This is an optimization exercise on Yosys and OpenROAD, whose aim is a short achievable clock period and few clock cycles, not a production implementation.
Where RTL was checked, it was by simulation tests only, not by an equivalence proof against the original.
Not every run is shown, and edits may drop behaviour that the tests do not exercise.
Function not checked in runs 4 and 5: the RTL went through the layout flow alone.
Power and IR drop assume default switching activity.

==> flow/design.v <==
`timescale 1ns/1ps
module alu(
    output reg [7:0] Result,
	output reg [3:0] NZVC,
	input wire [7:0] A, B,
	input wire [2:0] ALU_Sel
    );
	always @ (A, B, ALU_Sel)
		begin
			case (ALU_Sel)
                3'b000: begin
							{NZVC[0], Result} = A + B;
							NZVC[3] = Result[7];
							if (Result==0)
								NZVC[2] = 1;
							else
								NZVC[2] = 0;
							if (A[7]==0 && B[7]==0 && Result[7]==1) 
								NZVC[1] = 1;
							else if (A[7]==1 && B[7]==1 && Result[7]==0)
								NZVC[1] = 1;
							else
								NZVC[1] = 0;
						end
                3'b001: begin
							{NZVC[0], Result} = A + 1;
							NZVC[3] = Result[7];
							if (Result==0)
								NZVC[2] = 1;
							else
								NZVC[2] = 0;
							if (A[7]==0 && Result[7]==1) 
								NZVC[1] = 1;
							else
								NZVC[1] = 0;
						end	
                3'b010: begin
							{NZVC[0], Result} = A - B;
							NZVC[3] = Result[7];
							if (Result==0)
								NZVC[2] = 1;
							else
								NZVC[2] = 0;
							if (A[7]==0 && B[7]==1 && Result[7]==1) 
								NZVC[1] = 1;
							else if (A[7]==1 && B[7]==0 && Result[7]==0)
								NZVC[1] = 1;
							else 
								NZVC[1] = 0;
						end
                3'b011: begin
							{NZVC[0], Result} = A - 1;
							NZVC[3] = Result[7];
							if (Result==0)
								NZVC[2] = 1;
							else
								NZVC[2] = 0;
							if (A[7]==1 && Result[7]==0) 
								NZVC[1] = 1;
							else 
								NZVC[1] = 0;          
						end	
                3'b100: begin
							Result = A & B;
							NZVC[3] = Result[7];
							if (Result==0)
								NZVC[2] = 1;
							else
								NZVC[2] = 0;
							NZVC[1] = 0;
							NZVC[0] = 0;
						end
                3'b101: begin
							Result = A | B;
							NZVC[3] = Result[7];
							if (Result==0)
								NZVC[2] = 1;
							else
								NZVC[2] = 0;
							NZVC[1] = 0;
							NZVC[0] = 0;
						end
                3'b110: begin
							Result = A ^ B;
							NZVC[3] = Result[7];
							if (Result==0)
								NZVC[2] = 1;
							else
								NZVC[2] = 0;
							NZVC[1] = 0;
							NZVC[0] = 0;
						end
                3'b111: begin
							Result = ~A;
							NZVC[3] = Result[7];
							if (Result==0)
								NZVC[2] = 1;
							else
								NZVC[2] = 0;
							NZVC[1] = 0;
							NZVC[0] = 0;
						end	
                default: begin
							Result = 8'hXX;
							NZVC = 4'hX; 
						end
				endcase	
		end	
endmodule
`timescale 1ns/1ps
module register(
    output reg [7:0] Reg_Out, 
    input wire clk, load, reset,
    input wire [7:0] Reg_In
    );
  always @ (posedge clk)
    begin: REGISTER	  	
        if (!reset)
            Reg_Out <= 8'b0;
        else
            if (load)
                Reg_Out <= Reg_In;
  	end
endmodule
`timescale 1ns/1ps
module counter(
    output reg [7:0] CNT, 
    input wire clk, load, inc, reset,
    input wire [7:0] CNT_In
    );
  always @ (posedge clk)
    begin: COUNTER	  	
        if (!reset)
            CNT <= 8'b0;
        else
            if (load)
                CNT <= CNT_In;	
            else if (inc)
                CNT <= CNT + 1; 		
    end
endmodule
module data_path(
	output reg [7:0] address,
	output reg [7:0] to_memory,
	output wire [7:0] IR_out,
	output wire [3:0] CCR_Result, 
	input wire [7:0] from_memory,
	input wire [2:0] ALU_Sel,
	input wire [1:0] Bus1_Sel, Bus2_Sel,
	input wire IR_Load, MAR_Load, PC_Load, PC_Inc, A_Load, B_Load, CCR_Load,  
	input wire clk, reset
	);
	reg [7:0] Bus1, Bus2;
	wire [7:0] PC, MAR, A, B, ALU_Result;
	wire [3:0] NZVC;
	always @ (Bus1_Sel, PC, A, B) 
	begin: MUX_BUS1
		case (Bus1_Sel)
			2'b00 : Bus1 = PC;
			2'b01 : Bus1 = A;
			2'b10 : Bus1 = B; 
			default : Bus1 = 8'hXX;
		endcase 
	end
	always @ (Bus2_Sel, ALU_Result, Bus1, from_memory) 
	begin: MUX_BUS2
		case (Bus2_Sel)
			2'b00 : Bus2 = ALU_Result;
			2'b01 : Bus2 = Bus1;
			2'b10 : Bus2 = from_memory; 
			default : Bus2 = 8'hXX;
		endcase 
	end	
	always @ (Bus1, MAR) 
	begin
		to_memory = Bus1;
		address = MAR; 
	end
	counter PC0(
		.CNT(PC),
		.clk(clk),
		.load(PC_Load),
		.inc(PC_Inc),
		.reset(reset),
		.CNT_In(Bus2)
	);
	register MAR0(
		.Reg_Out(MAR),
		.clk(clk),
		.load(MAR_Load),
		.reset(reset),
		.Reg_In(Bus2)
	);
	register IR0(
		.Reg_Out(IR_out),
		.clk(clk),
		.load(IR_Load),
		.reset(reset),
		.Reg_In(Bus2)
	);
	register A_Register(
		.Reg_Out(A),
		.clk(clk),
		.load(A_Load),
		.reset(reset),
		.Reg_In(Bus2)
	);
	register B_Register(
		.Reg_Out(B),
		.clk(clk),
		.load(B_Load),
		.reset(reset),
		.Reg_In(Bus2)
	);
	alu ALU0(
		.A(B),
		.B(Bus1),
		.ALU_Sel(ALU_Sel),
		.Result(ALU_Result),
		.NZVC(NZVC)
	);
	register CCR0(
		.Reg_Out(CCR_Result),
		.clk(clk),
		.load(CCR_Load),
		.reset(reset),
		.Reg_In(NZVC)
	);
endmodule
module control_unit(
	output reg IR_Load, 
	output reg MAR_Load, 
	output reg PC_Load, PC_Inc, 
	output reg A_Load, B_Load,
	output reg CCR_Load,
	output reg [2:0] ALU_Sel,
	output reg [1:0] Bus1_Sel, Bus2_Sel,
	output reg write, 
	input wire [7:0] IR, 
	input wire [3:0] CCR_Result,
	input wire clk, reset
	);
  	reg [7:0] current_state, next_state;
	parameter LDA_IMM = 8'h86;  
	parameter LDA_DIR = 8'h87;  
	parameter LDB_IMM = 8'h88;  
	parameter LDB_DIR = 8'h89;  
	parameter STA_DIR = 8'h96;  
	parameter STB_DIR = 8'h97;  
	parameter ADD_AB  = 8'h42;  
	parameter SUB_AB  = 8'h43;  
	parameter AND_AB  = 8'h44;  
	parameter OR_AB   = 8'h45;  
	parameter INCA    = 8'h46;  
	parameter INCB    = 8'h47;  
	parameter DECA	  = 8'h48;  
	parameter DECB    = 8'h49;  
	parameter XOR_AB  = 8'h4A;  
	parameter NOTA	  = 8'h4B;  
	parameter NOTB    = 8'h4C;  
	parameter BRA     = 8'h20;  
	parameter BMI     = 8'h21;  
	parameter BPL     = 8'h22;  
	parameter BEQ     = 8'h23;  
	parameter BNE	  = 8'h24;  
	parameter BVS	  = 8'h25;  
	parameter BVC     = 8'h26;  
	parameter BCS     = 8'h27;  
	parameter BCC     = 8'h28;  
	parameter S0_FETCH =    0,   
              S1_FETCH =    1,
              S2_FETCH =    2,
              S3_DECODE =   3,  
              S4_LDA_IMM =  4,  
              S5_LDA_IMM =  5,
              S6_LDA_IMM =  6,
              S4_LDA_DIR =  7,  
              S5_LDA_DIR =  8,
              S6_LDA_DIR =  9,
			  S7_LDA_DIR = 10,
			  S8_LDA_DIR = 11,
			  S4_LDB_IMM = 12,  
			  S5_LDB_IMM = 13,
			  S6_LDB_IMM = 14,
			  S4_LDB_DIR = 15,  
			  S5_LDB_DIR = 16,
			  S6_LDB_DIR = 17,
			  S7_LDB_DIR = 18,
			  S8_LDB_DIR = 19,
			  S4_STA_DIR = 20,  
			  S5_STA_DIR = 21,
			  S6_STA_DIR = 22,
			  S7_STA_DIR = 23,
			  S4_STB_DIR = 24,  
			  S5_STB_DIR = 25,
			  S6_STB_DIR = 26,
			  S7_STB_DIR = 27,
			  S4_ADD_AB = 28,  
			  S4_SUB_AB = 29,  
			  S5_SUB_AB = 30,
			  S6_SUB_AB = 31,
			  S4_AND_AB = 32,  
			  S4_OR_AB  = 33,  
			  S4_INCA   = 34,  
			  S5_INCA   = 35,
			  S4_INCB   = 36,  
			  S4_DECA   = 37,  
			  S5_DECA   = 38,
			  S4_DECB   = 39,  
			  S4_XOR_AB = 40,  
			  S4_NOTA   = 41,  
			  S5_NOTA   = 42,
			  S4_NOTB   = 43,  
			  S4_BRA    = 44,  
			  S5_BRA    = 45,
			  S6_BRA    = 46,
			  S4_BMI    = 47,  
			  S5_BMI    = 48,
			  S6_BMI    = 49,
			  S7_BMI    = 50,
			  S4_BPL    = 51,  
			  S5_BPL    = 52,
			  S6_BPL    = 53,
			  S7_BPL    = 54,
			  S4_BEQ    = 55,  
			  S5_BEQ    = 56,
			  S6_BEQ    = 57,
			  S7_BEQ    = 58,
			  S4_BNE    = 59,  
			  S5_BNE    = 60,
			  S6_BNE    = 61,
			  S7_BNE    = 62,
			  S4_BVS    = 63,  
			  S5_BVS    = 64,
			  S6_BVS    = 65,
			  S7_BVS    = 66,
			  S4_BVC    = 67,  
			  S5_BVC    = 68,
			  S6_BVC    = 69,
			  S7_BVC    = 70,
			  S4_BCS    = 71,  
			  S5_BCS    = 72,
			  S6_BCS    = 73,
			  S7_BCS    = 74,
			  S4_BCC    = 75,  
			  S5_BCC    = 76,
			  S6_BCC    = 77,
			  S7_BCC    = 78;
  	always @ (posedge clk or negedge reset)
  		begin: STATE_MEMORY
  			if (!reset)
  				current_state <= S0_FETCH;
  			else
  				current_state <= next_state;
  		end
  	always @ (*)
  		begin: NEXT_STATE_LOGIC
			case (current_state)
				S0_FETCH : next_state = S1_FETCH;
  				S1_FETCH : next_state = S2_FETCH;
  				S2_FETCH : next_state = S3_DECODE;
  				S3_DECODE :  if (IR == LDA_IMM) next_state = S4_LDA_IMM;
  						else if (IR == LDA_DIR) next_state = S4_LDA_DIR;
						else if (IR == LDB_IMM) next_state = S4_LDB_IMM;
  						else if (IR == LDB_DIR) next_state = S4_LDB_DIR;
  						else if (IR == STA_DIR) next_state = S4_STA_DIR;
  						else if (IR == STB_DIR) next_state = S4_STB_DIR;
  						else if (IR ==  ADD_AB) next_state = S4_ADD_AB;
  						else if (IR ==  SUB_AB) next_state = S4_SUB_AB;
  						else if (IR ==  AND_AB) next_state = S4_AND_AB;
  						else if (IR ==   OR_AB) next_state = S4_OR_AB;
  						else if (IR ==    INCA) next_state = S4_INCA;
  						else if (IR ==    INCB) next_state = S4_INCB;
  						else if (IR ==    DECA) next_state = S4_DECA;
  						else if (IR ==    DECB) next_state = S4_DECB;
  						else if (IR ==  XOR_AB) next_state = S4_XOR_AB;
  						else if (IR ==    NOTA) next_state = S4_NOTA;
  						else if (IR ==    NOTB) next_state = S4_NOTB;
  						else if (IR ==     BRA) next_state = S4_BRA;
						else if (IR == BMI) begin
							if (CCR_Result[3] == 1)
								next_state = S4_BMI;
							else
								next_state = S7_BMI;
						end
						else if (IR == BPL) begin
							if (CCR_Result[3] == 0)
								next_state = S4_BPL;
							else
								next_state = S7_BPL;
						end
						else if (IR == BEQ) begin
							if (CCR_Result[2] == 1)
								next_state = S4_BEQ;
							else
								next_state = S7_BEQ;
						end
						else if (IR == BNE) begin
							if (CCR_Result[2] == 0)
								next_state = S4_BNE;
							else
								next_state = S7_BNE;
						end
						else if (IR == BVS) begin
							if (CCR_Result[1] == 1)
								next_state = S4_BVS;
							else
								next_state = S7_BVS;
						end
						else if (IR == BVC) begin
							if (CCR_Result[1] == 0)
								next_state = S4_BVC;
							else
								next_state = S7_BVC;
						end
						else if (IR == BCS) begin
							if (CCR_Result[0] == 1)
								next_state = S4_BCS;
							else
								next_state = S7_BCS;
						end
						else if (IR == BCC) begin
							if (CCR_Result[0] == 0)
								next_state = S4_BCC;
							else
								next_state = S7_BCC;
						end
						else next_state = S0_FETCH;
  				S4_LDA_IMM : next_state = S5_LDA_IMM;  
  				S5_LDA_IMM : next_state = S6_LDA_IMM;
				S6_LDA_IMM : next_state = S0_FETCH;
				S4_LDA_DIR : next_state = S5_LDA_DIR;  
				S5_LDA_DIR : next_state = S6_LDA_DIR;
				S6_LDA_DIR : next_state = S7_LDA_DIR;
				S7_LDA_DIR : next_state = S8_LDA_DIR;
				S8_LDA_DIR : next_state = S0_FETCH;
				S4_LDB_IMM : next_state = S5_LDB_IMM;  
				S5_LDB_IMM : next_state = S6_LDB_IMM;
				S6_LDB_IMM : next_state = S0_FETCH;
				S4_LDB_DIR : next_state = S5_LDB_DIR;  
				S5_LDB_DIR : next_state = S6_LDB_DIR;
				S6_LDB_DIR : next_state = S7_LDB_DIR;
				S7_LDB_DIR : next_state = S8_LDB_DIR;
				S8_LDB_DIR : next_state = S0_FETCH;
				S4_STA_DIR : next_state = S5_STA_DIR;  
				S5_STA_DIR : next_state = S6_STA_DIR;
				S6_STA_DIR : next_state = S7_STA_DIR;
				S7_STA_DIR : next_state = S0_FETCH;
				S4_STB_DIR : next_state = S5_STB_DIR;  
				S5_STB_DIR : next_state = S6_STB_DIR;
				S6_STB_DIR : next_state = S7_STB_DIR;
				S7_STB_DIR : next_state = S0_FETCH;
				S4_ADD_AB : next_state = S0_FETCH;  
				S4_SUB_AB : next_state = S5_SUB_AB;  
				S5_SUB_AB : next_state = S6_SUB_AB;
				S6_SUB_AB : next_state = S0_FETCH;
				S4_AND_AB : next_state = S0_FETCH;  
				S4_OR_AB  : next_state = S0_FETCH;  
				S4_INCA   : next_state = S5_INCA;
				S5_INCA   : next_state = S0_FETCH;  
				S4_INCB   : next_state = S0_FETCH;  
				S4_DECA   : next_state = S5_DECA;
				S5_DECA   : next_state = S0_FETCH;  
				S4_DECB   : next_state = S0_FETCH;  
				S4_XOR_AB : next_state = S0_FETCH;  
				S4_NOTA   : next_state = S5_NOTA;
				S5_NOTA   : next_state = S0_FETCH;  
				S4_NOTB   : next_state = S0_FETCH;  
				S4_BRA : next_state = S5_BRA;  
				S5_BRA : next_state = S6_BRA;
				S6_BRA : next_state = S0_FETCH;
				S4_BMI : next_state = S5_BMI;  
				S5_BMI : next_state = S6_BMI;
				S6_BMI : next_state = S0_FETCH;
				S7_BMI : next_state = S0_FETCH;
				S4_BPL : next_state = S5_BPL;  
				S5_BPL : next_state = S6_BPL;
				S6_BPL : next_state = S0_FETCH;
				S7_BPL : next_state = S0_FETCH;
				S4_BEQ : next_state = S5_BEQ;  
				S5_BEQ : next_state = S6_BEQ;
				S6_BEQ : next_state = S0_FETCH;
				S7_BEQ : next_state = S0_FETCH;
				S4_BNE : next_state = S5_BNE;  
				S5_BNE : next_state = S6_BNE;
				S6_BNE : next_state = S0_FETCH;
				S7_BNE : next_state = S0_FETCH;
				S4_BVS : next_state = S5_BVS;  
				S5_BVS : next_state = S6_BVS;
				S6_BVS : next_state = S0_FETCH;
				S7_BVS : next_state = S0_FETCH;
				S4_BVC : next_state = S5_BVC;  
				S5_BVC : next_state = S6_BVC;
				S6_BVC : next_state = S0_FETCH;
				S7_BVC : next_state = S0_FETCH;
				S4_BCS : next_state = S5_BCS;  
				S5_BCS : next_state = S6_BCS;
				S6_BCS : next_state = S0_FETCH;
				S7_BCS : next_state = S0_FETCH;
				S4_BCC : next_state = S5_BCC;  
				S5_BCC : next_state = S6_BCC;
				S6_BCC : next_state = S0_FETCH;
				S7_BCC : next_state = S0_FETCH;
  				default  : next_state = S0_FETCH;
			endcase
  		end
  		always @ (*)
  			begin: OUTPUT_LOGIC
  				case (current_state)
  					S0_FETCH : 
  						begin  
  							IR_Load = 0;
							MAR_Load = 1;
							PC_Load = 0;
							PC_Inc = 0;
 							A_Load = 0;
							B_Load = 0;
 							ALU_Sel = 3'b000;
 							CCR_Load = 0;
 							Bus1_Sel = 2'b00;  
  							Bus2_Sel = 2'b01;  
 							write = 0;
						end
					S1_FETCH : 
  						begin  
  							IR_Load = 0;
							MAR_Load = 1;
							PC_Load = 0;
							PC_Inc = 1;
 							A_Load = 0;
							B_Load = 0;
 							ALU_Sel = 3'b000;
 							CCR_Load = 0;
 							Bus1_Sel = 2'b00;  
  							Bus2_Sel = 2'b01;  
 							write = 0;
						end
					S2_FETCH : 
  						begin  
  							IR_Load = 1;
							MAR_Load = 0;
							PC_Load = 0;
							PC_Inc = 0;
 							A_Load = 0;
							B_Load = 0;
 							ALU_Sel = 3'b000;
 							CCR_Load = 0;
 							Bus1_Sel = 2'b00;  
  							Bus2_Sel = 2'b10;  
 							write = 0;
						end
					S3_DECODE : 
  						begin  
  							IR_Load = 0;
							MAR_Load = 0;
							PC_Load = 0;
							PC_Inc = 0;
 							A_Load = 0;
							B_Load = 0;
 							ALU_Sel = 3'b000;
 							CCR_Load = 0;
 							Bus1_Sel = 2'b00;  
  							Bus2_Sel = 2'b01;  
 							write = 0;
						end
					S4_LDA_IMM : 
  						begin  
  							IR_Load = 0;
							MAR_Load = 1;
							PC_Load = 0;
							PC_Inc = 0;
 							A_Load = 0;
							B_Load = 0;
 							ALU_Sel = 3'b000;
 							CCR_Load = 0;
 							Bus1_Sel = 2'b00;  
  							Bus2_Sel = 2'b01;  
 							write = 0;
						end
					S5_LDA_IMM : 
  						begin  
  							IR_Load = 0;
							MAR_Load = 0;
							PC_Load = 0;
							PC_Inc = 1;
 							A_Load = 0;
							B_Load = 0;
 							ALU_Sel = 3'b000;
 							CCR_Load = 0;
 							Bus1_Sel = 2'b00;  
  							Bus2_Sel = 2'b10;  
 							write = 0;
						end
					S6_LDA_IMM : 
  						begin  
  							IR_Load = 0;
							MAR_Load = 0;
							PC_Load = 0;
							PC_Inc = 0;
 							A_Load = 1;
							B_Load = 0;
 							ALU_Sel = 3'b000;
 							CCR_Load = 0;
 							Bus1_Sel = 2'b00;  
  							Bus2_Sel = 2'b10;  
 							write = 0;
						end
					S4_LDA_DIR : 
  						begin  
  							IR_Load = 0;
							MAR_Load = 1;
							PC_Load = 0;
							PC_Inc = 0;
 							A_Load = 0;
							B_Load = 0;
 							ALU_Sel = 3'b000;
 							CCR_Load = 0;
 							Bus1_Sel = 2'b00;  
  							Bus2_Sel = 2'b01;  
 							write = 0;
						end
					S5_LDA_DIR : 
  						begin  
  							IR_Load = 0;
							MAR_Load = 0;
							PC_Load = 0;
							PC_Inc = 1;
 							A_Load = 0;
							B_Load = 0;
 							ALU_Sel = 3'b000;
 							CCR_Load = 0;
 							Bus1_Sel = 2'b00;  
  							Bus2_Sel = 2'b10;  
 							write = 0;
						end
					S6_LDA_DIR : 
  						begin  
  							IR_Load = 0;
							MAR_Load = 1;
							PC_Load = 0;
							PC_Inc = 0;
 							A_Load = 0;
							B_Load = 0;
 							ALU_Sel = 3'b000;
 							CCR_Load = 0;
 							Bus1_Sel = 2'b00;  
  							Bus2_Sel = 2'b10;  
 							write = 0;
						end
					S7_LDA_DIR :
						begin  
  							IR_Load = 0;
							MAR_Load = 0;
							PC_Load = 0;
							PC_Inc = 0;
 							A_Load = 0;
							B_Load = 0;
 							ALU_Sel = 3'b000;
 							CCR_Load = 0;
 							Bus1_Sel = 2'b00;  
  							Bus2_Sel = 2'b10;  
 							write = 0;
						end
					S8_LDA_DIR :
						begin  
  							IR_Load = 0;
							MAR_Load = 0;
							PC_Load = 0;
							PC_Inc = 0;
 							A_Load = 1;
							B_Load = 0;
 							ALU_Sel = 3'b000;
 							CCR_Load = 0;
 							Bus1_Sel = 2'b00;  
  							Bus2_Sel = 2'b10;  
 							write = 0;
						end
					S4_LDB_IMM : 
  						begin  
  							IR_Load = 0;
							MAR_Load = 1;
							PC_Load = 0;
							PC_Inc = 0;
 							A_Load = 0;
							B_Load = 0;
 							ALU_Sel = 3'b000;
 							CCR_Load = 0;
 							Bus1_Sel = 2'b00;  
  							Bus2_Sel = 2'b01;  
 							write = 0;
						end
					S5_LDB_IMM : 
  						begin  
  							IR_Load = 0;
							MAR_Load = 0;
							PC_Load = 0;
							PC_Inc = 1;
 							A_Load = 0;
							B_Load = 0;
 							ALU_Sel = 3'b000;
 							CCR_Load = 0;
 							Bus1_Sel = 2'b00;  
  							Bus2_Sel = 2'b10;  
 							write = 0;
						end
					S6_LDB_IMM : 
  						begin  
  							IR_Load = 0;
							MAR_Load = 0;
							PC_Load = 0;
							PC_Inc = 0;
 							A_Load = 0;
							B_Load = 1;
 							ALU_Sel = 3'b000;
 							CCR_Load = 0;
 							Bus1_Sel = 2'b00;  
  							Bus2_Sel = 2'b10;  
 							write = 0;
						end
					S4_LDB_DIR : 
  						begin  
  							IR_Load = 0;
							MAR_Load = 1;
							PC_Load = 0;
							PC_Inc = 0;
 							A_Load = 0;
							B_Load = 0;
 							ALU_Sel = 3'b000;
 							CCR_Load = 0;
 							Bus1_Sel = 2'b00;  
  							Bus2_Sel = 2'b01;  
 							write = 0;
						end
					S5_LDB_DIR : 
  						begin  
  							IR_Load = 0;
							MAR_Load = 0;
							PC_Load = 0;
							PC_Inc = 1;
 							A_Load = 0;
							B_Load = 0;
 							ALU_Sel = 3'b000;
 							CCR_Load = 0;
 							Bus1_Sel = 2'b00;  
  							Bus2_Sel = 2'b10;  
 							write = 0;
						end
					S6_LDB_DIR : 
  						begin  
  							IR_Load = 0;
							MAR_Load = 1;
							PC_Load = 0;
							PC_Inc = 0;
 							A_Load = 0;
							B_Load = 0;
 							ALU_Sel = 3'b000;
 							CCR_Load = 0;
 							Bus1_Sel = 2'b00;  
  							Bus2_Sel = 2'b10;  
 							write = 0;
						end
					S7_LDB_DIR : 
  						begin  
  							IR_Load = 0;
							MAR_Load = 0;
							PC_Load = 0;
							PC_Inc = 0;
 							A_Load = 0;
							B_Load = 0;
 							ALU_Sel = 3'b000;
 							CCR_Load = 0;
 							Bus1_Sel = 2'b00;  
  							Bus2_Sel = 2'b10;  
 							write = 0;
						end
					S8_LDB_DIR :
						begin  
  							IR_Load = 0;
							MAR_Load = 0;
							PC_Load = 0;
							PC_Inc = 0;
 							A_Load = 0;
							B_Load = 1;
 							ALU_Sel = 3'b000;
 							CCR_Load = 0;
 							Bus1_Sel = 2'b00;  
  							Bus2_Sel = 2'b10;  
 							write = 0;
						end
					S4_STA_DIR : 
  						begin  
  							IR_Load = 0;
							MAR_Load = 1;
							PC_Load = 0;
							PC_Inc = 0;
 							A_Load = 0;
							B_Load = 0;
 							ALU_Sel = 3'b000;
 							CCR_Load = 0;
 							Bus1_Sel = 2'b00;  
  							Bus2_Sel = 2'b01;  
 							write = 0;
						end
					S5_STA_DIR : 
  						begin  
  							IR_Load = 0;
							MAR_Load = 0;
							PC_Load = 0;
							PC_Inc = 1;
 							A_Load = 0;
							B_Load = 0;
 							ALU_Sel = 3'b000;
 							CCR_Load = 0;
 							Bus1_Sel = 2'b00;  
  							Bus2_Sel = 2'b10;  
 							write = 0;
						end
					S6_STA_DIR : 
  						begin  
  							IR_Load = 0;
							MAR_Load = 1;
							PC_Load = 0;
							PC_Inc = 0;
 							A_Load = 0;
							B_Load = 0;
 							ALU_Sel = 3'b000;
 							CCR_Load = 0;
 							Bus1_Sel = 2'b00;  
  							Bus2_Sel = 2'b10;  
 							write = 0;
						end
					S7_STA_DIR : 
  						begin  
  							IR_Load = 0;
							MAR_Load = 0;
							PC_Load = 0;
							PC_Inc = 0;
 							A_Load = 0;
							B_Load = 0;
 							ALU_Sel = 3'b000;
 							CCR_Load = 0;
 							Bus1_Sel = 2'b01;  
  							Bus2_Sel = 2'b00;  
 							write = 1;
						end
					S4_STB_DIR : 
  						begin  
  							IR_Load = 0;
							MAR_Load = 1;
							PC_Load = 0;
							PC_Inc = 0;
 							A_Load = 0;
							B_Load = 0;
 							ALU_Sel = 3'b000;
 							CCR_Load = 0;
 							Bus1_Sel = 2'b00;  
  							Bus2_Sel = 2'b01;  
 							write = 0;
						end
					S5_STB_DIR : 
  						begin  
  							IR_Load = 0;
							MAR_Load = 0;
							PC_Load = 0;
							PC_Inc = 1;
 							A_Load = 0;
							B_Load = 0;
 							ALU_Sel = 3'b000;
 							CCR_Load = 0;
 							Bus1_Sel = 2'b00;  
  							Bus2_Sel = 2'b10;  
 							write = 0;
						end
					S6_STB_DIR : 
  						begin  
  							IR_Load = 0;
							MAR_Load = 1;
							PC_Load = 0;
							PC_Inc = 0;
 							A_Load = 0;
							B_Load = 0;
 							ALU_Sel = 3'b000;
 							CCR_Load = 0;
 							Bus1_Sel = 2'b00;  
  							Bus2_Sel = 2'b10;  
 							write = 0;
						end
					S7_STB_DIR : 
  						begin  
  							IR_Load = 0;
							MAR_Load = 0;
							PC_Load = 0;
							PC_Inc = 0;
 							A_Load = 0;
							B_Load = 0;
 							ALU_Sel = 3'b000;
 							CCR_Load = 0;
 							Bus1_Sel = 2'b10;  
  							Bus2_Sel = 2'b00;  
 							write = 1;
						end
					S4_ADD_AB : 
  						begin  
  							IR_Load = 0;
							MAR_Load = 0;
							PC_Load = 0;
							PC_Inc = 0;
 							A_Load = 1;
							B_Load = 0;
 							ALU_Sel = 3'b000;
 							CCR_Load = 1;
 							Bus1_Sel = 2'b01;  
  							Bus2_Sel = 2'b00;  
 							write = 0;
						end
					S4_SUB_AB :
						begin  
							IR_Load = 0;
							MAR_Load = 0;
							PC_Load = 0;
							PC_Inc = 0;
							A_Load = 0;
							B_Load = 1;
							ALU_Sel = 3'b111;
							CCR_Load = 0;
							Bus1_Sel = 2'b10;  
							Bus2_Sel = 2'b00;  
							write = 0;
						end
					S5_SUB_AB :
						begin  
							IR_Load = 0;
							MAR_Load = 0;
							PC_Load = 0;
							PC_Inc = 0;
							A_Load = 0;
							B_Load = 1;
							ALU_Sel = 3'b001;
							CCR_Load = 0;
							Bus1_Sel = 2'b10;  
							Bus2_Sel = 2'b00;  
							write = 0;
						end
					S6_SUB_AB :
						begin  
							IR_Load = 0;
							MAR_Load = 0;
							PC_Load = 0;
							PC_Inc = 0;
							A_Load = 1;
							B_Load = 0;
							ALU_Sel = 3'b000;
							CCR_Load = 1;
							Bus1_Sel = 2'b01;  
							Bus2_Sel = 2'b00;  
							write = 0;
						end
					S4_AND_AB :
						begin  
							IR_Load = 0;
							MAR_Load = 0;
							PC_Load = 0;
							PC_Inc = 0;
							A_Load = 1;
							B_Load = 0;
							ALU_Sel = 3'b100;
							CCR_Load = 1;
							Bus1_Sel = 2'b01;  
							Bus2_Sel = 2'b00;  
							write = 0;
						end
					S4_OR_AB :
						begin  
							IR_Load = 0;
							MAR_Load = 0;
							PC_Load = 0;
							PC_Inc = 0;
							A_Load = 1;
							B_Load = 0;
							ALU_Sel = 3'b101;
							CCR_Load = 1;
							Bus1_Sel = 2'b01;  
							Bus2_Sel = 2'b00;  
							write = 0;
						end
					S4_INCA :
						begin  
							IR_Load = 0;
							MAR_Load = 0;
							PC_Load = 0;
							PC_Inc = 0;
							A_Load = 0;
							B_Load = 1;
							ALU_Sel = 3'b000;
							CCR_Load = 0;
							Bus1_Sel = 2'b01;  
							Bus2_Sel = 2'b01;  
							write = 0;
						end
					S5_INCA :
						begin  
							IR_Load = 0;
							MAR_Load = 0;
							PC_Load = 0;
							PC_Inc = 0;
							A_Load = 1;
							B_Load = 0;
							ALU_Sel = 3'b001;
							CCR_Load = 0;
							Bus1_Sel = 2'b01;  
							Bus2_Sel = 2'b00;  
							write = 0;
						end
					S4_INCB :
						begin  
							IR_Load = 0;
							MAR_Load = 0;
							PC_Load = 0;
							PC_Inc = 0;
							A_Load = 0;
							B_Load = 1;
							ALU_Sel = 3'b001;
							CCR_Load = 1;
							Bus1_Sel = 2'b10;  
							Bus2_Sel = 2'b00;  
							write = 0;
						end	
					S4_DECA :
						begin  
							IR_Load = 0;
							MAR_Load = 0;
							PC_Load = 0;
							PC_Inc = 0;
							A_Load = 0;
							B_Load = 1;
							ALU_Sel = 3'b000;
							CCR_Load = 0;
							Bus1_Sel = 2'b01;  
							Bus2_Sel = 2'b01;  
							write = 0;
						end
					S5_DECA :
						begin  
							IR_Load = 0;
							MAR_Load = 0;
							PC_Load = 0;
							PC_Inc = 0;
							A_Load = 1;
							B_Load = 0;
							ALU_Sel = 3'b011;
							CCR_Load = 0;
							Bus1_Sel = 2'b01;  
							Bus2_Sel = 2'b00;  
							write = 0;
						end
					S4_DECB :
						begin  
							IR_Load = 0;
							MAR_Load = 0;
							PC_Load = 0;
							PC_Inc = 0;
							A_Load = 0;
							B_Load = 1;
							ALU_Sel = 3'b011;
							CCR_Load = 1;
							Bus1_Sel = 2'b10;  
							Bus2_Sel = 2'b00;  
							write = 0;
						end
					S4_XOR_AB :
						begin  
							IR_Load = 0;
							MAR_Load = 0;
							PC_Load = 0;
							PC_Inc = 0;
							A_Load = 1;
							B_Load = 0;
							ALU_Sel = 3'b110;
							CCR_Load = 1;
							Bus1_Sel = 2'b01;  
							Bus2_Sel = 2'b00;  
							write = 0;
						end
					S4_NOTA :
						begin  
							IR_Load = 0;
							MAR_Load = 0;
							PC_Load = 0;
							PC_Inc = 0;
							A_Load = 0;
							B_Load = 1;
							ALU_Sel = 3'b000;
							CCR_Load = 0;
							Bus1_Sel = 2'b01;  
							Bus2_Sel = 2'b01;  
							write = 0;
						end
					S5_NOTA :
						begin  
							IR_Load = 0;
							MAR_Load = 0;
							PC_Load = 0;
							PC_Inc = 0;
							A_Load = 1;
							B_Load = 0;
							ALU_Sel = 3'b111;
							CCR_Load = 1;
							Bus1_Sel = 2'b01;  
							Bus2_Sel = 2'b00;  
							write = 0;
						end
					S4_NOTB :
						begin  
							IR_Load = 0;
							MAR_Load = 0;
							PC_Load = 0;
							PC_Inc = 0;
							A_Load = 0;
							B_Load = 1;
							ALU_Sel = 3'b111;
							CCR_Load = 1;
							Bus1_Sel = 2'b10;  
							Bus2_Sel = 2'b00;  
							write = 0;
						end
					S4_BRA :
						begin  
							IR_Load = 0;
							MAR_Load = 1;
							PC_Load = 0;
							PC_Inc = 0;
							A_Load = 0;
							B_Load = 0;
							ALU_Sel = 3'b000;
							CCR_Load = 0;
							Bus1_Sel = 2'b00;  
							Bus2_Sel = 2'b01;  
							write = 0;
						end
					S5_BRA :
						begin  
							IR_Load = 0;
							MAR_Load = 0;
							PC_Load = 0;
							PC_Inc = 0;
							A_Load = 0;
							B_Load = 0;
							ALU_Sel = 3'b000;
							CCR_Load = 0;
							Bus1_Sel = 2'b00;  
							Bus2_Sel = 2'b10;  
							write = 0;
						end
					S6_BRA :
						begin  
							IR_Load = 0;
							MAR_Load = 0;
							PC_Load = 1;
							PC_Inc = 0;
							A_Load = 0;
							B_Load = 0;
							ALU_Sel = 3'b000;
							CCR_Load = 0;
							Bus1_Sel = 2'b00;  
							Bus2_Sel = 2'b10;  
							write = 0;
						end
					S4_BMI :
						begin  
							IR_Load = 0;
							MAR_Load = 1;
							PC_Load = 0;
							PC_Inc = 0;
							A_Load = 0;
							B_Load = 0;
							ALU_Sel = 3'b000;
							CCR_Load = 0;
							Bus1_Sel = 2'b00;  
							Bus2_Sel = 2'b01;  
							write = 0;
						end
					S5_BMI :
						begin  
							IR_Load = 0;
							MAR_Load = 0;
							PC_Load = 0;
							PC_Inc = 0;
							A_Load = 0;
							B_Load = 0;
							ALU_Sel = 3'b000;
							CCR_Load = 0;
							Bus1_Sel = 2'b00;  
							Bus2_Sel = 2'b10;  
							write = 0;
						end
					S6_BMI :
						begin  
							IR_Load = 0;
							MAR_Load = 0;
							PC_Load = 1;
							PC_Inc = 0;
							A_Load = 0;
							B_Load = 0;
							ALU_Sel = 3'b000;
							CCR_Load = 0;
							Bus1_Sel = 2'b00;  
							Bus2_Sel = 2'b10;  
							write = 0;
						end
					S7_BMI :
						begin  
							IR_Load = 0;
							MAR_Load = 0;
							PC_Load = 0;
							PC_Inc = 1;
							A_Load = 0;
							B_Load = 0;
							ALU_Sel = 3'b000;
							CCR_Load = 0;
							Bus1_Sel = 2'b00;  
							Bus2_Sel = 2'b10;  
							write = 0;
						end
					S4_BPL :
						begin  
							IR_Load = 0;
							MAR_Load = 1;
							PC_Load = 0;
							PC_Inc = 0;
							A_Load = 0;
							B_Load = 0;
							ALU_Sel = 3'b000;
							CCR_Load = 0;
							Bus1_Sel = 2'b00;  
							Bus2_Sel = 2'b01;  
							write = 0;
						end
					S5_BPL :
						begin  
							IR_Load = 0;
							MAR_Load = 0;
							PC_Load = 0;
							PC_Inc = 0;
							A_Load = 0;
							B_Load = 0;
							ALU_Sel = 3'b000;
							CCR_Load = 0;
							Bus1_Sel = 2'b00;  
							Bus2_Sel = 2'b10;  
							write = 0;
						end
					S6_BPL :
						begin  
							IR_Load = 0;
							MAR_Load = 0;
							PC_Load = 1;
							PC_Inc = 0;
							A_Load = 0;
							B_Load = 0;
							ALU_Sel = 3'b000;
							CCR_Load = 0;
							Bus1_Sel = 2'b00;  
							Bus2_Sel = 2'b10;  
							write = 0;
						end
					S7_BPL :
						begin  
							IR_Load = 0;
							MAR_Load = 0;
							PC_Load = 0;
							PC_Inc = 1;
							A_Load = 0;
							B_Load = 0;
							ALU_Sel = 3'b000;
							CCR_Load = 0;
							Bus1_Sel = 2'b00;  
							Bus2_Sel = 2'b10;  
							write = 0;
						end
					S4_BEQ :
						begin  
							IR_Load = 0;
							MAR_Load = 1;
							PC_Load = 0;
							PC_Inc = 0;
							A_Load = 0;
							B_Load = 0;
							ALU_Sel = 3'b000;
							CCR_Load = 0;
							Bus1_Sel = 2'b00;  
							Bus2_Sel = 2'b01;  
							write = 0;
						end
					S5_BEQ :
						begin  
							IR_Load = 0;
							MAR_Load = 0;
							PC_Load = 0;
							PC_Inc = 0;
							A_Load = 0;
							B_Load = 0;
							ALU_Sel = 3'b000;
							CCR_Load = 0;
							Bus1_Sel = 2'b00;  
							Bus2_Sel = 2'b10;  
							write = 0;
						end
					S6_BEQ :
						begin  
							IR_Load = 0;
							MAR_Load = 0;
							PC_Load = 1;
							PC_Inc = 0;
							A_Load = 0;
							B_Load = 0;
							ALU_Sel = 3'b000;
							CCR_Load = 0;
							Bus1_Sel = 2'b00;  
							Bus2_Sel = 2'b10;  
							write = 0;
						end
					S7_BEQ :
						begin  
							IR_Load = 0;
							MAR_Load = 0;
							PC_Load = 0;
							PC_Inc = 1;
							A_Load = 0;
							B_Load = 0;
							ALU_Sel = 3'b000;
							CCR_Load = 0;
							Bus1_Sel = 2'b00;  
							Bus2_Sel = 2'b10;  
							write = 0;
						end
					S4_BNE :
						begin  
							IR_Load = 0;
							MAR_Load = 1;
							PC_Load = 0;
							PC_Inc = 0;
							A_Load = 0;
							B_Load = 0;
							ALU_Sel = 3'b000;
							CCR_Load = 0;
							Bus1_Sel = 2'b00;  
							Bus2_Sel = 2'b01;  
							write = 0;
						end
					S5_BNE :
						begin  
							IR_Load = 0;
							MAR_Load = 0;
							PC_Load = 0;
							PC_Inc = 0;
							A_Load = 0;
							B_Load = 0;
							ALU_Sel = 3'b000;
							CCR_Load = 0;
							Bus1_Sel = 2'b00;  
							Bus2_Sel = 2'b10;  
							write = 0;
						end
					S6_BNE :
						begin  
							IR_Load = 0;
							MAR_Load = 0;
							PC_Load = 1;
							PC_Inc = 0;
							A_Load = 0;
							B_Load = 0;
							ALU_Sel = 3'b000;
							CCR_Load = 0;
							Bus1_Sel = 2'b00;  
							Bus2_Sel = 2'b10;  
							write = 0;
						end
					S7_BNE :
						begin  
							IR_Load = 0;
							MAR_Load = 0;
							PC_Load = 0;
							PC_Inc = 1;
							A_Load = 0;
							B_Load = 0;
							ALU_Sel = 3'b000;
							CCR_Load = 0;
							Bus1_Sel = 2'b00;  
							Bus2_Sel = 2'b10;  
							write = 0;
						end
					S4_BVS :
						begin  
							IR_Load = 0;
							MAR_Load = 1;
							PC_Load = 0;
							PC_Inc = 0;
							A_Load = 0;
							B_Load = 0;
							ALU_Sel = 3'b000;
							CCR_Load = 0;
							Bus1_Sel = 2'b00;  
							Bus2_Sel = 2'b01;  
							write = 0;
						end
					S5_BVS :
						begin  
							IR_Load = 0;
							MAR_Load = 0;
							PC_Load = 0;
							PC_Inc = 0;
							A_Load = 0;
							B_Load = 0;
							ALU_Sel = 3'b000;
							CCR_Load = 0;
							Bus1_Sel = 2'b00;  
							Bus2_Sel = 2'b10;  
							write = 0;
						end
					S6_BVS :
						begin  
							IR_Load = 0;
							MAR_Load = 0;
							PC_Load = 1;
							PC_Inc = 0;
							A_Load = 0;
							B_Load = 0;
							ALU_Sel = 3'b000;
							CCR_Load = 0;
							Bus1_Sel = 2'b00;  
							Bus2_Sel = 2'b10;  
							write = 0;
						end
					S7_BVS :
						begin  
							IR_Load = 0;
							MAR_Load = 0;
							PC_Load = 0;
							PC_Inc = 1;
							A_Load = 0;
							B_Load = 0;
							ALU_Sel = 3'b000;
							CCR_Load = 0;
							Bus1_Sel = 2'b00;  
							Bus2_Sel = 2'b10;  
							write = 0;
						end
					S4_BVC :
						begin  
							IR_Load = 0;
							MAR_Load = 1;
							PC_Load = 0;
							PC_Inc = 0;
							A_Load = 0;
							B_Load = 0;
							ALU_Sel = 3'b000;
							CCR_Load = 0;
							Bus1_Sel = 2'b00;  
							Bus2_Sel = 2'b01;  
							write = 0;
						end
					S5_BVC :
						begin  
							IR_Load = 0;
							MAR_Load = 0;
							PC_Load = 0;
							PC_Inc = 0;
							A_Load = 0;
							B_Load = 0;
							ALU_Sel = 3'b000;
							CCR_Load = 0;
							Bus1_Sel = 2'b00;  
							Bus2_Sel = 2'b10;  
							write = 0;
						end
					S6_BVC :
						begin  
							IR_Load = 0;
							MAR_Load = 0;
							PC_Load = 1;
							PC_Inc = 0;
							A_Load = 0;
							B_Load = 0;
							ALU_Sel = 3'b000;
							CCR_Load = 0;
							Bus1_Sel = 2'b00;  
							Bus2_Sel = 2'b10;  
							write = 0;
						end
					S7_BVC :
						begin  
							IR_Load = 0;
							MAR_Load = 0;
							PC_Load = 0;
							PC_Inc = 1;
							A_Load = 0;
							B_Load = 0;
							ALU_Sel = 3'b000;
							CCR_Load = 0;
							Bus1_Sel = 2'b00;  
							Bus2_Sel = 2'b10;  
							write = 0;
						end
					S4_BCS :
						begin  
							IR_Load = 0;
							MAR_Load = 1;
							PC_Load = 0;
							PC_Inc = 0;
							A_Load = 0;
							B_Load = 0;
							ALU_Sel = 3'b000;
							CCR_Load = 0;
							Bus1_Sel = 2'b00;  
							Bus2_Sel = 2'b01;  
							write = 0;
						end
					S5_BCS :
						begin  
							IR_Load = 0;
							MAR_Load = 0;
							PC_Load = 0;
							PC_Inc = 0;
							A_Load = 0;
							B_Load = 0;
							ALU_Sel = 3'b000;
							CCR_Load = 0;
							Bus1_Sel = 2'b00;  
							Bus2_Sel = 2'b10;  
							write = 0;
						end
					S6_BCS :
						begin  
							IR_Load = 0;
							MAR_Load = 0;
							PC_Load = 1;
							PC_Inc = 0;
							A_Load = 0;
							B_Load = 0;
							ALU_Sel = 3'b000;
							CCR_Load = 0;
							Bus1_Sel = 2'b00;  
							Bus2_Sel = 2'b10;  
							write = 0;
						end
					S7_BCS :
						begin  
							IR_Load = 0;
							MAR_Load = 0;
							PC_Load = 0;
							PC_Inc = 1;
							A_Load = 0;
							B_Load = 0;
							ALU_Sel = 3'b000;
							CCR_Load = 0;
							Bus1_Sel = 2'b00;  
							Bus2_Sel = 2'b10;  
							write = 0;
						end
					S4_BCC :
						begin  
							IR_Load = 0;
							MAR_Load = 1;
							PC_Load = 0;
							PC_Inc = 0;
							A_Load = 0;
							B_Load = 0;
							ALU_Sel = 3'b000;
							CCR_Load = 0;
							Bus1_Sel = 2'b00;  
							Bus2_Sel = 2'b01;  
							write = 0;
						end
					S5_BCC :
						begin  
							IR_Load = 0;
							MAR_Load = 0;
							PC_Load = 0;
							PC_Inc = 0;
							A_Load = 0;
							B_Load = 0;
							ALU_Sel = 3'b000;
							CCR_Load = 0;
							Bus1_Sel = 2'b00;  
							Bus2_Sel = 2'b10;  
							write = 0;
						end
					S6_BCC :
						begin  
							IR_Load = 0;
							MAR_Load = 0;
							PC_Load = 1;
							PC_Inc = 0;
							A_Load = 0;
							B_Load = 0;
							ALU_Sel = 3'b000;
							CCR_Load = 0;
							Bus1_Sel = 2'b00;  
							Bus2_Sel = 2'b10;  
							write = 0;
						end
					S7_BCC :
						begin  
							IR_Load = 0;
							MAR_Load = 0;
							PC_Load = 0;
							PC_Inc = 1;
							A_Load = 0;
							B_Load = 0;
							ALU_Sel = 3'b000;
							CCR_Load = 0;
							Bus1_Sel = 2'b00;  
							Bus2_Sel = 2'b10;  
							write = 0;
						end
					default : 
						begin
							IR_Load = 0;
							MAR_Load = 0;
							PC_Load = 0;
							PC_Inc = 0;
							A_Load = 0;
							B_Load = 0;
							ALU_Sel = 3'b000;
							CCR_Load = 0;
							Bus1_Sel = 2'b00;  
							Bus2_Sel = 2'b00;  
							write = 0;
						end
				endcase
  			end
endmodule
module cpu(
    output wire [7:0] address,
    output wire [7:0] to_memory,
    output wire write,
    input wire [7:0] from_memory,
    input wire clk, reset
    );
    wire IR_Load;
    wire MAR_Load;
    wire PC_Load;
    wire PC_Inc;
    wire A_Load;
    wire B_Load;
    wire CCR_Load;
    wire [2:0] ALU_Sel;
    wire [1:0] Bus1_Sel;
    wire [1:0] Bus2_Sel;
    wire [7:0] IR;
    wire [3:0] CCR_Result;
    control_unit c_unit(
        .IR_Load(IR_Load),
        .MAR_Load(MAR_Load),
        .PC_Load(PC_Load),
        .PC_Inc(PC_Inc),
        .A_Load(A_Load),
        .B_Load(B_Load),
        .CCR_Load(CCR_Load),
        .ALU_Sel(ALU_Sel),
        .Bus1_Sel(Bus1_Sel),
        .Bus2_Sel(Bus2_Sel),
        .write(write),
        .IR(IR),
        .CCR_Result(CCR_Result),
        .clk(clk),
        .reset(reset)
    );
    data_path d_path(
        .address(address),
        .to_memory(to_memory),
        .IR_out(IR),
        .CCR_Result(CCR_Result),
        .from_memory(from_memory),
        .ALU_Sel(ALU_Sel),
        .Bus1_Sel(Bus1_Sel),
        .Bus2_Sel(Bus2_Sel),
        .IR_Load(IR_Load),
        .MAR_Load(MAR_Load),
        .PC_Load(PC_Load),
        .PC_Inc(PC_Inc),
        .A_Load(A_Load),
        .B_Load(B_Load),
        .CCR_Load(CCR_Load),
        .clk(clk),
        .reset(reset)
    );
endmodule
module port_out8_sync
	(output reg [7:0] port_out_00,
	 output reg [7:0] port_out_01,
	 output reg [7:0] port_out_02,
	 output reg [7:0] port_out_03,
	 output reg [7:0] port_out_04,
	 output reg [7:0] port_out_05,
	 output reg [7:0] port_out_06,
	 output reg [7:0] port_out_07,
	 output reg [7:0] port_out_08,
	 output reg [7:0] port_out_09,
	 output reg [7:0] port_out_10,
	 output reg [7:0] port_out_11,
	 output reg [7:0] port_out_12,
	 output reg [7:0] port_out_13,
	 output reg [7:0] port_out_14,
	 output reg [7:0] port_out_15,
	 input wire [7:0] address,
	 input wire [7:0] data_in,
	 input wire write, clk, reset);
	 always @ (posedge clk or negedge reset)
		begin
			if (!reset)
				port_out_00 <= 8'h00; 
			else if (address == 8'hE0 && write)
				port_out_00 <= data_in;
		end
	 always @ (posedge clk or negedge reset)
		begin
			if (!reset)
				port_out_01 <= 8'h00; 
			else if (address == 8'hE1 && write) 
				port_out_01 <= data_in;
		end
	 always @ (posedge clk or negedge reset)
		begin
			if (!reset)
				port_out_02 <= 8'h00; 
			else if (address == 8'hE2 && write)
				port_out_02 <= data_in;
		end	
	 always @ (posedge clk or negedge reset)
		begin
			if (!reset)
				port_out_03 <= 8'h00; 
			else if (address == 8'hE3 && write)
				port_out_03 <= data_in;
		end	
	 always @ (posedge clk or negedge reset)
		begin
			if (!reset)
				port_out_04 <= 8'h00; 
			else if (address == 8'hE4 && write) 
				port_out_04 <= data_in;
		end	
	 always @ (posedge clk or negedge reset)
		begin
			if (!reset)
				port_out_05 <= 8'h00; 
			else if (address == 8'hE5 && write) 
				port_out_05 <= data_in;
		end
	 always @ (posedge clk or negedge reset)
		begin
			if (!reset)
				port_out_06 <= 8'h00; 
			else if (address == 8'hE6 && write)
				port_out_06 <= data_in;
		end	
	 always @ (posedge clk or negedge reset)
		begin
			if (!reset)
				port_out_07 <= 8'h00; 
			else if (address == 8'hE7 && write) 
				port_out_07 <= data_in;
		end	
	 always @ (posedge clk or negedge reset)
		begin
			if (!reset)
				port_out_08 <= 8'h00; 
			else if (address == 8'hE8 && write) 
				port_out_08 <= data_in;
		end	
	 always @ (posedge clk or negedge reset)
		begin
			if (!reset)
				port_out_09 <= 8'h00; 
			else if (address == 8'hE9 && write) 
				port_out_09 <= data_in;
		end	
	 always @ (posedge clk or negedge reset)
		begin
			if (!reset)
				port_out_10 <= 8'h00; 
			else if (address == 8'hEA && write)
				port_out_10 <= data_in;
		end	
	 always @ (posedge clk or negedge reset)
		begin
			if (!reset)
				port_out_11 <= 8'h00; 
			else if (address == 8'hEB && write) 
				port_out_11 <= data_in;
		end	
	 always @ (posedge clk or negedge reset)
		begin
			if (!reset)
				port_out_12 <= 8'h00; 
			else if (address == 8'hEC && write) 
				port_out_12 <= data_in;
		end	
	 always @ (posedge clk or negedge reset)
		begin
			if (!reset)
				port_out_13 <= 8'h00; 
			else if (address == 8'hED && write) 
				port_out_13 <= data_in;
		end
	 always @ (posedge clk or negedge reset)
		begin
			if (!reset)
				port_out_14 <= 8'h00; 
			else if (address == 8'hEE && write) 
				port_out_14 <= data_in;
		end	
	 always @ (posedge clk or negedge reset)
		begin
			if (!reset)
				port_out_15 <= 8'h00; 
			else if (address == 8'hEF && write) 
				port_out_15 <= data_in;
		end					
endmodule
module rw_96x8_sync(
	output reg [7:0] data_out,
	input wire [7:0] address,
	input wire       WE,
	input wire [7:0] data_in,
	input wire       clk
	);
	reg[7:0] RW[0:95];
	reg EN;
	always @ (address) 
	begin
	if ( (address >= 128) && (address <= 223) ) 
		EN = 1'b1;
	else
		EN = 1'b0;
	end
	always @ (posedge clk)
	begin
		if (WE && EN)
			RW[address[6:0]] = data_in;
		else if (!WE && EN)
			data_out = RW[address[6:0]];
	end
endmodule
module memory(
	output wire [7:0] port_out_00,
	output wire [7:0] port_out_01,
	output wire [7:0] port_out_02,
	output wire [7:0] port_out_03,
	output wire [7:0] port_out_04,
	output wire [7:0] port_out_05,
	output wire [7:0] port_out_06,
	output wire [7:0] port_out_07,
	output wire [7:0] port_out_08,
	output wire [7:0] port_out_09,
	output wire [7:0] port_out_10,
	output wire [7:0] port_out_11,
	output wire [7:0] port_out_12,
	output wire [7:0] port_out_13,
	output wire [7:0] port_out_14,
	output wire [7:0] port_out_15,
	output reg [7:0] data_out,
	output wire [6:0] rom_addr,
	input wire [7:0] rom_data,
	input wire [7:0] address,
	input wire [7:0] data_in,
	input wire [7:0] port_in_00,
	input wire [7:0] port_in_01,
	input wire [7:0] port_in_02,
	input wire [7:0] port_in_03,
	input wire [7:0] port_in_04,
	input wire [7:0] port_in_05,
	input wire [7:0] port_in_06,
	input wire [7:0] port_in_07,
	input wire [7:0] port_in_08,
	input wire [7:0] port_in_09,
	input wire [7:0] port_in_10,
	input wire [7:0] port_in_11,
	input wire [7:0] port_in_12,
	input wire [7:0] port_in_13,
	input wire [7:0] port_in_14,
	input wire [7:0] port_in_15,
	input wire write, clk, reset
	);
	wire [7:0] rom_data_out, rw_data_out;
	assign rom_addr = address[6:0];
	assign rom_data_out = rom_data;
	always @ (	address, rom_data_out, rw_data_out, 
				port_in_00, port_in_01, port_in_02, port_in_03,
				port_in_04, port_in_05, port_in_06, port_in_07,
				port_in_08, port_in_09, port_in_10, port_in_11,
				port_in_12, port_in_13, port_in_14, port_in_15	)
	begin: Multiplexing_to_Memory_Data_Bus
		if ( (address >= 0) && (address <= 127) ) 
			data_out = rom_data_out;
		else if ( (address >= 128) && (address <= 223) ) 
			data_out = rw_data_out;
		else if (address == 8'hF0) 
			data_out = port_in_00; 
		else if (address == 8'hF1) 
			data_out = port_in_01; 
		else if (address == 8'hF2) 
			data_out = port_in_02; 
		else if (address == 8'hF3) 
			data_out = port_in_03; 
		else if (address == 8'hF4) 
			data_out = port_in_04; 
		else if (address == 8'hF5) 
			data_out = port_in_05; 
		else if (address == 8'hF6) 
			data_out = port_in_06; 
		else if (address == 8'hF7) 
			data_out = port_in_07; 
		else if (address == 8'hF8) 
			data_out = port_in_08; 
		else if (address == 8'hF9) 
			data_out = port_in_09; 
		else if (address == 8'hFA) 
			data_out = port_in_10; 
		else if (address == 8'hFB) 
			data_out = port_in_11; 
		else if (address == 8'hFC) 
			data_out = port_in_12; 
		else if (address == 8'hFD) 
			data_out = port_in_13; 
		else if (address == 8'hFE) 
			data_out = port_in_14; 
		else if (address == 8'hFF) 
			data_out = port_in_15;
		else
			data_out = 8'h00;
	end
	port_out8_sync port_out_sync(
		.port_out_00(port_out_00),
		.port_out_01(port_out_01),
		.port_out_02(port_out_02),
		.port_out_03(port_out_03),
		.port_out_04(port_out_04),
		.port_out_05(port_out_05),
		.port_out_06(port_out_06),
		.port_out_07(port_out_07),
		.port_out_08(port_out_08),
		.port_out_09(port_out_09),
		.port_out_10(port_out_10),
		.port_out_11(port_out_11),
		.port_out_12(port_out_12),
		.port_out_13(port_out_13),
		.port_out_14(port_out_14),
		.port_out_15(port_out_15),
		.address(address),
		.data_in(data_in),
		.write(write),
		.clk(clk),
		.reset(reset)
	);
	rw_96x8_sync rw_sync(
		.data_out(rw_data_out),
		.address(address),
		.data_in(data_in),
		.WE(write),
		.clk(clk)
	);
endmodule
module computer(
	output wire [7:0] port_out_00,
	output wire [7:0] port_out_01,
	output wire [7:0] port_out_02,
	output wire [7:0] port_out_03,
	output wire [7:0] port_out_04,
	output wire [7:0] port_out_05,
	output wire [7:0] port_out_06,
	output wire [7:0] port_out_07,
	output wire [7:0] port_out_08,
	output wire [7:0] port_out_09,
	output wire [7:0] port_out_10,
	output wire [7:0] port_out_11,
	output wire [7:0] port_out_12,
	output wire [7:0] port_out_13,
	output wire [7:0] port_out_14,
	output wire [7:0] port_out_15,
	input wire [7:0] port_in_00,
	input wire [7:0] port_in_01,
	input wire [7:0] port_in_02,
	input wire [7:0] port_in_03,
	input wire [7:0] port_in_04,
	input wire [7:0] port_in_05,
	input wire [7:0] port_in_06,
	input wire [7:0] port_in_07,
	input wire [7:0] port_in_08,
	input wire [7:0] port_in_09,
	input wire [7:0] port_in_10,
	input wire [7:0] port_in_11,
	input wire [7:0] port_in_12,
	input wire [7:0] port_in_13,
	input wire [7:0] port_in_14,
	input wire [7:0] port_in_15,
	output wire [6:0] rom_addr,
	input wire [7:0] rom_data,
	input wire clk, reset
	);
	wire [7:0] address; 
	wire [7:0] to_memory;
	wire [7:0] from_memory;
	wire write;
	cpu cpu_1(
		.address(address),
		.to_memory(to_memory),
		.from_memory(from_memory),
		.write(write),
		.clk(clk),
		.reset(reset)
	);
	memory memory_1(
		.rom_addr(rom_addr),
		.rom_data(rom_data),
		.port_out_00(port_out_00),
		.port_out_01(port_out_01),
		.port_out_02(port_out_02),
		.port_out_03(port_out_03),
		.port_out_04(port_out_04),
		.port_out_05(port_out_05),
		.port_out_06(port_out_06),
		.port_out_07(port_out_07),
		.port_out_08(port_out_08),
		.port_out_09(port_out_09),
		.port_out_10(port_out_10),
		.port_out_11(port_out_11),
		.port_out_12(port_out_12),
		.port_out_13(port_out_13),
		.port_out_14(port_out_14),
		.port_out_15(port_out_15),
		.data_out(from_memory),
		.port_in_00(port_in_00),
		.port_in_01(port_in_01),
		.port_in_02(port_in_02),
		.port_in_03(port_in_03),
		.port_in_04(port_in_04),
		.port_in_05(port_in_05),
		.port_in_06(port_in_06),
		.port_in_07(port_in_07),
		.port_in_08(port_in_08),
		.port_in_09(port_in_09),
		.port_in_10(port_in_10),
		.port_in_11(port_in_11),
		.port_in_12(port_in_12),
		.port_in_13(port_in_13),
		.port_in_14(port_in_14),
		.port_in_15(port_in_15),
		.data_in(to_memory),
		.write(write),
		.clk(clk),
		.reset(reset),
		.address(address)
	);
endmodule
==> flow/run.sh <==
#!/bin/bash
# synth_recipe.tcl (not shown) runs the flow's synth.tcl, then flattens the netlist and writes it again
# the make line also repeats each setting of config.mk as NAME=value (left out here)
make -C /OpenROAD-flow-scripts/flow DESIGN_CONFIG=/design/flow/config.mk WORK_HOME=/design/flow/orfs CLKGATE_MAP_FILE= SYNTH_SCRIPT=/design/flow/synth_recipe.tcl finish
==> flow/config.mk <==
export PLATFORM = sky130hd
export DESIGN_NAME = computer
export DESIGN_NICKNAME = computer
export VERILOG_FILES = /design/flow/design.v
export SDC_FILE = /design/flow/constraint.sdc
export NUM_CORES = 4
export LEC_CHECK = 0
export CAP_MARGIN = 20
export CORE_MARGIN = 2
export CORE_UTILIZATION = 40
export SLEW_MARGIN = 20
==> flow/constraint.sdc <==
create_clock -name core_clock -period 8.0 [get_ports {clk}]
set_input_delay 1.6000 -clock core_clock [delete_from_list [all_inputs] [get_ports {clk}]]
set_output_delay 1.6000 -clock core_clock [all_outputs]
set_load 0.01 [all_outputs]
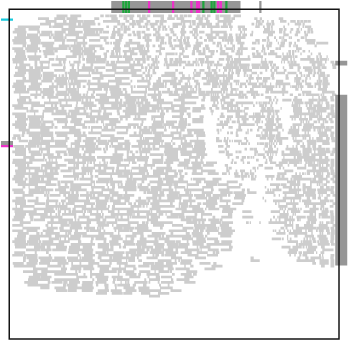
Figure 1: run 1, pin placement.
Scale: 1 px per um. Pins as bars across the die edge, other pins in grey.
| port | colour | pins | direction | edge |
|---|---|---|---|---|
| clk | cyan | 1 | input | left |
| rom_addr | green | 7 | output | top |
| port_in_03 | magenta | 8 | input | 7 top, 1 left |
all pins by edge: 140 top, 128 right, 5 left

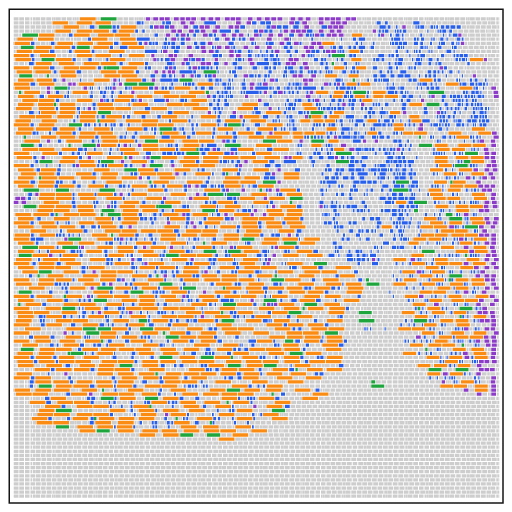
Figure 2: run 1, cells coloured by class.
Scale: 1.5 px per um. Fill, decap, tap and diode cells in grey.
| class | colour | cells | share of their area |
|---|---|---|---|
| clock drivers and dummy loads | green | 176 | 6.7% |
| remaining buffers and delay cells | purple | 427 | 8.1% |
| registers | orange | 955 | 57% |
| remaining logic cells | blue | 2122 | 28% |
total non-filler cell area in the finished layout: 49900 sq um
core occupancy in the finished layout: 0.480
Seq area share: 0.553
core box area: 104000 sq um
count of standard-cell rows: 118

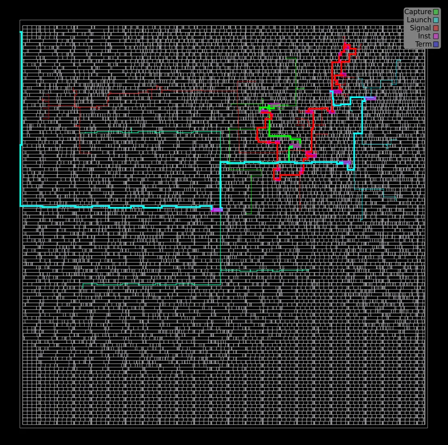
Figure 3: run 1, worst path highlighted.
Final Non-Filler Cells: 5065
shortest period the worst path allows: 6.17 ns
setup TNS: 0 ns
post-route setup slack: 1.83 ns

==> impl_metrics.toml, run 1 <==
[power]
power.internal_mw = 9.30
ir_drop_worst_case_vdd_mv = 0.197
clock_power_share = 0.330
pg_comb_mw = 3.75
combinationalPowerShare = 0.266
pwr_density_cell_nw_per_um2 = 283

[clocking]
clk_latency_ns = 0.71
post_cts_hold_buffer_count = 0
root_buf_cell = "clkbuf_16"
cts-buffers-inserted = 97
cts_tree = "built"
cts_sinks = 955
cts_resized = 0

[sta]
tightestPinTransition_ns = 1.26
timing.final.crit_share = 0.771
clock-skew-final_ns = 0.0596
slew_viol_final = 0

[final_layout]
final-nonclk-buf-share = 0.0781
clock_area_frac = 0.0647
antenna-diode-count = 5
drive_gt1_frac = 0.108
layout.cells.most_common = "edfxtp_1"
layout.clock_buffers = 127
syn_to_final_growth_pct = 18.7
multi_input_cells = 2065
final.signal_inverter_count = 57
nFlopsAndLatches = 955
dominant_cells = "flip-flops and latches"
seqCellArea_sq_um = 27600
multi_input_gate_share_of_the_layout_cell_area = 0.265

[placement]
place.gp.congestion = 0.966
dp_worst_setup_slack_ns = 1.94
post_placement_cell_area_sq_um = 46600
dp_cells = 4881
port_buffers = 272
place_hpwl_um = 112000

[detailed_routing]
met3_wirelength_um = 22100
route.final.wire_length_um = 171000
routed-via-count = 33173
met2RoutedLength_um = 73700
avgRoutedWirePerCell_um = 33.8
route.detailed.vias_per_inst = 6.55

[logic_synthesis]
async_reset_ff_frac = 0.141
syn-cell-area_sq_um = 42000
postSynthNetCount = 3548
synth-simple-area-share = 0.117
number_of_instances_in_the_synthesized_netlist = 3362
synth.area.top_cells = "edfxtp_1 (55%), dfrtp_1 (8.0%), a22oi_1 (3.4%)"
synth_seq_cells = 955
synth_flop_cell = "edfxtp_1"
leading_area_contributor_after_synthesis = "edfxtp_1"
yosysSeqAreaShare = 0.656
synth_compound_area_frac = 0.156
synth_xor_xnor_area_share = 0.00625
synth_cell_type_count = 104
synth_adder_area_share = 0.0146

[grt]
highest_utilization_routing_layer_at_the_global_route_stage = "met2"
grt_max_degree = 121
grtUsageMet2 = 0.461
use_met1 = 0.417

[die]
taps = 1380
initial_core_util = 0.405
die_height_um = 328
design.portCount = 273

[worst_setup_path]
worstSetupStartpoint = "cpu_1.c_unit.current_state[1]"
timing.critical_path.slowest_stage_cell = "o21ai_4"
crit_path_end = "cpu_1.d_path.IR0.Reg_Out[4]"
critical_path.startpoint_type = "register"
critPathCaptureType = "register"
cp.arrival_ns = 6.70
regToRegEndpoint = "cpu_1.d_path.IR0.Reg_Out[4]"
critical_path_class = "register to register"
r2r_setup_slack_ns = 1.83
r2r_cells = 18
cp_data_required_time_ns = 8.53
critical_path.max_fanout = 29
regToRegStartpoint = "cpu_1.c_unit.current_state[1]"

[outcome]
run_status = "no timing/DRC/antenna violations"

[worst_hold_path]
min_path_type = "register to register"
min-delay-start = "cpu_1.d_path.A_Register.Reg_Out[5]"
worstHoldPathCells = 2
Testbench counts for the RTL of run 1, summed over its fixed seeds: cycles 228,308.
run 1: worst register-to-register path, cell delays in order, from the launching register on:
cell,delay (ns)
dfrtp_1,0.57
inv_1,0.17
ha_1,0.48
nor2_1,0.13
o22a_1,0.21
nor2_1,0.10
a31oi_1,0.05
nor2_1,0.24
ha_1,0.60
o21ai_4,0.92
ha_1,0.36
fa_1,0.31
o21bai_1,0.09
a21oi_1,0.41
a31o_2,0.22
a211oi_1,0.08
or4b_1,0.55
a22oi_1,0.43
a21oi_1,0.14
run 1: Yosys cell counts (14+ instances only):
master    instances
a211oi_1         17
o22ai_1          62
nand3_1         197
dfrtp_1         135
a21oi_1         148
clkbuf_1        164
a31oi_1          40
nor2_1          168
or4_1            16
nand2_1         266
and3_1           25
edfxtp_1        776
buf_1            26
mux2_2           23
inv_1            56
nor4_1           26
xnor2_1          19
buf_2            69
a32oi_1          40
buf_4            14
o211ai_1         19
o21ai_0         245
nand2b_1         25
nor3_1           41
dfxtp_1          44
ha_1             46
nand3b_1         15
a22oi_1         189
a222oi_1         39
nor2b_1          19
nor3b_1          18
nand4_1          66
mux2i_1          29
a221oi_1         23
a22o_1           23
--- run 2 (changed files replaced; the others as in run 1) ---
==> flow/design.v <==
module cpu(
	output wire [6:0] rom_addr,
	input  wire [7:0] rom_data,
	output wire [7:0] mem_addr,
	output wire [7:0] mem_wdata,
	output wire       mem_we,
	input  wire [7:0] mem_rdata,
	input  wire       clk, reset
	);
	localparam [7:0] LDA_IMM = 8'h86, LDA_DIR = 8'h87, LDB_IMM = 8'h88, LDB_DIR = 8'h89,
	                 STA_DIR = 8'h96, STB_DIR = 8'h97,
	                 ADD_AB = 8'h42, SUB_AB = 8'h43, AND_AB = 8'h44, OR_AB = 8'h45,
	                 INCA = 8'h46, INCB = 8'h47, DECA = 8'h48, DECB = 8'h49,
	                 XOR_AB = 8'h4A, NOTA = 8'h4B, NOTB = 8'h4C, BRA = 8'h20;
	localparam [2:0] K_LDI = 3'd0, K_LDD = 3'd1, K_ST = 3'd2, K_BR = 3'd3;
	reg [6:0] fa;         
	reg [6:0] fa_save;    
	reg       rv;         
	reg       lw;         
	reg       rl;         
	reg       rlb;        
	reg       opnd;       
	reg [2:0] pk;         
	reg       pb;         
	reg [3:0] pc;         
	reg [7:0] A, B;
	reg       N, Z, V, C;
	reg [7:0] ib;
	reg       ev;
	reg       e_add, e_sub, e_and, e_or, e_xor, e_inca, e_deca, e_nota,
	          e_incb, e_decb, e_notb;
	reg       e_ldi, e_ldm, e_st, e_b;
	assign rom_addr = fa;
	wire [7:0] b = rom_data;
	reg taken;
	always @(*) begin
		case (pc)
			4'h0: taken = 1'b1;
			4'h1: taken = N;
			4'h2: taken = !N;
			4'h3: taken = Z;
			4'h4: taken = !Z;
			4'h5: taken = V;
			4'h6: taken = !V;
			4'h7: taken = C;
			4'h8: taken = !C;
			default: taken = 1'b0;
		endcase
	end
	wire is_opc   = rv && !opnd;
	wire is_opd   = rv && opnd;
	wire br_take  = is_opd && pk == K_BR && taken;
	wire rom_load = is_opd && pk == K_LDD && !b[7];
	wire o_ldi = b == LDA_IMM || b == LDB_IMM;
	wire o_ldd = b == LDA_DIR || b == LDB_DIR;
	wire o_st  = b == STA_DIR || b == STB_DIR;
	wire o_br  = b[7:4] == 4'h2 && b[3:0] <= 4'h8;
	wire o_two = o_ldi || o_ldd || o_st || o_br;
	always @(posedge clk or negedge reset) begin
		if (!reset) begin
			fa <= 7'd0; fa_save <= 7'd0;
			rv <= 1'b0; lw <= 1'b0; rl <= 1'b0; rlb <= 1'b0;
			opnd <= 1'b0; pk <= 3'd0; pb <= 1'b0; pc <= 4'd0;
		end else begin
			if (br_take || rom_load)
				fa <= b[6:0];
			else if (lw)
				fa <= fa_save;
			else
				fa <= fa + 7'd1;
			if (rom_load)
				fa_save <= fa + 7'd1;
			rv <= !br_take && !lw;
			lw <= rom_load;
			rl <= lw;
			if (rom_load) rlb <= pb;
			if (is_opc) begin
				opnd <= o_two;
				pk   <= o_ldi ? K_LDI : o_ldd ? K_LDD : o_st ? K_ST : K_BR;
				pb   <= o_st ? b[0] : b[3];
				pc   <= b[3:0];
			end else if (is_opd) begin
				opnd <= 1'b0;
			end
		end
	end
	always @(posedge clk or negedge reset) begin
		if (!reset) begin
			ib <= 8'd0; ev <= 1'b0;
			{e_add, e_sub, e_and, e_or, e_xor, e_inca, e_deca, e_nota,
			 e_incb, e_decb, e_notb} <= 11'd0;
			{e_ldi, e_ldm, e_st, e_b} <= 4'd0;
		end else if (rv) begin
			ib <= b;
			ev <= 1'b1;
			e_add  <= is_opc && b == ADD_AB;
			e_sub  <= is_opc && b == SUB_AB;
			e_and  <= is_opc && b == AND_AB;
			e_or   <= is_opc && b == OR_AB;
			e_xor  <= is_opc && b == XOR_AB;
			e_inca <= is_opc && b == INCA;
			e_deca <= is_opc && b == DECA;
			e_nota <= is_opc && b == NOTA;
			e_incb <= is_opc && b == INCB;
			e_decb <= is_opc && b == DECB;
			e_notb <= is_opc && b == NOTB;
			e_ldi  <= is_opd && pk == K_LDI;
			e_ldm  <= is_opd && pk == K_LDD && b[7];
			e_st   <= is_opd && pk == K_ST;
			e_b    <= pb;
		end else if (!rl) begin
			ev <= 1'b0;
		end
	end
	wire x = ev && !rl;    
	assign mem_addr  = ib;
	assign mem_wdata = e_b ? B : A;
	assign mem_we    = x && e_st;
	wire [8:0] add_s  = {1'b0, B} + {1'b0, A};
	wire [7:0] sub_r  = A - B;
	wire       b_nz   = |B;
	wire [7:0] negb   = 8'd0 - B;
	wire       sub_c  = (A >= B) && b_nz;
	wire       sub_v  = (negb[7] == A[7]) && (sub_r[7] != A[7]);
	wire       add_v  = (B[7] == A[7]) && (add_s[7] != A[7]);
	wire [7:0] incb_r = B + 8'd1;
	wire [7:0] decb_r = B - 8'd1;
	reg [7:0] a_n, b_n;
	reg       a_w, b_w, f_w;
	reg [7:0] f_r;      
	reg       v_n, c_n;
	always @(*) begin
		a_n = A; b_n = B; a_w = 1'b0; b_w = 1'b0; f_w = 1'b0;
		f_r = 8'd0; v_n = 1'b0; c_n = 1'b0;
		if (rl) begin
			if (rlb) begin b_n = b; b_w = 1'b1; end
			else     begin a_n = b; a_w = 1'b1; end
		end else if (ev) begin
			if (e_add) begin
				a_n = add_s[7:0]; a_w = 1'b1; f_w = 1'b1; f_r = add_s[7:0];
				v_n = add_v; c_n = add_s[8];
			end
			if (e_sub) begin
				a_n = sub_r; a_w = 1'b1; b_n = negb; b_w = 1'b1; f_w = 1'b1; f_r = sub_r;
				v_n = sub_v; c_n = sub_c;
			end
			if (e_and) begin
				a_n = A & B; a_w = 1'b1; f_w = 1'b1; f_r = A & B;
			end
			if (e_or) begin
				a_n = A | B; a_w = 1'b1; f_w = 1'b1; f_r = A | B;
			end
			if (e_xor) begin
				a_n = A ^ B; a_w = 1'b1; f_w = 1'b1; f_r = A ^ B;
			end
			if (e_inca) begin
				a_n = A + 8'd1; a_w = 1'b1; b_n = A; b_w = 1'b1;
			end
			if (e_deca) begin
				a_n = A - 8'd1; a_w = 1'b1; b_n = A; b_w = 1'b1;
			end
			if (e_nota) begin
				a_n = ~A; a_w = 1'b1; b_n = A; b_w = 1'b1; f_w = 1'b1; f_r = ~A;
			end
			if (e_incb) begin
				b_n = incb_r; b_w = 1'b1; f_w = 1'b1; f_r = incb_r;
				v_n = !B[7] && incb_r[7]; c_n = B == 8'hFF;
			end
			if (e_decb) begin
				b_n = decb_r; b_w = 1'b1; f_w = 1'b1; f_r = decb_r;
				v_n = B[7] && !decb_r[7]; c_n = B == 8'h00;
			end
			if (e_notb) begin
				b_n = ~B; b_w = 1'b1; f_w = 1'b1; f_r = ~B;
			end
			if (e_ldi) begin
				if (e_b) begin b_n = ib; b_w = 1'b1; end
				else     begin a_n = ib; a_w = 1'b1; end
			end
			if (e_ldm) begin
				if (e_b) begin b_n = mem_rdata; b_w = 1'b1; end
				else     begin a_n = mem_rdata; a_w = 1'b1; end
			end
		end
	end
	always @(posedge clk or negedge reset) begin
		if (!reset) begin
			A <= 8'd0; B <= 8'd0;
			N <= 1'b0; Z <= 1'b0; V <= 1'b0; C <= 1'b0;
		end else begin
			if (a_w) A <= a_n;
			if (b_w) B <= b_n;
			if (f_w) begin
				N <= f_r[7]; Z <= f_r == 8'd0; V <= v_n; C <= c_n;
			end
		end
	end
endmodule
module port_out8_sync(
	output reg [127:0] port_out,
	input  wire [7:0]  address,
	input  wire [7:0]  data_in,
	input  wire        write, clk, reset
	);
	integer i;
	always @(posedge clk or negedge reset) begin
		if (!reset)
			port_out <= 128'd0;
		else if (write && address[7:4] == 4'hE)
			for (i = 0; i < 16; i = i + 1)
				if (address[3:0] == i)
					port_out[8*i +: 8] <= data_in;
	end
endmodule
module rw_96x8_sync(
	output wire [7:0] data_out,
	input  wire [7:0] address,
	input  wire       WE,
	input  wire [7:0] data_in,
	input  wire       clk
	);
	reg [7:0] RW [0:95];
	always @(posedge clk)
		if (WE && address[7] && address[6:0] < 7'd96)
			RW[address[6:0]] <= data_in;
	assign data_out = RW[address[6:0]];
endmodule
module memory(
	output wire [127:0] port_out,
	output reg  [7:0]   data_out,
	input  wire [127:0] port_in,
	input  wire [7:0]   address,
	input  wire [7:0]   data_in,
	input  wire         write, clk, reset
	);
	wire [7:0] rw_data_out;
	always @(*) begin
		if (address[7:4] == 4'hF)
			data_out = port_in[8*address[3:0] +: 8];
		else
			data_out = rw_data_out;
	end
	port_out8_sync port_out_sync(
		.port_out(port_out),
		.address(address),
		.data_in(data_in),
		.write(write),
		.clk(clk),
		.reset(reset)
	);
	rw_96x8_sync rw_sync(
		.data_out(rw_data_out),
		.address(address),
		.WE(write),
		.data_in(data_in),
		.clk(clk)
	);
endmodule
module computer(
	output wire [7:0] port_out_00,
	output wire [7:0] port_out_01,
	output wire [7:0] port_out_02,
	output wire [7:0] port_out_03,
	output wire [7:0] port_out_04,
	output wire [7:0] port_out_05,
	output wire [7:0] port_out_06,
	output wire [7:0] port_out_07,
	output wire [7:0] port_out_08,
	output wire [7:0] port_out_09,
	output wire [7:0] port_out_10,
	output wire [7:0] port_out_11,
	output wire [7:0] port_out_12,
	output wire [7:0] port_out_13,
	output wire [7:0] port_out_14,
	output wire [7:0] port_out_15,
	input wire [7:0] port_in_00,
	input wire [7:0] port_in_01,
	input wire [7:0] port_in_02,
	input wire [7:0] port_in_03,
	input wire [7:0] port_in_04,
	input wire [7:0] port_in_05,
	input wire [7:0] port_in_06,
	input wire [7:0] port_in_07,
	input wire [7:0] port_in_08,
	input wire [7:0] port_in_09,
	input wire [7:0] port_in_10,
	input wire [7:0] port_in_11,
	input wire [7:0] port_in_12,
	input wire [7:0] port_in_13,
	input wire [7:0] port_in_14,
	input wire [7:0] port_in_15,
	output wire [6:0] rom_addr,
	input wire [7:0] rom_data,
	input wire clk, reset
	);
	wire [7:0] address, to_memory, from_memory;
	wire write;
	wire [127:0] port_out, port_in;
	assign port_out_00 = port_out[7:0];
	assign port_out_01 = port_out[15:8];
	assign port_out_02 = port_out[23:16];
	assign port_out_03 = port_out[31:24];
	assign port_out_04 = port_out[39:32];
	assign port_out_05 = port_out[47:40];
	assign port_out_06 = port_out[55:48];
	assign port_out_07 = port_out[63:56];
	assign port_out_08 = port_out[71:64];
	assign port_out_09 = port_out[79:72];
	assign port_out_10 = port_out[87:80];
	assign port_out_11 = port_out[95:88];
	assign port_out_12 = port_out[103:96];
	assign port_out_13 = port_out[111:104];
	assign port_out_14 = port_out[119:112];
	assign port_out_15 = port_out[127:120];
	assign port_in = {port_in_15, port_in_14, port_in_13, port_in_12, port_in_11, port_in_10, port_in_09, port_in_08, port_in_07, port_in_06, port_in_05, port_in_04, port_in_03, port_in_02, port_in_01, port_in_00};
	cpu cpu_1(
		.rom_addr(rom_addr),
		.rom_data(rom_data),
		.mem_addr(address),
		.mem_wdata(to_memory),
		.mem_we(write),
		.mem_rdata(from_memory),
		.clk(clk),
		.reset(reset)
	);
	memory memory_1(
		.port_out(port_out),
		.data_out(from_memory),
		.port_in(port_in),
		.address(address),
		.data_in(to_memory),
		.write(write),
		.clk(clk),
		.reset(reset)
	);
endmodule
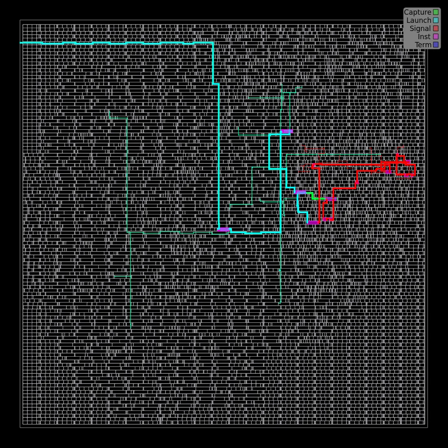
Figure 4: run 2, worst path highlighted.
Final Non-Filler Cells: 4367
post-route setup slack: 3.68 ns
shortest period the worst path allows: 4.32 ns
core occupancy in the finished layout: 0.473

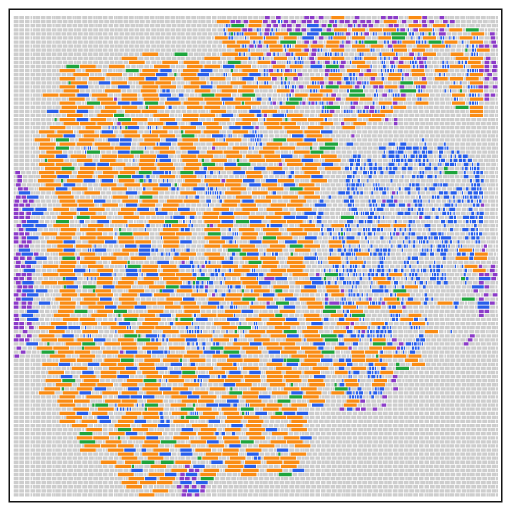
Figure 5: run 2, cells coloured by class.
Scale: 1.5 px per um. Fill, decap, tap and diode cells in grey.
| class | colour | cells | share of their area |
|---|---|---|---|
| remaining buffers and delay cells | purple | 321 | 6.6% |
| clock drivers and dummy loads | green | 177 | 6.7% |
| registers | orange | 966 | 59% |
| remaining logic cells | blue | 1522 | 27% |

==> run 2 against run 1 <==
Flip-flop and latch count is 11 higher; register-to-register slack better by 1.9 ns; still clean; sequential share of layout area is 1.9 points higher; setup slack better by 1.9 ns; hold slack better by 0.0010 ns.
==> impl_metrics.toml, run 2 <==
[outcome]
run_status = "no timing/DRC/antenna violations"

[logic_synthesis]
synth_cell_type_count = 77
async_reset_ff_frac = 0.205
synth_xor_xnor_area_share = 0.00524
synth_adder_area_share = 0.0101
syn-cell-area_sq_um = 41800
synth_seq_cells = 966
number_of_instances_in_the_synthesized_netlist = 2664
portion_of_synthesized_cell_area_occupied_by_the_leading_cell_type = 0.551
synth_compound_area_frac = 0.0737
yosysSeqAreaShare = 0.670
synth-simple-area-share = 0.0638
share_of_cell_area_taken_by_muxes_after_synthesis = 0.150
synth_enable_flop_cells = 768
synth.most_common_cell = "edfxtp_1"
synth_flop_cell = "edfxtp_1"
synth.area.top_cells = "edfxtp_1 (55%), mux4_2 (14%), dfrtp_1 (12%)"
synth.top_cells.by_count = "edfxtp_1 (768), nor2_1 (313), mux4_2 (254), a21oi_1 (211), dfrtp_1 (198)"
postSynthNetCount = 2835
leading_area_contributor_after_synthesis = "edfxtp_1"

[clocking]
cts_sinks = 966
cts_setup_buffers = 0
clock_tree.buffer_depth = 3
cts_resized = 0
cts_htree_levels = 3
root_buf_cell = "clkbuf_16"
post_cts_hold_buffer_count = 0
clk_latency_ns = 0.69
cts-buffers-inserted = 98
cts_tree = "built"

[sta]
timing_hold_violations_final = 0
fin_setup_tns_ns = 0
max-slew-margin-rel = 0.238
setup_violations_final = 0
unrepaired_setup_endpoints_after_global_routing = "no"
slew_viol_final = 0
timing.final.crit_share = 0.540
fmax_mhz = 232
tightestPinTransition_ns = 1.14
clock-skew-final_ns = 0.0401

[placement]
place_hpwl_um = 74200
place.gp.congestion = 0.937
port_buffers = 272
post_placement_cell_area_sq_um = 45800

[final_layout]
largest_register_ffs = 768
drive_gt1_frac = 0.169
fill_cells = 8834
syn_to_final_growth_pct = 17.2
postLayoutCellArea_sq_um = 49000
layout.cells.most_common_list = "edfxtp_1 (768), nor2_1 (310), clkdlybuf4s50_1 (271)"
layout.cells.most_common = "edfxtp_1"

[worst_setup_path]
critical_path.max_fanout = 13
critPathCaptureType = "register"
critical_path_class = "register to register"
regToRegEndpoint = "cpu_1.A[5]"
worstSetupStartpoint = "cpu_1.B[4]"
cp.arrival_ns = 4.88
path_cells = "inv_1 > ha_1 > inv_1 > a221oi_1 > a21oi_1 > o41ai_1 > a31oi_1 > a31o_2 > a31o_2"
critical_path.startpoint_type = "register"
timing.critical_path.slowest_stage_cell = "a221oi_1"
timing.critical_path.max_delay_family = "compound AO/OA/AOI/OAI gates"
cp_data_required_time_ns = 8.57
critPathMaxStageDelay_ns = 0.77
critical_path.n_buffers_inverters = 2
r2r_setup_slack_ns = 3.68
regToRegStartpoint = "cpu_1.B[4]"
r2r_cells = 9
crit_path_end = "cpu_1.A[5]"

[power]
ir_drop_worst_case_vdd_mv = 0.170
pwr_density_cell_nw_per_um2 = 271
power.switching_fraction = 0.291
clock_power_share = 0.340
combinationalPowerShare = 0.191
pg_comb_mw = 2.53
power.internal_mw = 9.41
p_sw_mw = 3.86
total_sequential_power_mw = 6.23

[worst_hold_path]
min-delay-start = "cpu_1.ev"
min_delay_worst_endpoint = "cpu_1.ev"
min_path_type = "register to register"
worstHoldPathCells = 1

[detailed_routing]
route.final.wire_length_um = 115000
route.detailed.vias_per_inst = 5.79
routed-via-count = 25292
avgRoutedWirePerCell_um = 26.3
drc_errors_left = 0

[die]
initial_core_util = 0.404
die_height_um = 327
dieArea_sq_um = 107000
coreArea_sq_um = 104000
design.portCount = 273
die_w_um = 327
placement_rows = 118

[grt]
global_route.overflow_total = 0
grt_max_degree = 144
grt_use_total = 0.213

[run]
maxCapViolations = 0
Testbench counts for the RTL of run 2, summed over its fixed seeds: cycles 60,028.
==> run 2: metrics by stage <==
step	hold slack (ns)	power [mW]	std cells	util	setup slack (ns)
6_report	0.474	13.3	4367	0.473	3.68
5_1_grt	0.498	13.8	4366	0.473	3.47
4_1_cts	0.476	13.3	4365	0.473	3.71
3_5_place_dp	0.462	8.84	4188	0.442	3.75
3_3_place_gp	0.456	8.77	4188	0.442	3.82
2_1_floorplan	0.437	7.77	2664	-	4.84
==> run 2: area by class of cell <==
cell class | count | area, sq um | share of cell area
sequential | 966 | 28000 | 0.572
inverter | 59 | 221 | 0.00452
clock inverter | 51 | 528 | 0.0108
antenna | 1 | 2.50 | 0.0000511
timing repair buffer | 321 | 3120 | 0.0637
clock buffer | 126 | 2640 | 0.0539
tap | 1380 | 1730 | 0.0352
multi-input combinational | 1463 | 12700 | 0.260
==> run 2: layer usage <==
layer  share of wire  up-vias  track usage
met1            0.41    13065        0.287
met3           0.069      200       0.0339
li1                -    10939            -
met2            0.49     1088        0.354
met4           0.031        0       0.0717
met5               0        -            0
## Run 3: what changed since run 2
--- a/flow/config.mk
+++ b/flow/config.mk
@@ -5,7 +5,9 @@
 export SDC_FILE = /design/flow/constraint.sdc
 export NUM_CORES = 4
 export LEC_CHECK = 0
+export ABC_CLOCK_PERIOD_IN_PS = 2500
 export CAP_MARGIN = 20
 export CORE_MARGIN = 2
 export CORE_UTILIZATION = 40
+export SETUP_SLACK_MARGIN = 5
 export SLEW_MARGIN = 20
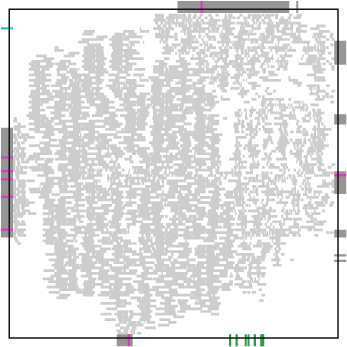
Figure 6: run 3, pin placement.
Scale: 1 px per um. Pins as bars across the die edge, other pins in grey.
PortBufs: 272
height of the die: 327 um
die span in x: 327 um

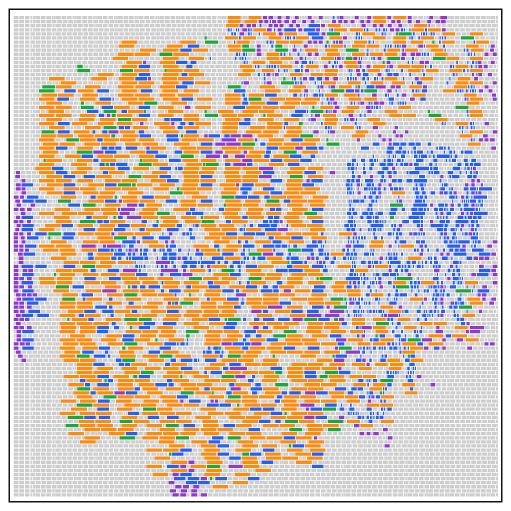
Figure 7: run 3, cells coloured by class.
Scale: 1.5 px per um. Fill, decap, tap and diode cells in grey.
| class | colour | cells | share of their area |
|---|---|---|---|
| remaining buffers and delay cells | purple | 465 | 9.8% |
| remaining logic cells | blue | 1522 | 29% |
| registers | orange | 966 | 55% |
| clock drivers and dummy loads | green | 178 | 6.2% |

==> run 3 against run 2 <==
Combinational power increased by 32%; setup slack improved by 1.1 ns; clock-buffer cell count decreased by 5; sequential power decreased by 1%; die area unchanged; non-clock buffer count increased by 144; routed wire length increased by 11%; sequential share of layout area decreased by 3.9 points; global-route usage increased by 2.0 points; via count increased by 6.3%; utilization increased by 3.5 points; clock power increased by 1%.
==> impl_metrics.toml, run 3 <==
[worst_setup_path]
critPathCaptureType = "register"
cp.arrival_ns = 3.74
regToRegEndpoint = "cpu_1.A[3]"
r2r_cells = 12
cp_data_required_time_ns = 8.54
critical_path.max_fanout = 6
critical_path.startpoint_type = "register"
r2r_setup_slack_ns = 4.80
critical_path_class = "register to register"

[final_layout]
multi_input_cells = 1463
final-nonclk-buf-share = 0.0945
layout.clock_buffers = 121
multi_input_comb_area_sq_um = 14400
layout.cells.most_common = "edfxtp_1"
syn_to_final_growth_pct = 25.8
instances_no_fill = 4511
nFlopsAndLatches = 966
sh_seq_area = 0.533
antenna-diode-count = 0
dominant_cells = "flip-flops and latches"
clock_area_frac = 0.0604
seqCellArea_sq_um = 28100
final.signal_inverter_count = 59

[grt]
grt_use_total = 0.234
highest_utilization_routing_layer_at_the_global_route_stage = "met2"
global_route.overflow_total = 0
grtUsageMet2 = 0.395
use_met1 = 0.313

[power]
power.switching_fraction = 0.297
combinationalPowerShare = 0.237
pwr_density_cell_nw_per_um2 = 267
total_sequential_power_mw = 6.17
clock_power_share = 0.325
p_sw_mw = 4.18

[worst_hold_path]
min-delay-start = "cpu_1.pc[3]"
min_delay_worst_endpoint = "cpu_1.pc[3]"
worstHoldPathCells = 2
min_path_type = "register to register"

[sta]
fmax_mhz = 312
slew_viol_final = 0
holdWs_ns = 0.485
clock-skew-final_ns = 0.0312
timing.final.crit_share = 0.401
setup_violations_final = 0
max-slew-margin-rel = 0.242
fin_setup_tns_ns = 0
finalCriticalPeriod_ns = 3.20

[detailed_routing]
routed-via-count = 26885
avgRoutedWirePerCell_um = 28.2
route.detailed.vias_per_inst = 5.96

[logic_synthesis]
leading_area_contributor_after_synthesis = "edfxtp_1"
number_of_instances_in_the_synthesized_netlist = 2664
synth_compound_area_frac = 0.0737
postSynthNetCount = 2835
synth_cell_type_count = 77
synth_seq_cells = 966
synth_adder_area_share = 0.0101
synth.top_cells.by_count = "edfxtp_1 (768), nor2_1 (313), mux4_2 (254), a21oi_1 (211), dfrtp_1 (198)"
yosysSeqAreaShare = 0.670
synth_flop_cell = "edfxtp_1"
share_of_cell_area_taken_by_muxes_after_synthesis = 0.150
syn-cell-area_sq_um = 41800
synth_xor_xnor_area_share = 0.00524

[placement]
place.gp.congestion = 0.949
place_hpwl_um = 77000

[die]
taps = 1380
placement_rows = 118
dieArea_sq_um = 107000
design.portCount = 273

[clocking]
clk_latency_ns = 0.69
root_buf_cell = "clkbuf_16"
cts_htree_levels = 3
post_cts_hold_buffer_count = 0

[outcome]
run_status = "no timing/DRC/antenna violations"
## run 3: through the flow
| stage | power (mW) | utilization | instance area, sq um | setup WS, ns |
|---|---|---|---|---|
| after floorplan | 7.78 | - | 41800 | 4.84 |
| after global placement | 8.86 | 0.442 | 45900 | 3.63 |
| after detailed placement | 8.92 | 0.442 | 45900 | 3.77 |
| after CTS | 13.8 | 0.495 | 51300 | 4.85 |
| after global routing | 14.6 | 0.507 | 52600 | 4.77 |
| final | 14.1 | 0.507 | 52600 | 4.80 |
## run 3: per-layer routing
metal	vias up	wire, um
met1	14069	49800
met4	0	3560
met2	1311	63900
met3	241	9840
li1	11264	-
met5	-	0
## run 3: worst max-delay path, cell delays in order, from the launching register on
cell,delay (ns)
dfrtp_4,0.48
buf_12,0.17
buf_12,0.15
buf_16,0.14
buf_8,0.13
mux4_2,0.49
mux4_2,0.54
nor3_4,0.27
a2111oi_4,0.10
a211oi_2,0.17
buf_4,0.19
nand2b_1,0.12
a21oi_1,0.09
## run 3: timing repair
item                                     CTS  global route
pin swaps                                 38            41
gates resized for setup                  562           154
gates cloned                              14             2
endpoints found under the hold margin      0             0
endpoints found under the setup margin  1240           721
buffers inserted                          65            63
## Run 4: what changed since run 3
--- a/flow/design.v
+++ b/flow/design.v
@@ -2,6 +2,7 @@
 	output wire [6:0] rom_addr,
 	input  wire [7:0] rom_data,
 	output wire [7:0] mem_addr,
+	output wire [127:0] mem_sel,
 	output wire [7:0] mem_wdata,
 	output wire       mem_we,
 	input  wire [7:0] mem_rdata,
@@ -25,8 +26,9 @@
 	reg [3:0] pc;         
 	reg [7:0] A, B;
 	reg       N, Z, V, C;
-	reg [7:0] ib;
-	reg       ev;
+	reg [7:0]   ib;
+	reg [127:0] ibh;      
+	reg         ev;
 	reg       e_add, e_sub, e_and, e_or, e_xor, e_inca, e_deca, e_nota,
 	          e_incb, e_decb, e_notb;
 	reg       e_ldi, e_ldm, e_st, e_b;
@@ -86,12 +88,13 @@
 	end
 	always @(posedge clk or negedge reset) begin
 		if (!reset) begin
-			ib <= 8'd0; ev <= 1'b0;
+			ib <= 8'd0; ibh <= 128'd0; ev <= 1'b0;
 			{e_add, e_sub, e_and, e_or, e_xor, e_inca, e_deca, e_nota,
 			 e_incb, e_decb, e_notb} <= 11'd0;
 			{e_ldi, e_ldm, e_st, e_b} <= 4'd0;
 		end else if (rv) begin
 			ib <= b;
+			ibh <= 128'd1 << b[6:0];
 			ev <= 1'b1;
 			e_add  <= is_opc && b == ADD_AB;
 			e_sub  <= is_opc && b == SUB_AB;
@@ -114,6 +117,7 @@
 	end
 	wire x = ev && !rl;    
 	assign mem_addr  = ib;
+	assign mem_sel   = ibh;
 	assign mem_wdata = e_b ? B : A;
 	assign mem_we    = x && e_st;
 	wire [8:0] add_s  = {1'b0, B} + {1'b0, A};
@@ -198,60 +202,66 @@
 endmodule
 module port_out8_sync(
 	output reg [127:0] port_out,
-	input  wire [7:0]  address,
+	input  wire [15:0] sel,
 	input  wire [7:0]  data_in,
 	input  wire        write, clk, reset
 	);
 	integer i;
-	always @(posedge clk or negedge reset) begin
-		if (!reset)
-			port_out <= 128'd0;
-		else if (write && address[7:4] == 4'hE)
-			for (i = 0; i < 16; i = i + 1)
-				if (address[3:0] == i)
-					port_out[8*i +: 8] <= data_in;
-	end
+	always @(posedge clk)
+		for (i = 0; i < 16; i = i + 1)
+			if (!reset)
+				port_out[8*i +: 8] <= 8'h00;
+			else if (write && sel[i])
+				port_out[8*i +: 8] <= data_in;
 endmodule
 module rw_96x8_sync(
-	output wire [7:0] data_out,
-	input  wire [7:0] address,
-	input  wire       WE,
-	input  wire [7:0] data_in,
-	input  wire       clk
+	output wire [767:0] words,
+	input  wire [95:0]  sel,
+	input  wire         WE,
+	input  wire [7:0]   data_in,
+	input  wire         clk
 	);
 	reg [7:0] RW [0:95];
-	always @(posedge clk)
-		if (WE && address[7] && address[6:0] < 7'd96)
-			RW[address[6:0]] <= data_in;
-	assign data_out = RW[address[6:0]];
+	genvar g;
+	generate
+		for (g = 0; g < 96; g = g + 1) begin : w
+			always @(posedge clk)
+				if (WE && sel[g])
+					RW[g] <= data_in;
+			assign words[8*g +: 8] = RW[g];
+		end
+	endgenerate
 endmodule
 module memory(
 	output wire [127:0] port_out,
 	output reg  [7:0]   data_out,
 	input  wire [127:0] port_in,
 	input  wire [7:0]   address,
+	input  wire [127:0] sel,
 	input  wire [7:0]   data_in,
 	input  wire         write, clk, reset
 	);
-	wire [7:0] rw_data_out;
+	wire [767:0] ram_words;
+	integer i;
 	always @(*) begin
-		if (address[7:4] == 4'hF)
-			data_out = port_in[8*address[3:0] +: 8];
-		else
-			data_out = rw_data_out;
+		data_out = 8'd0;
+		for (i = 0; i < 96; i = i + 1)
+			data_out = data_out | ({8{sel[i]}} & ram_words[8*i +: 8]);
+		for (i = 0; i < 16; i = i + 1)
+			data_out = data_out | ({8{sel[112 + i]}} & port_in[8*i +: 8]);
 	end
 	port_out8_sync port_out_sync(
 		.port_out(port_out),
-		.address(address),
+		.sel(sel[111:96]),
 		.data_in(data_in),
-		.write(write),
+		.write(write && address[7]),
 		.clk(clk),
 		.reset(reset)
 	);
 	rw_96x8_sync rw_sync(
-		.data_out(rw_data_out),
-		.address(address),
-		.WE(write),
+		.words(ram_words),
+		.sel(sel[95:0]),
+		.WE(write && address[7]),
 		.data_in(data_in),
 		.clk(clk)
 	);
@@ -295,7 +305,7 @@
 	);
 	wire [7:0] address, to_memory, from_memory;
 	wire write;
-	wire [127:0] port_out, port_in;
+	wire [127:0] port_out, port_in, sel;
 	assign port_out_00 = port_out[7:0];
 	assign port_out_01 = port_out[15:8];
 	assign port_out_02 = port_out[23:16];
@@ -317,6 +327,7 @@
 		.rom_addr(rom_addr),
 		.rom_data(rom_data),
 		.mem_addr(address),
+		.mem_sel(sel),
 		.mem_wdata(to_memory),
 		.mem_we(write),
 		.mem_rdata(from_memory),
@@ -328,6 +339,7 @@
 		.data_out(from_memory),
 		.port_in(port_in),
 		.address(address),
+		.sel(sel),
 		.data_in(to_memory),
 		.write(write),
 		.clk(clk),
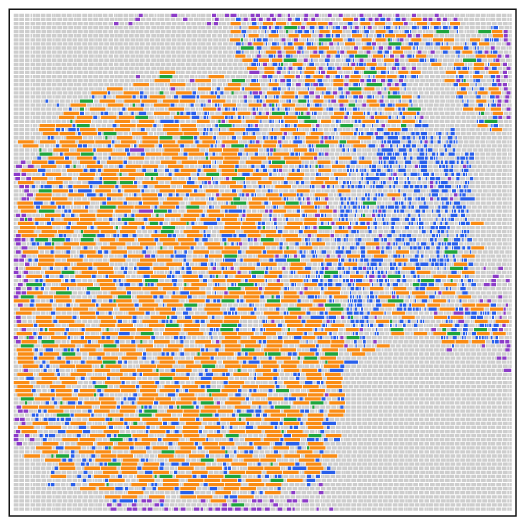
Figure 8: run 4, cells coloured by class.
Scale: 1.5 px per um. Fill, decap, tap and diode cells in grey.
| class | colour | cells | share of their area |
|---|---|---|---|
| clock drivers and dummy loads | green | 212 | 7.1% |
| registers | orange | 1094 | 59% |
| remaining logic cells | blue | 1884 | 27% |
| remaining buffers and delay cells | purple | 384 | 6.7% |
total non-filler cell area in the finished layout: 53400 sq um
count of standard-cell rows: 122
core occupancy in the finished layout: 0.485

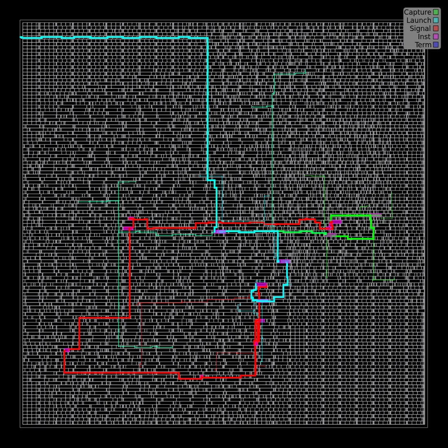
Figure 9: run 4, worst path highlighted.
shortest period the worst path allows: 3.26 ns
post-route setup slack: 4.74 ns
Final Non-Filler Cells: 5070

==> run 4 against run 3 <==
Still clean on timing, DRC and antenna; global-route usage up 9.7 points; total power up 2.1%; critical endpoint is now cpu_1.B[6]; sequential share of layout area up 4.0 points; register-to-register slack worse by 0.05 ns; critical path depth down 4; flip-flop and latch count up 128; largest power group unchanged; clock power up 14%; routed wire length up 50%; non-clock buffer count down 81; sequential power up 9.7%; largest cell class unchanged; clock-buffer cell count up 21; combinational power down 29%.
==> impl_metrics.toml, run 4 <==
[logic_synthesis]
synth_seq_cells = 1094
synth.area.top_cells = "edfxtp_1 (52%), dfrtp_1 (11%), dfxtp_1 (5.8%)"
syn-cell-area_sq_um = 44300
synth_flop_cell = "edfxtp_1"

[die]
die_height_um = 337
taps = 1488
initial_core_util = 0.402
die_w_um = 337

[final_layout]
syn_to_final_growth_pct = 20.6
buffers_excl_clock = 384
multi_input_comb_area_sq_um = 13200
largest_register_ffs = 768
dominant_cells = "flip-flops and latches"
fill_cells = 9787
antenna-diode-count = 8

[outcome]
run_status = "no timing/DRC/antenna violations"

[power]
combinationalPowerShare = 0.165
clock_power_share = 0.364
pg_comb_mw = 2.36
power_mw = 14.4
power.switching_fraction = 0.287
total_sequential_power_mw = 6.77
pwr_density_cell_nw_per_um2 = 269
ir_drop_worst_case_vdd_mv = 0.247

[worst_setup_path]
worstSetupStartpoint = "cpu_1.ibh[43]"
timing.critical_path.max_delay_family = "simple AND/OR/NAND/NOR gates"
path_cells = "a22o_1 > a221oi_2 > nand4_1 > or4_4 > nor4_4 > buf_6 > a221o_1 > a31oi_1"
critical_path_class = "register to register"
regToRegEndpoint = "cpu_1.B[6]"
critical_path.max_fanout = 10
cp_data_required_time_ns = 8.52
crit_path_end = "cpu_1.B[6]"
timing.critical_path.slowest_stage_cell = "dfrtp_1"
critical_path.startpoint_type = "register"
crit_cells = 8
r2r_cells = 8
critical_path.n_buffers_inverters = 1

[sta]
unrepaired_setup_endpoints_after_global_routing = "yes"
max-slew-margin-rel = 0.189
timing.final.crit_share = 0.407
tightestPinTransition_ns = 1.22
setup_violations_final = 0

[clocking]
cts-buffers-inserted = 112
cts_tree = "built"
cts_sinks = 1094
root_buf_cell = "clkbuf_16"

[grt]
grt_use_total = 0.330
global_route.overflow_total = 0
grt_max_degree = 113

[detailed_routing]
route.final.wire_length_um = 190000
met2RoutedLength_um = 81800
met3_wirelength_um = 25600
route.detailed.vias_per_inst = 6.54
highest_layer = "met5"
wl_met1_um = 67000

[worst_hold_path]
min_path_type = "register to register"
## run 4: cell types whose count changed after synthesis, moves of 107 or more
cell / delta
a22oi_1: +169
a21oi_1: -156
o211a_1: +130
nor2_1: -256
mux4_2: -254
o22ai_1: +122
dfxtp_1: +128
clkbuf_1: +137
a22o_1: +123
inv_1: +113
a221oi_1: +107
## run 4: worst min path at each step
stage,startpoint,to,slack (ns)
2_1_floorplan,cpu_1.lw,cpu_1.rl,0.44
3_3_place_gp,cpu_1.N,cpu_1.N,0.47
3_5_place_dp,cpu_1.N,cpu_1.N,0.47
4_1_cts,cpu_1.N,cpu_1.N,0.48
5_1_grt,cpu_1.N,cpu_1.N,0.49
6_report,cpu_1.N,cpu_1.N,0.48
## run 4: repair_timing
action	CTS	global route
endpoints found under the setup margin	971	146
pin swaps	85	54
setup buffers	24	5
hold buffers	0	0
gates resized for setup	432	92
cloned	2	0
## run 4: cell families after synthesis
| family | Yosys count | synth area share |
|---|---|---|
| flops | 1094 | 0.690 |
| xor+xnor | 20 | 0.00395 |
| simple gates | 647 | 0.0756 |
| mux | 41 | 0.00986 |
| buf+inv | 451 | 0.0394 |
| fa+ha+maj | 33 | 0.00966 |
| compound gates | 963 | 0.171 |
--- run 5 (changed files replaced; the others as in run 4) ---
==> flow/design.v <==
module cpu(
	output wire [6:0] rom_addr,
	input  wire [7:0] rom_data,
	output wire [7:0] mem_addr,
	output wire [127:0] mem_sel,
	output wire [7:0] mem_wdata,
	output wire       mem_we,
	input  wire [7:0] mem_rdata,
	input  wire       clk, reset
	);
	localparam [7:0] LDA_IMM = 8'h86, LDA_DIR = 8'h87, LDB_IMM = 8'h88, LDB_DIR = 8'h89,
	                 STA_DIR = 8'h96, STB_DIR = 8'h97,
	                 ADD_AB = 8'h42, SUB_AB = 8'h43, AND_AB = 8'h44, OR_AB = 8'h45,
	                 INCA = 8'h46, INCB = 8'h47, DECA = 8'h48, DECB = 8'h49,
	                 XOR_AB = 8'h4A, NOTA = 8'h4B, NOTB = 8'h4C;
	reg [7:0]   ic [0:127];
	reg [127:0] iv;
	reg [6:0] fp;        
	reg [6:0] fd;        
	reg       fdv;       
	reg [6:0] fret;      
	reg       fres;      
	assign rom_addr = fp;
	always @(posedge clk)
		if (fdv) ic[fd] <= rom_data;
	reg [6:0] PC;
	reg [7:0] A, B;
	reg       N, Z, V, C;
	reg         ev;
	reg [7:0]   eo;         
	reg [127:0] eoh;        
	reg       e_add, e_sub, e_and, e_or, e_xor, e_inca, e_deca, e_nota,
	          e_incb, e_decb, e_notb;
	reg       e_ldi, e_ld, e_st, e_b, e_fs;
	reg  [127:0] pco;    
	wire [127:0] oh0 = pco;
	wire [127:0] oh1 = {pco[126:0], pco[127]};
	wire [127:0] oh2 = {pco[125:0], pco[127:126]};
	reg [7:0] op, opr;
	reg       opv, oprv;
	integer i;
	always @(*) begin
		op = 8'd0; opr = 8'd0;
		for (i = 0; i < 128; i = i + 1) begin
			op  = op  | ({8{oh0[i]}} & ic[i]);
			opr = opr | ({8{oh1[i]}} & ic[i]);
		end
		opv  = |(oh0 & iv);
		oprv = |(oh1 & iv);
	end
	wire o_ldi = op == LDA_IMM || op == LDB_IMM;
	wire o_ld  = op == LDA_DIR || op == LDB_DIR;
	wire o_st  = op == STA_DIR || op == STB_DIR;
	wire o_br  = op[7:4] == 4'h2 && op[3:0] <= 4'h8;
	wire o_two = o_ldi || o_ld || o_st || o_br;
	wire o_fs  = op == ADD_AB || op == SUB_AB || op == AND_AB || op == OR_AB ||
	             op == XOR_AB || op == NOTA || op == INCB || op == DECB || op == NOTB;
	reg cond;
	always @(*) begin
		case (op[3:0])
			4'h0: cond = 1'b1;
			4'h1: cond = N;
			4'h2: cond = !N;
			4'h3: cond = Z;
			4'h4: cond = !Z;
			4'h5: cond = V;
			4'h6: cond = !V;
			4'h7: cond = C;
			default: cond = !C;
		endcase
	end
	wire       x_rom   = !eo[7];
	wire       x_hit   = |(eoh & iv);
	wire       x_byp   = fdv && fd == eo[6:0];
	wire       ex_ldr  = ev && e_ld && x_rom;
	wire       ex_stall = ex_ldr && !x_hit && !x_byp;
	wire flag_wait = o_br && op[3:0] != 4'h0 && ev && e_fs;
	wire go   = !ex_stall && opv && (!o_two || oprv) && !flag_wait;
	wire take = o_br && cond;
	wire [6:0] pc1 = PC + 7'd1;
	wire [6:0] pc2 = PC + 7'd2;
	wire [6:0] npc = take ? opr[6:0] : (o_two ? pc2 : pc1);
	wire [127:0] opr_oh = 128'd1 << opr[6:0];
	wire [127:0] npco = take ? opr_oh : (o_two ? oh2 : oh1);
	always @(posedge clk or negedge reset) begin
		if (!reset) begin
			PC <= 7'd0; pco <= 128'd1;
			ev <= 1'b0; eo <= 8'd0; eoh <= 128'd0;
			{e_add, e_sub, e_and, e_or, e_xor, e_inca, e_deca, e_nota,
			 e_incb, e_decb, e_notb} <= 11'd0;
			{e_ldi, e_ld, e_st, e_b, e_fs} <= 5'd0;
		end else if (!ex_stall) begin
			if (go) begin PC <= npc; pco <= npco; end
			ev     <= go;
			eo     <= opr;
			eoh    <= opr_oh;
			e_add  <= op == ADD_AB;
			e_sub  <= op == SUB_AB;
			e_and  <= op == AND_AB;
			e_or   <= op == OR_AB;
			e_xor  <= op == XOR_AB;
			e_inca <= op == INCA;
			e_deca <= op == DECA;
			e_nota <= op == NOTA;
			e_incb <= op == INCB;
			e_decb <= op == DECB;
			e_notb <= op == NOTB;
			e_ldi  <= o_ldi;
			e_ld   <= o_ld;
			e_st   <= o_st;
			e_b    <= o_st ? op[0] : op[3];
			e_fs   <= o_fs;
		end
	end
	wire [6:0] miss_a = !opv ? PC : pc1;
	wire       miss   = !opv || (o_two && !oprv);
	wire       soon   = (fdv && fd == miss_a) || fp == miss_a || fp + 7'd1 == miss_a;
	wire       x_soon = x_byp || fp == eo[6:0];
	wire       x_req  = ex_stall && !x_soon;
	wire       i_req  = !ex_stall && miss && !soon;
	always @(posedge clk or negedge reset) begin
		if (!reset) begin
			fp <= 7'd0; fd <= 7'd0; fdv <= 1'b1; fret <= 7'd0; fres <= 1'b0;
			iv <= 128'd0;
		end else begin
			if (fdv) iv[fd] <= 1'b1;
			fd  <= fp;
			fdv <= 1'b1;
			fres <= x_req;
			if (x_req) begin
				fp   <= eo[6:0];
				fret <= fp + 7'd1;
			end else if (fres)
				fp <= fret;
			else if (i_req)
				fp <= miss_a;
			else
				fp <= fp + 7'd1;
		end
	end
	reg [7:0] icx;
	always @(*) begin
		icx = 8'd0;
		for (i = 0; i < 128; i = i + 1)
			icx = icx | ({8{eoh[i]}} & ic[i]);
	end
	wire [7:0] ldv = x_rom ? (x_hit ? icx : rom_data) : mem_rdata;
	wire       x   = ev && !ex_stall;
	assign mem_addr  = eo;
	assign mem_sel   = eoh;
	assign mem_wdata = e_b ? B : A;
	assign mem_we    = x && e_st;
	wire [8:0] add_s  = {1'b0, B} + {1'b0, A};
	wire [7:0] sub_r  = A - B;
	wire [7:0] negb   = 8'd0 - B;
	wire       sub_c  = (A >= B) && (|B);
	wire       sub_v  = (negb[7] == A[7]) && (sub_r[7] != A[7]);
	wire       add_v  = (B[7] == A[7]) && (add_s[7] != A[7]);
	wire [7:0] incb_r = B + 8'd1;
	wire [7:0] decb_r = B - 8'd1;
	reg [7:0] a_n, b_n, f_r;
	reg       a_w, b_w, f_w, v_n, c_n;
	always @(*) begin
		a_n = A; b_n = B; a_w = 1'b0; b_w = 1'b0; f_w = 1'b0;
		f_r = 8'd0; v_n = 1'b0; c_n = 1'b0;
		if (x) begin
			if (e_add) begin
				a_n = add_s[7:0]; a_w = 1'b1; f_w = 1'b1; f_r = add_s[7:0];
				v_n = add_v; c_n = add_s[8];
			end
			if (e_sub) begin
				a_n = sub_r; a_w = 1'b1; b_n = negb; b_w = 1'b1; f_w = 1'b1; f_r = sub_r;
				v_n = sub_v; c_n = sub_c;
			end
			if (e_and) begin a_n = A & B; a_w = 1'b1; f_w = 1'b1; f_r = A & B; end
			if (e_or)  begin a_n = A | B; a_w = 1'b1; f_w = 1'b1; f_r = A | B; end
			if (e_xor) begin a_n = A ^ B; a_w = 1'b1; f_w = 1'b1; f_r = A ^ B; end
			if (e_inca) begin a_n = A + 8'd1; a_w = 1'b1; b_n = A; b_w = 1'b1; end
			if (e_deca) begin a_n = A - 8'd1; a_w = 1'b1; b_n = A; b_w = 1'b1; end
			if (e_nota) begin
				a_n = ~A; a_w = 1'b1; b_n = A; b_w = 1'b1; f_w = 1'b1; f_r = ~A;
			end
			if (e_incb) begin
				b_n = incb_r; b_w = 1'b1; f_w = 1'b1; f_r = incb_r;
				v_n = !B[7] && incb_r[7]; c_n = B == 8'hFF;
			end
			if (e_decb) begin
				b_n = decb_r; b_w = 1'b1; f_w = 1'b1; f_r = decb_r;
				v_n = B[7] && !decb_r[7]; c_n = B == 8'h00;
			end
			if (e_notb) begin b_n = ~B; b_w = 1'b1; f_w = 1'b1; f_r = ~B; end
			if (e_ldi) begin
				if (e_b) begin b_n = eo; b_w = 1'b1; end
				else     begin a_n = eo; a_w = 1'b1; end
			end
			if (e_ld) begin
				if (e_b) begin b_n = ldv; b_w = 1'b1; end
				else     begin a_n = ldv; a_w = 1'b1; end
			end
		end
	end
	always @(posedge clk or negedge reset) begin
		if (!reset) begin
			A <= 8'd0; B <= 8'd0;
			N <= 1'b0; Z <= 1'b0; V <= 1'b0; C <= 1'b0;
		end else begin
			if (a_w) A <= a_n;
			if (b_w) B <= b_n;
			if (f_w) begin
				N <= f_r[7]; Z <= f_r == 8'd0; V <= v_n; C <= c_n;
			end
		end
	end
endmodule
module port_out8_sync(
	output reg [127:0] port_out,
	input  wire [15:0] sel,
	input  wire [7:0]  data_in,
	input  wire        write, clk, reset
	);
	integer i;
	always @(posedge clk)
		for (i = 0; i < 16; i = i + 1)
			if (!reset)
				port_out[8*i +: 8] <= 8'h00;
			else if (write && sel[i])
				port_out[8*i +: 8] <= data_in;
endmodule
module rw_96x8_sync(
	output wire [767:0] words,
	input  wire [95:0]  sel,
	input  wire         WE,
	input  wire [7:0]   data_in,
	input  wire         clk
	);
	reg [7:0] RW [0:95];
	genvar g;
	generate
		for (g = 0; g < 96; g = g + 1) begin : w
			always @(posedge clk)
				if (WE && sel[g])
					RW[g] <= data_in;
			assign words[8*g +: 8] = RW[g];
		end
	endgenerate
endmodule
module memory(
	output wire [127:0] port_out,
	output reg  [7:0]   data_out,
	input  wire [127:0] port_in,
	input  wire [7:0]   address,
	input  wire [127:0] sel,
	input  wire [7:0]   data_in,
	input  wire         write, clk, reset
	);
	wire [767:0] ram_words;
	integer i;
	always @(*) begin
		data_out = 8'd0;
		for (i = 0; i < 96; i = i + 1)
			data_out = data_out | ({8{sel[i]}} & ram_words[8*i +: 8]);
		for (i = 0; i < 16; i = i + 1)
			data_out = data_out | ({8{sel[112 + i]}} & port_in[8*i +: 8]);
	end
	port_out8_sync port_out_sync(
		.port_out(port_out),
		.sel(sel[111:96]),
		.data_in(data_in),
		.write(write && address[7]),
		.clk(clk),
		.reset(reset)
	);
	rw_96x8_sync rw_sync(
		.words(ram_words),
		.sel(sel[95:0]),
		.WE(write && address[7]),
		.data_in(data_in),
		.clk(clk)
	);
endmodule
module computer(
	output wire [7:0] port_out_00,
	output wire [7:0] port_out_01,
	output wire [7:0] port_out_02,
	output wire [7:0] port_out_03,
	output wire [7:0] port_out_04,
	output wire [7:0] port_out_05,
	output wire [7:0] port_out_06,
	output wire [7:0] port_out_07,
	output wire [7:0] port_out_08,
	output wire [7:0] port_out_09,
	output wire [7:0] port_out_10,
	output wire [7:0] port_out_11,
	output wire [7:0] port_out_12,
	output wire [7:0] port_out_13,
	output wire [7:0] port_out_14,
	output wire [7:0] port_out_15,
	input wire [7:0] port_in_00,
	input wire [7:0] port_in_01,
	input wire [7:0] port_in_02,
	input wire [7:0] port_in_03,
	input wire [7:0] port_in_04,
	input wire [7:0] port_in_05,
	input wire [7:0] port_in_06,
	input wire [7:0] port_in_07,
	input wire [7:0] port_in_08,
	input wire [7:0] port_in_09,
	input wire [7:0] port_in_10,
	input wire [7:0] port_in_11,
	input wire [7:0] port_in_12,
	input wire [7:0] port_in_13,
	input wire [7:0] port_in_14,
	input wire [7:0] port_in_15,
	output wire [6:0] rom_addr,
	input wire [7:0] rom_data,
	input wire clk, reset
	);
	wire [7:0] address, to_memory, from_memory;
	wire write;
	wire [127:0] port_out, port_in, sel;
	assign port_out_00 = port_out[7:0];
	assign port_out_01 = port_out[15:8];
	assign port_out_02 = port_out[23:16];
	assign port_out_03 = port_out[31:24];
	assign port_out_04 = port_out[39:32];
	assign port_out_05 = port_out[47:40];
	assign port_out_06 = port_out[55:48];
	assign port_out_07 = port_out[63:56];
	assign port_out_08 = port_out[71:64];
	assign port_out_09 = port_out[79:72];
	assign port_out_10 = port_out[87:80];
	assign port_out_11 = port_out[95:88];
	assign port_out_12 = port_out[103:96];
	assign port_out_13 = port_out[111:104];
	assign port_out_14 = port_out[119:112];
	assign port_out_15 = port_out[127:120];
	assign port_in = {port_in_15, port_in_14, port_in_13, port_in_12, port_in_11, port_in_10, port_in_09, port_in_08, port_in_07, port_in_06, port_in_05, port_in_04, port_in_03, port_in_02, port_in_01, port_in_00};
	cpu cpu_1(
		.rom_addr(rom_addr),
		.rom_data(rom_data),
		.mem_addr(address),
		.mem_sel(sel),
		.mem_wdata(to_memory),
		.mem_we(write),
		.mem_rdata(from_memory),
		.clk(clk),
		.reset(reset)
	);
	memory memory_1(
		.port_out(port_out),
		.data_out(from_memory),
		.port_in(port_in),
		.address(address),
		.sel(sel),
		.data_in(to_memory),
		.write(write),
		.clk(clk),
		.reset(reset)
	);
endmodule
==> run 5 against run 4 <==
The run now fails in 5_1_grt; synthesized cell count grew to 2.6 times the previous value; area after synthesis grew 140%.
==> impl_metrics.toml, run 5 <==
[logic_synthesis]
number_of_instances_in_the_synthesized_netlist = 8347
synth_xor_xnor_area_share = 0.00630
synth_enable_flop_cells = 1792
synth-simple-area-share = 0.0772
synth_adder_area_share = 0.00454
leading_area_contributor_after_synthesis = "edfxtp_1"
syn-cell-area_sq_um = 108000
share_of_cell_area_taken_by_muxes_after_synthesis = 0.0289
synth_flop_cell = "edfxtp_1"
postSynthNetCount = 8523
syn_area_per_cell_sq_um = 12.9
yosysSeqAreaShare = 0.628
async_reset_ff_frac = 0.193
synth_cell_type_count = 94
synth.area.top_cells = "edfxtp_1 (50%), dfrtp_1 (11%), a22o_1 (6.0%)"
yosys_warnings = 5
synth.top_cells.by_count = "edfxtp_1 (1792), a22o_1 (742), a22oi_1 (734), a221oi_1 (732), clkbuf_1 (640)"
synth_seq_cells = 2378
synth_compound_area_frac = 0.224
synth.most_common_cell = "edfxtp_1"
synth_top_family_by_area = "compound AO/OA/AOI/OAI gates"
portion_of_synthesized_cell_area_occupied_by_the_leading_cell_type = 0.498

[placement]
post_placement_cell_area_sq_um = 119000
place.gp.congestion = 1.30
port_buffers = 272
place_hpwl_um = 708000

[grt]
global_route.overflow_total = 1490
grt_use_total = 0.881
grt_max_degree = 141
first_global_vias = 136814
grt_pass1_wl_um = 1610000

[die]
placement_rows = 190
design.portCount = 273
die_height_um = 524
die_w_um = 524
initial_core_util = 0.403

[clocking]
cts_htree_levels = 5
post_cts_hold_buffer_count = 0
cts-buffers-inserted = 272
clock_tree.buffer_depth = 4
cts_sinks = 2378
root_buf_cell = "clkbuf_16"

[outcome]
first_err = "[ERROR GRT-0116] Global routing finished with congestion. Check the congestion regions in the DRC Viewer."
run_status = "aborted with a tool error"
failing_step = "5_1_grt"
## run 5: cell types whose count changed after synthesis, moves of 289 or more
cell / change
a22oi_1: +531
nor2_1: +289
clkbuf_1: +407
a22o_1: +617
nand2_1: +312
edfxtp_1: +1024
a221oi_1: +608
## run 5: worst max-delay path by stage
stage	depth (start not counted)	endpoint	slack, ns	from
after floorplan	13	cpu_1.PC[4]	4.60	cpu_1.pco[52]
after global placement	10	cpu_1.pco[66]	0.06	cpu_1.pco[77]
after detailed placement	11	cpu_1.pco[118]	1.85	cpu_1.pco[59]
after CTS	16	cpu_1.pco[50]	3.88	cpu_1.pco[98]
## run 5: repair_timing
action	CTS
buffers inserted	555
pin swaps	255
endpoints found under the setup margin	1912
gates resized for setup	2247
gates cloned	90
## run 5: metrics by stage
step	cells	utilization	setup slack (ns)	total power, mW
detailed placement	12068	0.444	1.85	13.7
global placement	12050	0.442	0.0600	13.7
CTS	13210	0.529	3.88	26.7
floorplan	8347	-	4.60	13.5
## run 5: metal layers
| metal | track usage | GRT overflow |
|---|---|---|
| met1 | 0.889 | 199 |
| met2 | 0.951 | 646 |
| met3 | 0.829 | 184 |
| met4 | 0.843 | 447 |
| met5 | 0.674 | 14 |
==> run 6: too many edits to list; what changed since run 5 <==
flow/design.v: 360 -> 463 lines; modules unchanged: 4
  cpu: edited, 214 -> 317 lines
--- a/flow/config.mk
+++ b/flow/config.mk
@@ -9,5 +9,6 @@
 export CAP_MARGIN = 20
 export CORE_MARGIN = 2
-export CORE_UTILIZATION = 40
+export CORE_UTILIZATION = 35
+export PLACE_DENSITY = 0.45
 export SETUP_SLACK_MARGIN = 5
 export SLEW_MARGIN = 20
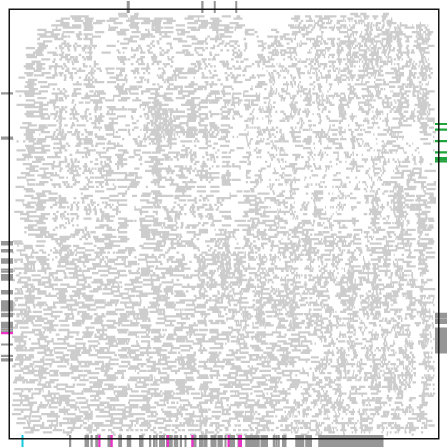
Figure 10: run 6, pin placement.
Pins as bars across the die edge, other pins in grey.
| port | colour | pins | direction | edge |
|---|---|---|---|---|
| clk | cyan | 1 | input | bottom |
| rom_addr | green | 7 | output | right |
| port_in_03 | magenta | 8 | input | 7 bottom, 1 left |
all pins by edge: 190 bottom, 40 left, 38 right, 5 top
die span in x: 512 um
height of the die: 512 um

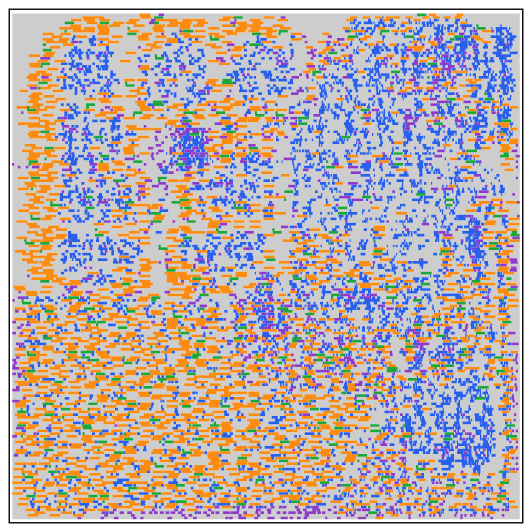
Figure 11: run 6, cells coloured by class.
Scale: 1 px per um. Fill, decap, tap and diode cells in grey.
| class | colour | cells | share of their area |
|---|---|---|---|
| registers | orange | 1952 | 48% |
| remaining logic cells | blue | 5350 | 35% |
| remaining buffers and delay cells | purple | 1112 | 10% |
| clock drivers and dummy loads | green | 413 | 6.6% |
count of standard-cell rows: 186
core box area: 257000 sq um
core occupancy in the finished layout: 0.453
total non-filler cell area in the finished layout: 116000 sq um

==> run 6 against run 5 <==
Now fails the layout checks on max-slew violations; synthesized cell count decreased by 4.5%; area after synthesis decreased by 16%.
==> impl_metrics.toml, run 6 <==
[worst_setup_path]
timing.critical_path.max_delay_family = "simple AND/OR/NAND/NOR gates"
critical_path.n_buffers_inverters = 2
path_cells = "buf_4 > a22o_1 > a221oi_1 > nand4_1 > or4_4 > or4b_4 > buf_4 > o32ai_2"
r2r_cells = 8
critical_path.startpoint_type = "register"
critPathCaptureType = "register"
regToRegEndpoint = "cpu_1.e_incb"
critical_path.max_fanout = 12
crit_path_end = "cpu_1.e_incb"
regToRegStartpoint = "cpu_1.pco[18]"
timing.critical_path.slowest_stage_cell = "or4_4"
critPathMaxStageDelay_ns = 0.72
cp.arrival_ns = 4.11
worstSetupStartpoint = "cpu_1.pco[18]"
crit_top_cell = "buf_4"
r2r_setup_slack_ns = 4.68
cp_data_required_time_ns = 8.79
critical_path_class = "register to register"
crit_cells = 8

[grt]
grt_use_total = 0.467
first_global_vias = 78869
highest_utilization_routing_layer_at_the_global_route_stage = "met2"
grtUsageMet2 = 0.629
groute.layer.met3.usage = 0.235
use_met1 = 0.576
grt_max_degree = 149
global_route.overflow_total = 0
grt_pass1_wl_um = 809000

[logic_synthesis]
synth.most_common_cell = "edfxtp_1"
synth.top_cells.by_count = "edfxtp_1 (1408), nand2_1 (574), nor2_1 (543), a22o_1 (541), dfxtp_1 (530)"
syn-cell-area_sq_um = 90300
synth_cell_type_count = 97
leading_area_contributor_after_synthesis = "edfxtp_1"
portion_of_synthesized_cell_area_occupied_by_the_leading_cell_type = 0.468
synth.area.top_cells = "edfxtp_1 (47%), dfxtp_1 (12%), a22o_1 (5.2%)"
postSynthNetCount = 8157
yosys_warnings = 5
number_of_instances_in_the_synthesized_netlist = 7973
async_reset_ff_frac = 0.00717
synth_enable_flop_cells = 1408
synth_flop_cell = "edfxtp_1"
synth_seq_cells = 1952
yosysSeqAreaShare = 0.589
syn_area_per_cell_sq_um = 11.3

[detailed_routing]
met2RoutedLength_um = 249000
detailedRoute.firstPassIterationCount = 12
route.final.wire_length_um = 638000
drc_errors_left = 0
avgRoutedWirePerCell_um = 51.9
routed-via-count = 89673
route.detailed.vias_per_inst = 7.29
highest_layer = "met5"
wl_met1_um = 231000

[clocking]
clk_latency_ns = 0.98
cts-buffers-inserted = 227
cts_htree_levels = 4
cts_sinks = 1952
cts_tree = "built"
post_cts_hold_buffer_count = 0
cts_setup_buffers = 243
cts_resized = 1698
clock_tree.buffer_depth = 4
root_buf_cell = "clkbuf_16"

[sta]
final.setup.worst_slack_ns = 4.68
clock-skew-final_ns = 0.120
timing.final.crit_share = 0.415
unrepaired_setup_endpoints_after_global_routing = "yes"
timing_hold_violations_final = 0
max-slew-margin-rel = -0.00775
finalCriticalPeriod_ns = 3.32
holdWs_ns = 0.444
setup_violations_final = 0
slew_viol_final = 13
fin_setup_tns_ns = 0
tightestPinTransition_ns = 1.51
fmax_mhz = 301

[power]
ir_drop_worst_case_vdd_mv = 0.185
p_sw_mw = 10.3
clock_power_share = 0.356
power.switching_fraction = 0.344
pwr_density_cell_nw_per_um2 = 258
combinationalPowerShare = 0.239
power.internal_mw = 19.7

[final_layout]
instances_no_fill = 12302
layout.cells.most_common = "edfxtp_1"
drive_gt1_frac = 0.261
largest_register_ffs = 768
syn_to_final_growth_pct = 28.6
nets = 8827
layout.cells.most_common_list = "edfxtp_1 (1408), buf_4 (572), a22o_1 (536)"

[outcome]
run_status = "failed layout checks"
so.violations = "max-slew violations"

[placement]
post_placement_cell_area_sq_um = 98100
place.gp.congestion = 1.08
place_hpwl_um = 430000
port_buffers = 272
dp_cells = 11372
dp_worst_setup_slack_ns = 2.57

[worst_hold_path]
min_delay_worst_endpoint = "cpu_1.e_cc[3]"
min_path_type = "register to register"
min-delay-start = "cpu_1.e_cc[3]"
worstHoldPathCells = 2

[die]
design.portCount = 273
dieArea_sq_um = 262000
initial_core_util = 0.352

[run]
maxCapViolations = 0
Testbench counts for the RTL of run 6, summed over its fixed seeds: cycles 44,847.
-- run 6: cell types whose count changed after synthesis, moves of 123 or more --
cell,delta
o21ai_0,+223
clkbuf_1,-143
a22oi_1,-328
dfrtp_1,-443
dfxtp_1,+402
a21oi_1,+326
a221oi_1,-297
edfxtp_1,-384
a211oi_1,+188
o211a_1,-123
nor2_1,+197
a22o_1,-201
mux2i_1,-124
-- run 6: cell families after synthesis --
family	count (synthesis)	synth area share
compound gates	2765	0.224
xor+xnor	258	0.0250
fa+ha+maj	47	0.00673
buf+inv	806	0.0365
flops	1952	0.589
mux	62	0.00734
simple gates	2083	0.111
-- run 6: power by group through the flow --
stage / Clock (mW) / Sequential [mW] / Combinational (mW)
floorplan: 0 / 11.7 / 2.66
global placement: 0 / 12.3 / 5.05
detailed placement: 0 / 12.3 / 5.07
CTS: 10.7 / 12.1 / 6.23
global route: 11.0 / 12.1 / 7.19
finish: 10.7 / 12.1 / 7.18
-- run 6: area by class of cell --
cell class	instances	area [sq um]
inverter	135	588
clock buffer	303	6310
timing repair buffer	1112	11400
sequential	1952	53500
tap	3384	4230
multi-input combinational	5215	38800
antenna	91	228
fill	23796	141000
clock inverter	110	1070

==> layout pictures side by side <==
Wiring by layer.
panel A
Scale: 1.5 px per um.
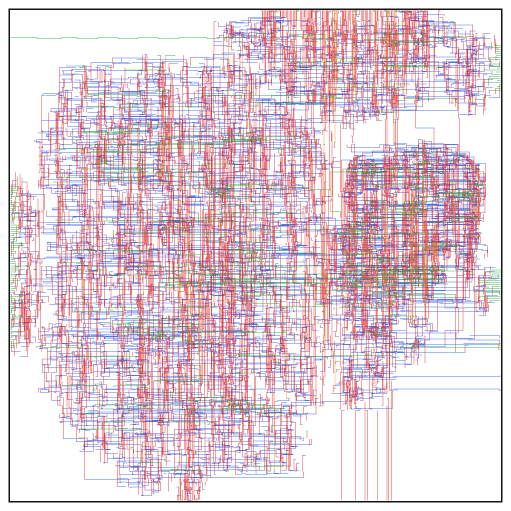
panel B
Scale: 1 px per um.
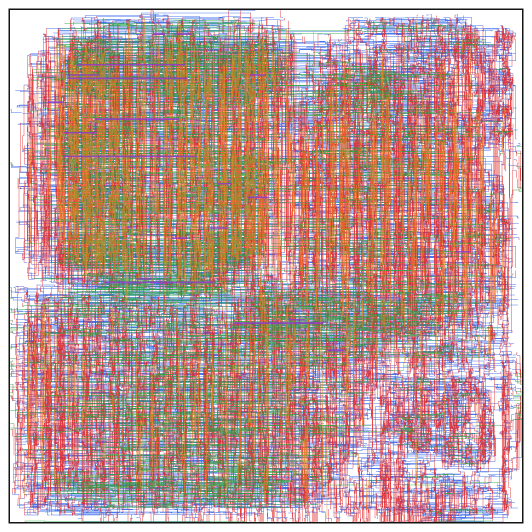
panel C
Scale: 1.5 px per um.
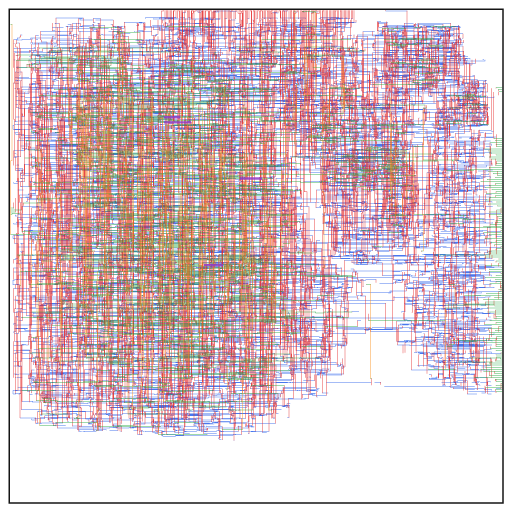
panel D
Scale: 1.5 px per um.
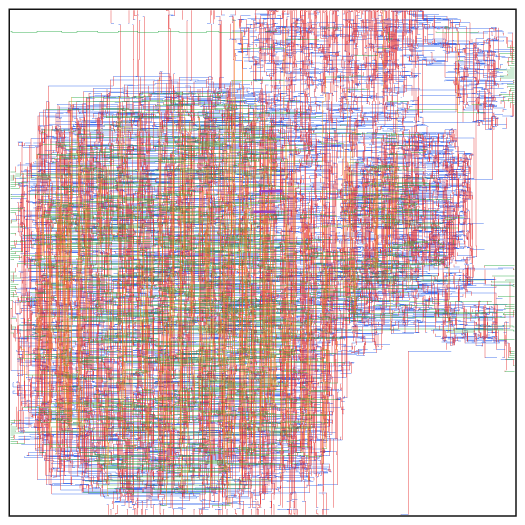
For run 6, see panel B.
For run 4, see panel D.
For run 1, see panel C.
For run 2, see panel A.
Of these, most wire: panel B
Of these, largest die: panel B

-- what the ideal ports hide --
The flow's constraints put no driver on any port. The routed layouts listed below were extracted and timed again, unchanged, in two steps.
Step 1: set_driving_cell puts a clkbuf_16 on clk and a buf_2 on each other input, an assumption about the parent block.
Step 2 times the ports against the registers' clock, not the clock port: input delays grow and output delays shrink by t, the midpoint of the rising clock arrivals with the driver on.
a / b / c = ideal / step 1 / step 2; a / b = the first two.
| run | t, ns | slack for setup (ns) | worst data-port slew with drivers (ns) | pins driven straight from the clock port |
|---|---|---|---|---|
| run 1 | 0.754 | 1.831 / 1.831 / 1.831 | 0.08 | 1 |
| run 2 | 0.740 | 3.684 / 3.684 / 3.684 | 0.08 | 1 |
| run 3 | 0.737 | 4.795 / 4.795 / 4.177 | 0.06 | 1 |
| run 4 | 0.779 | 4.742 / 4.742 / 4.077 | 0.10 | 1 |
| run 6 | 1.006 | 4.679 / 4.679 / 3.995 | 0.10 | 1 |
For run 6, which loses most, drivers alone change the setup slack by 0.000 ns; drivers and shift together by -0.684 ns.
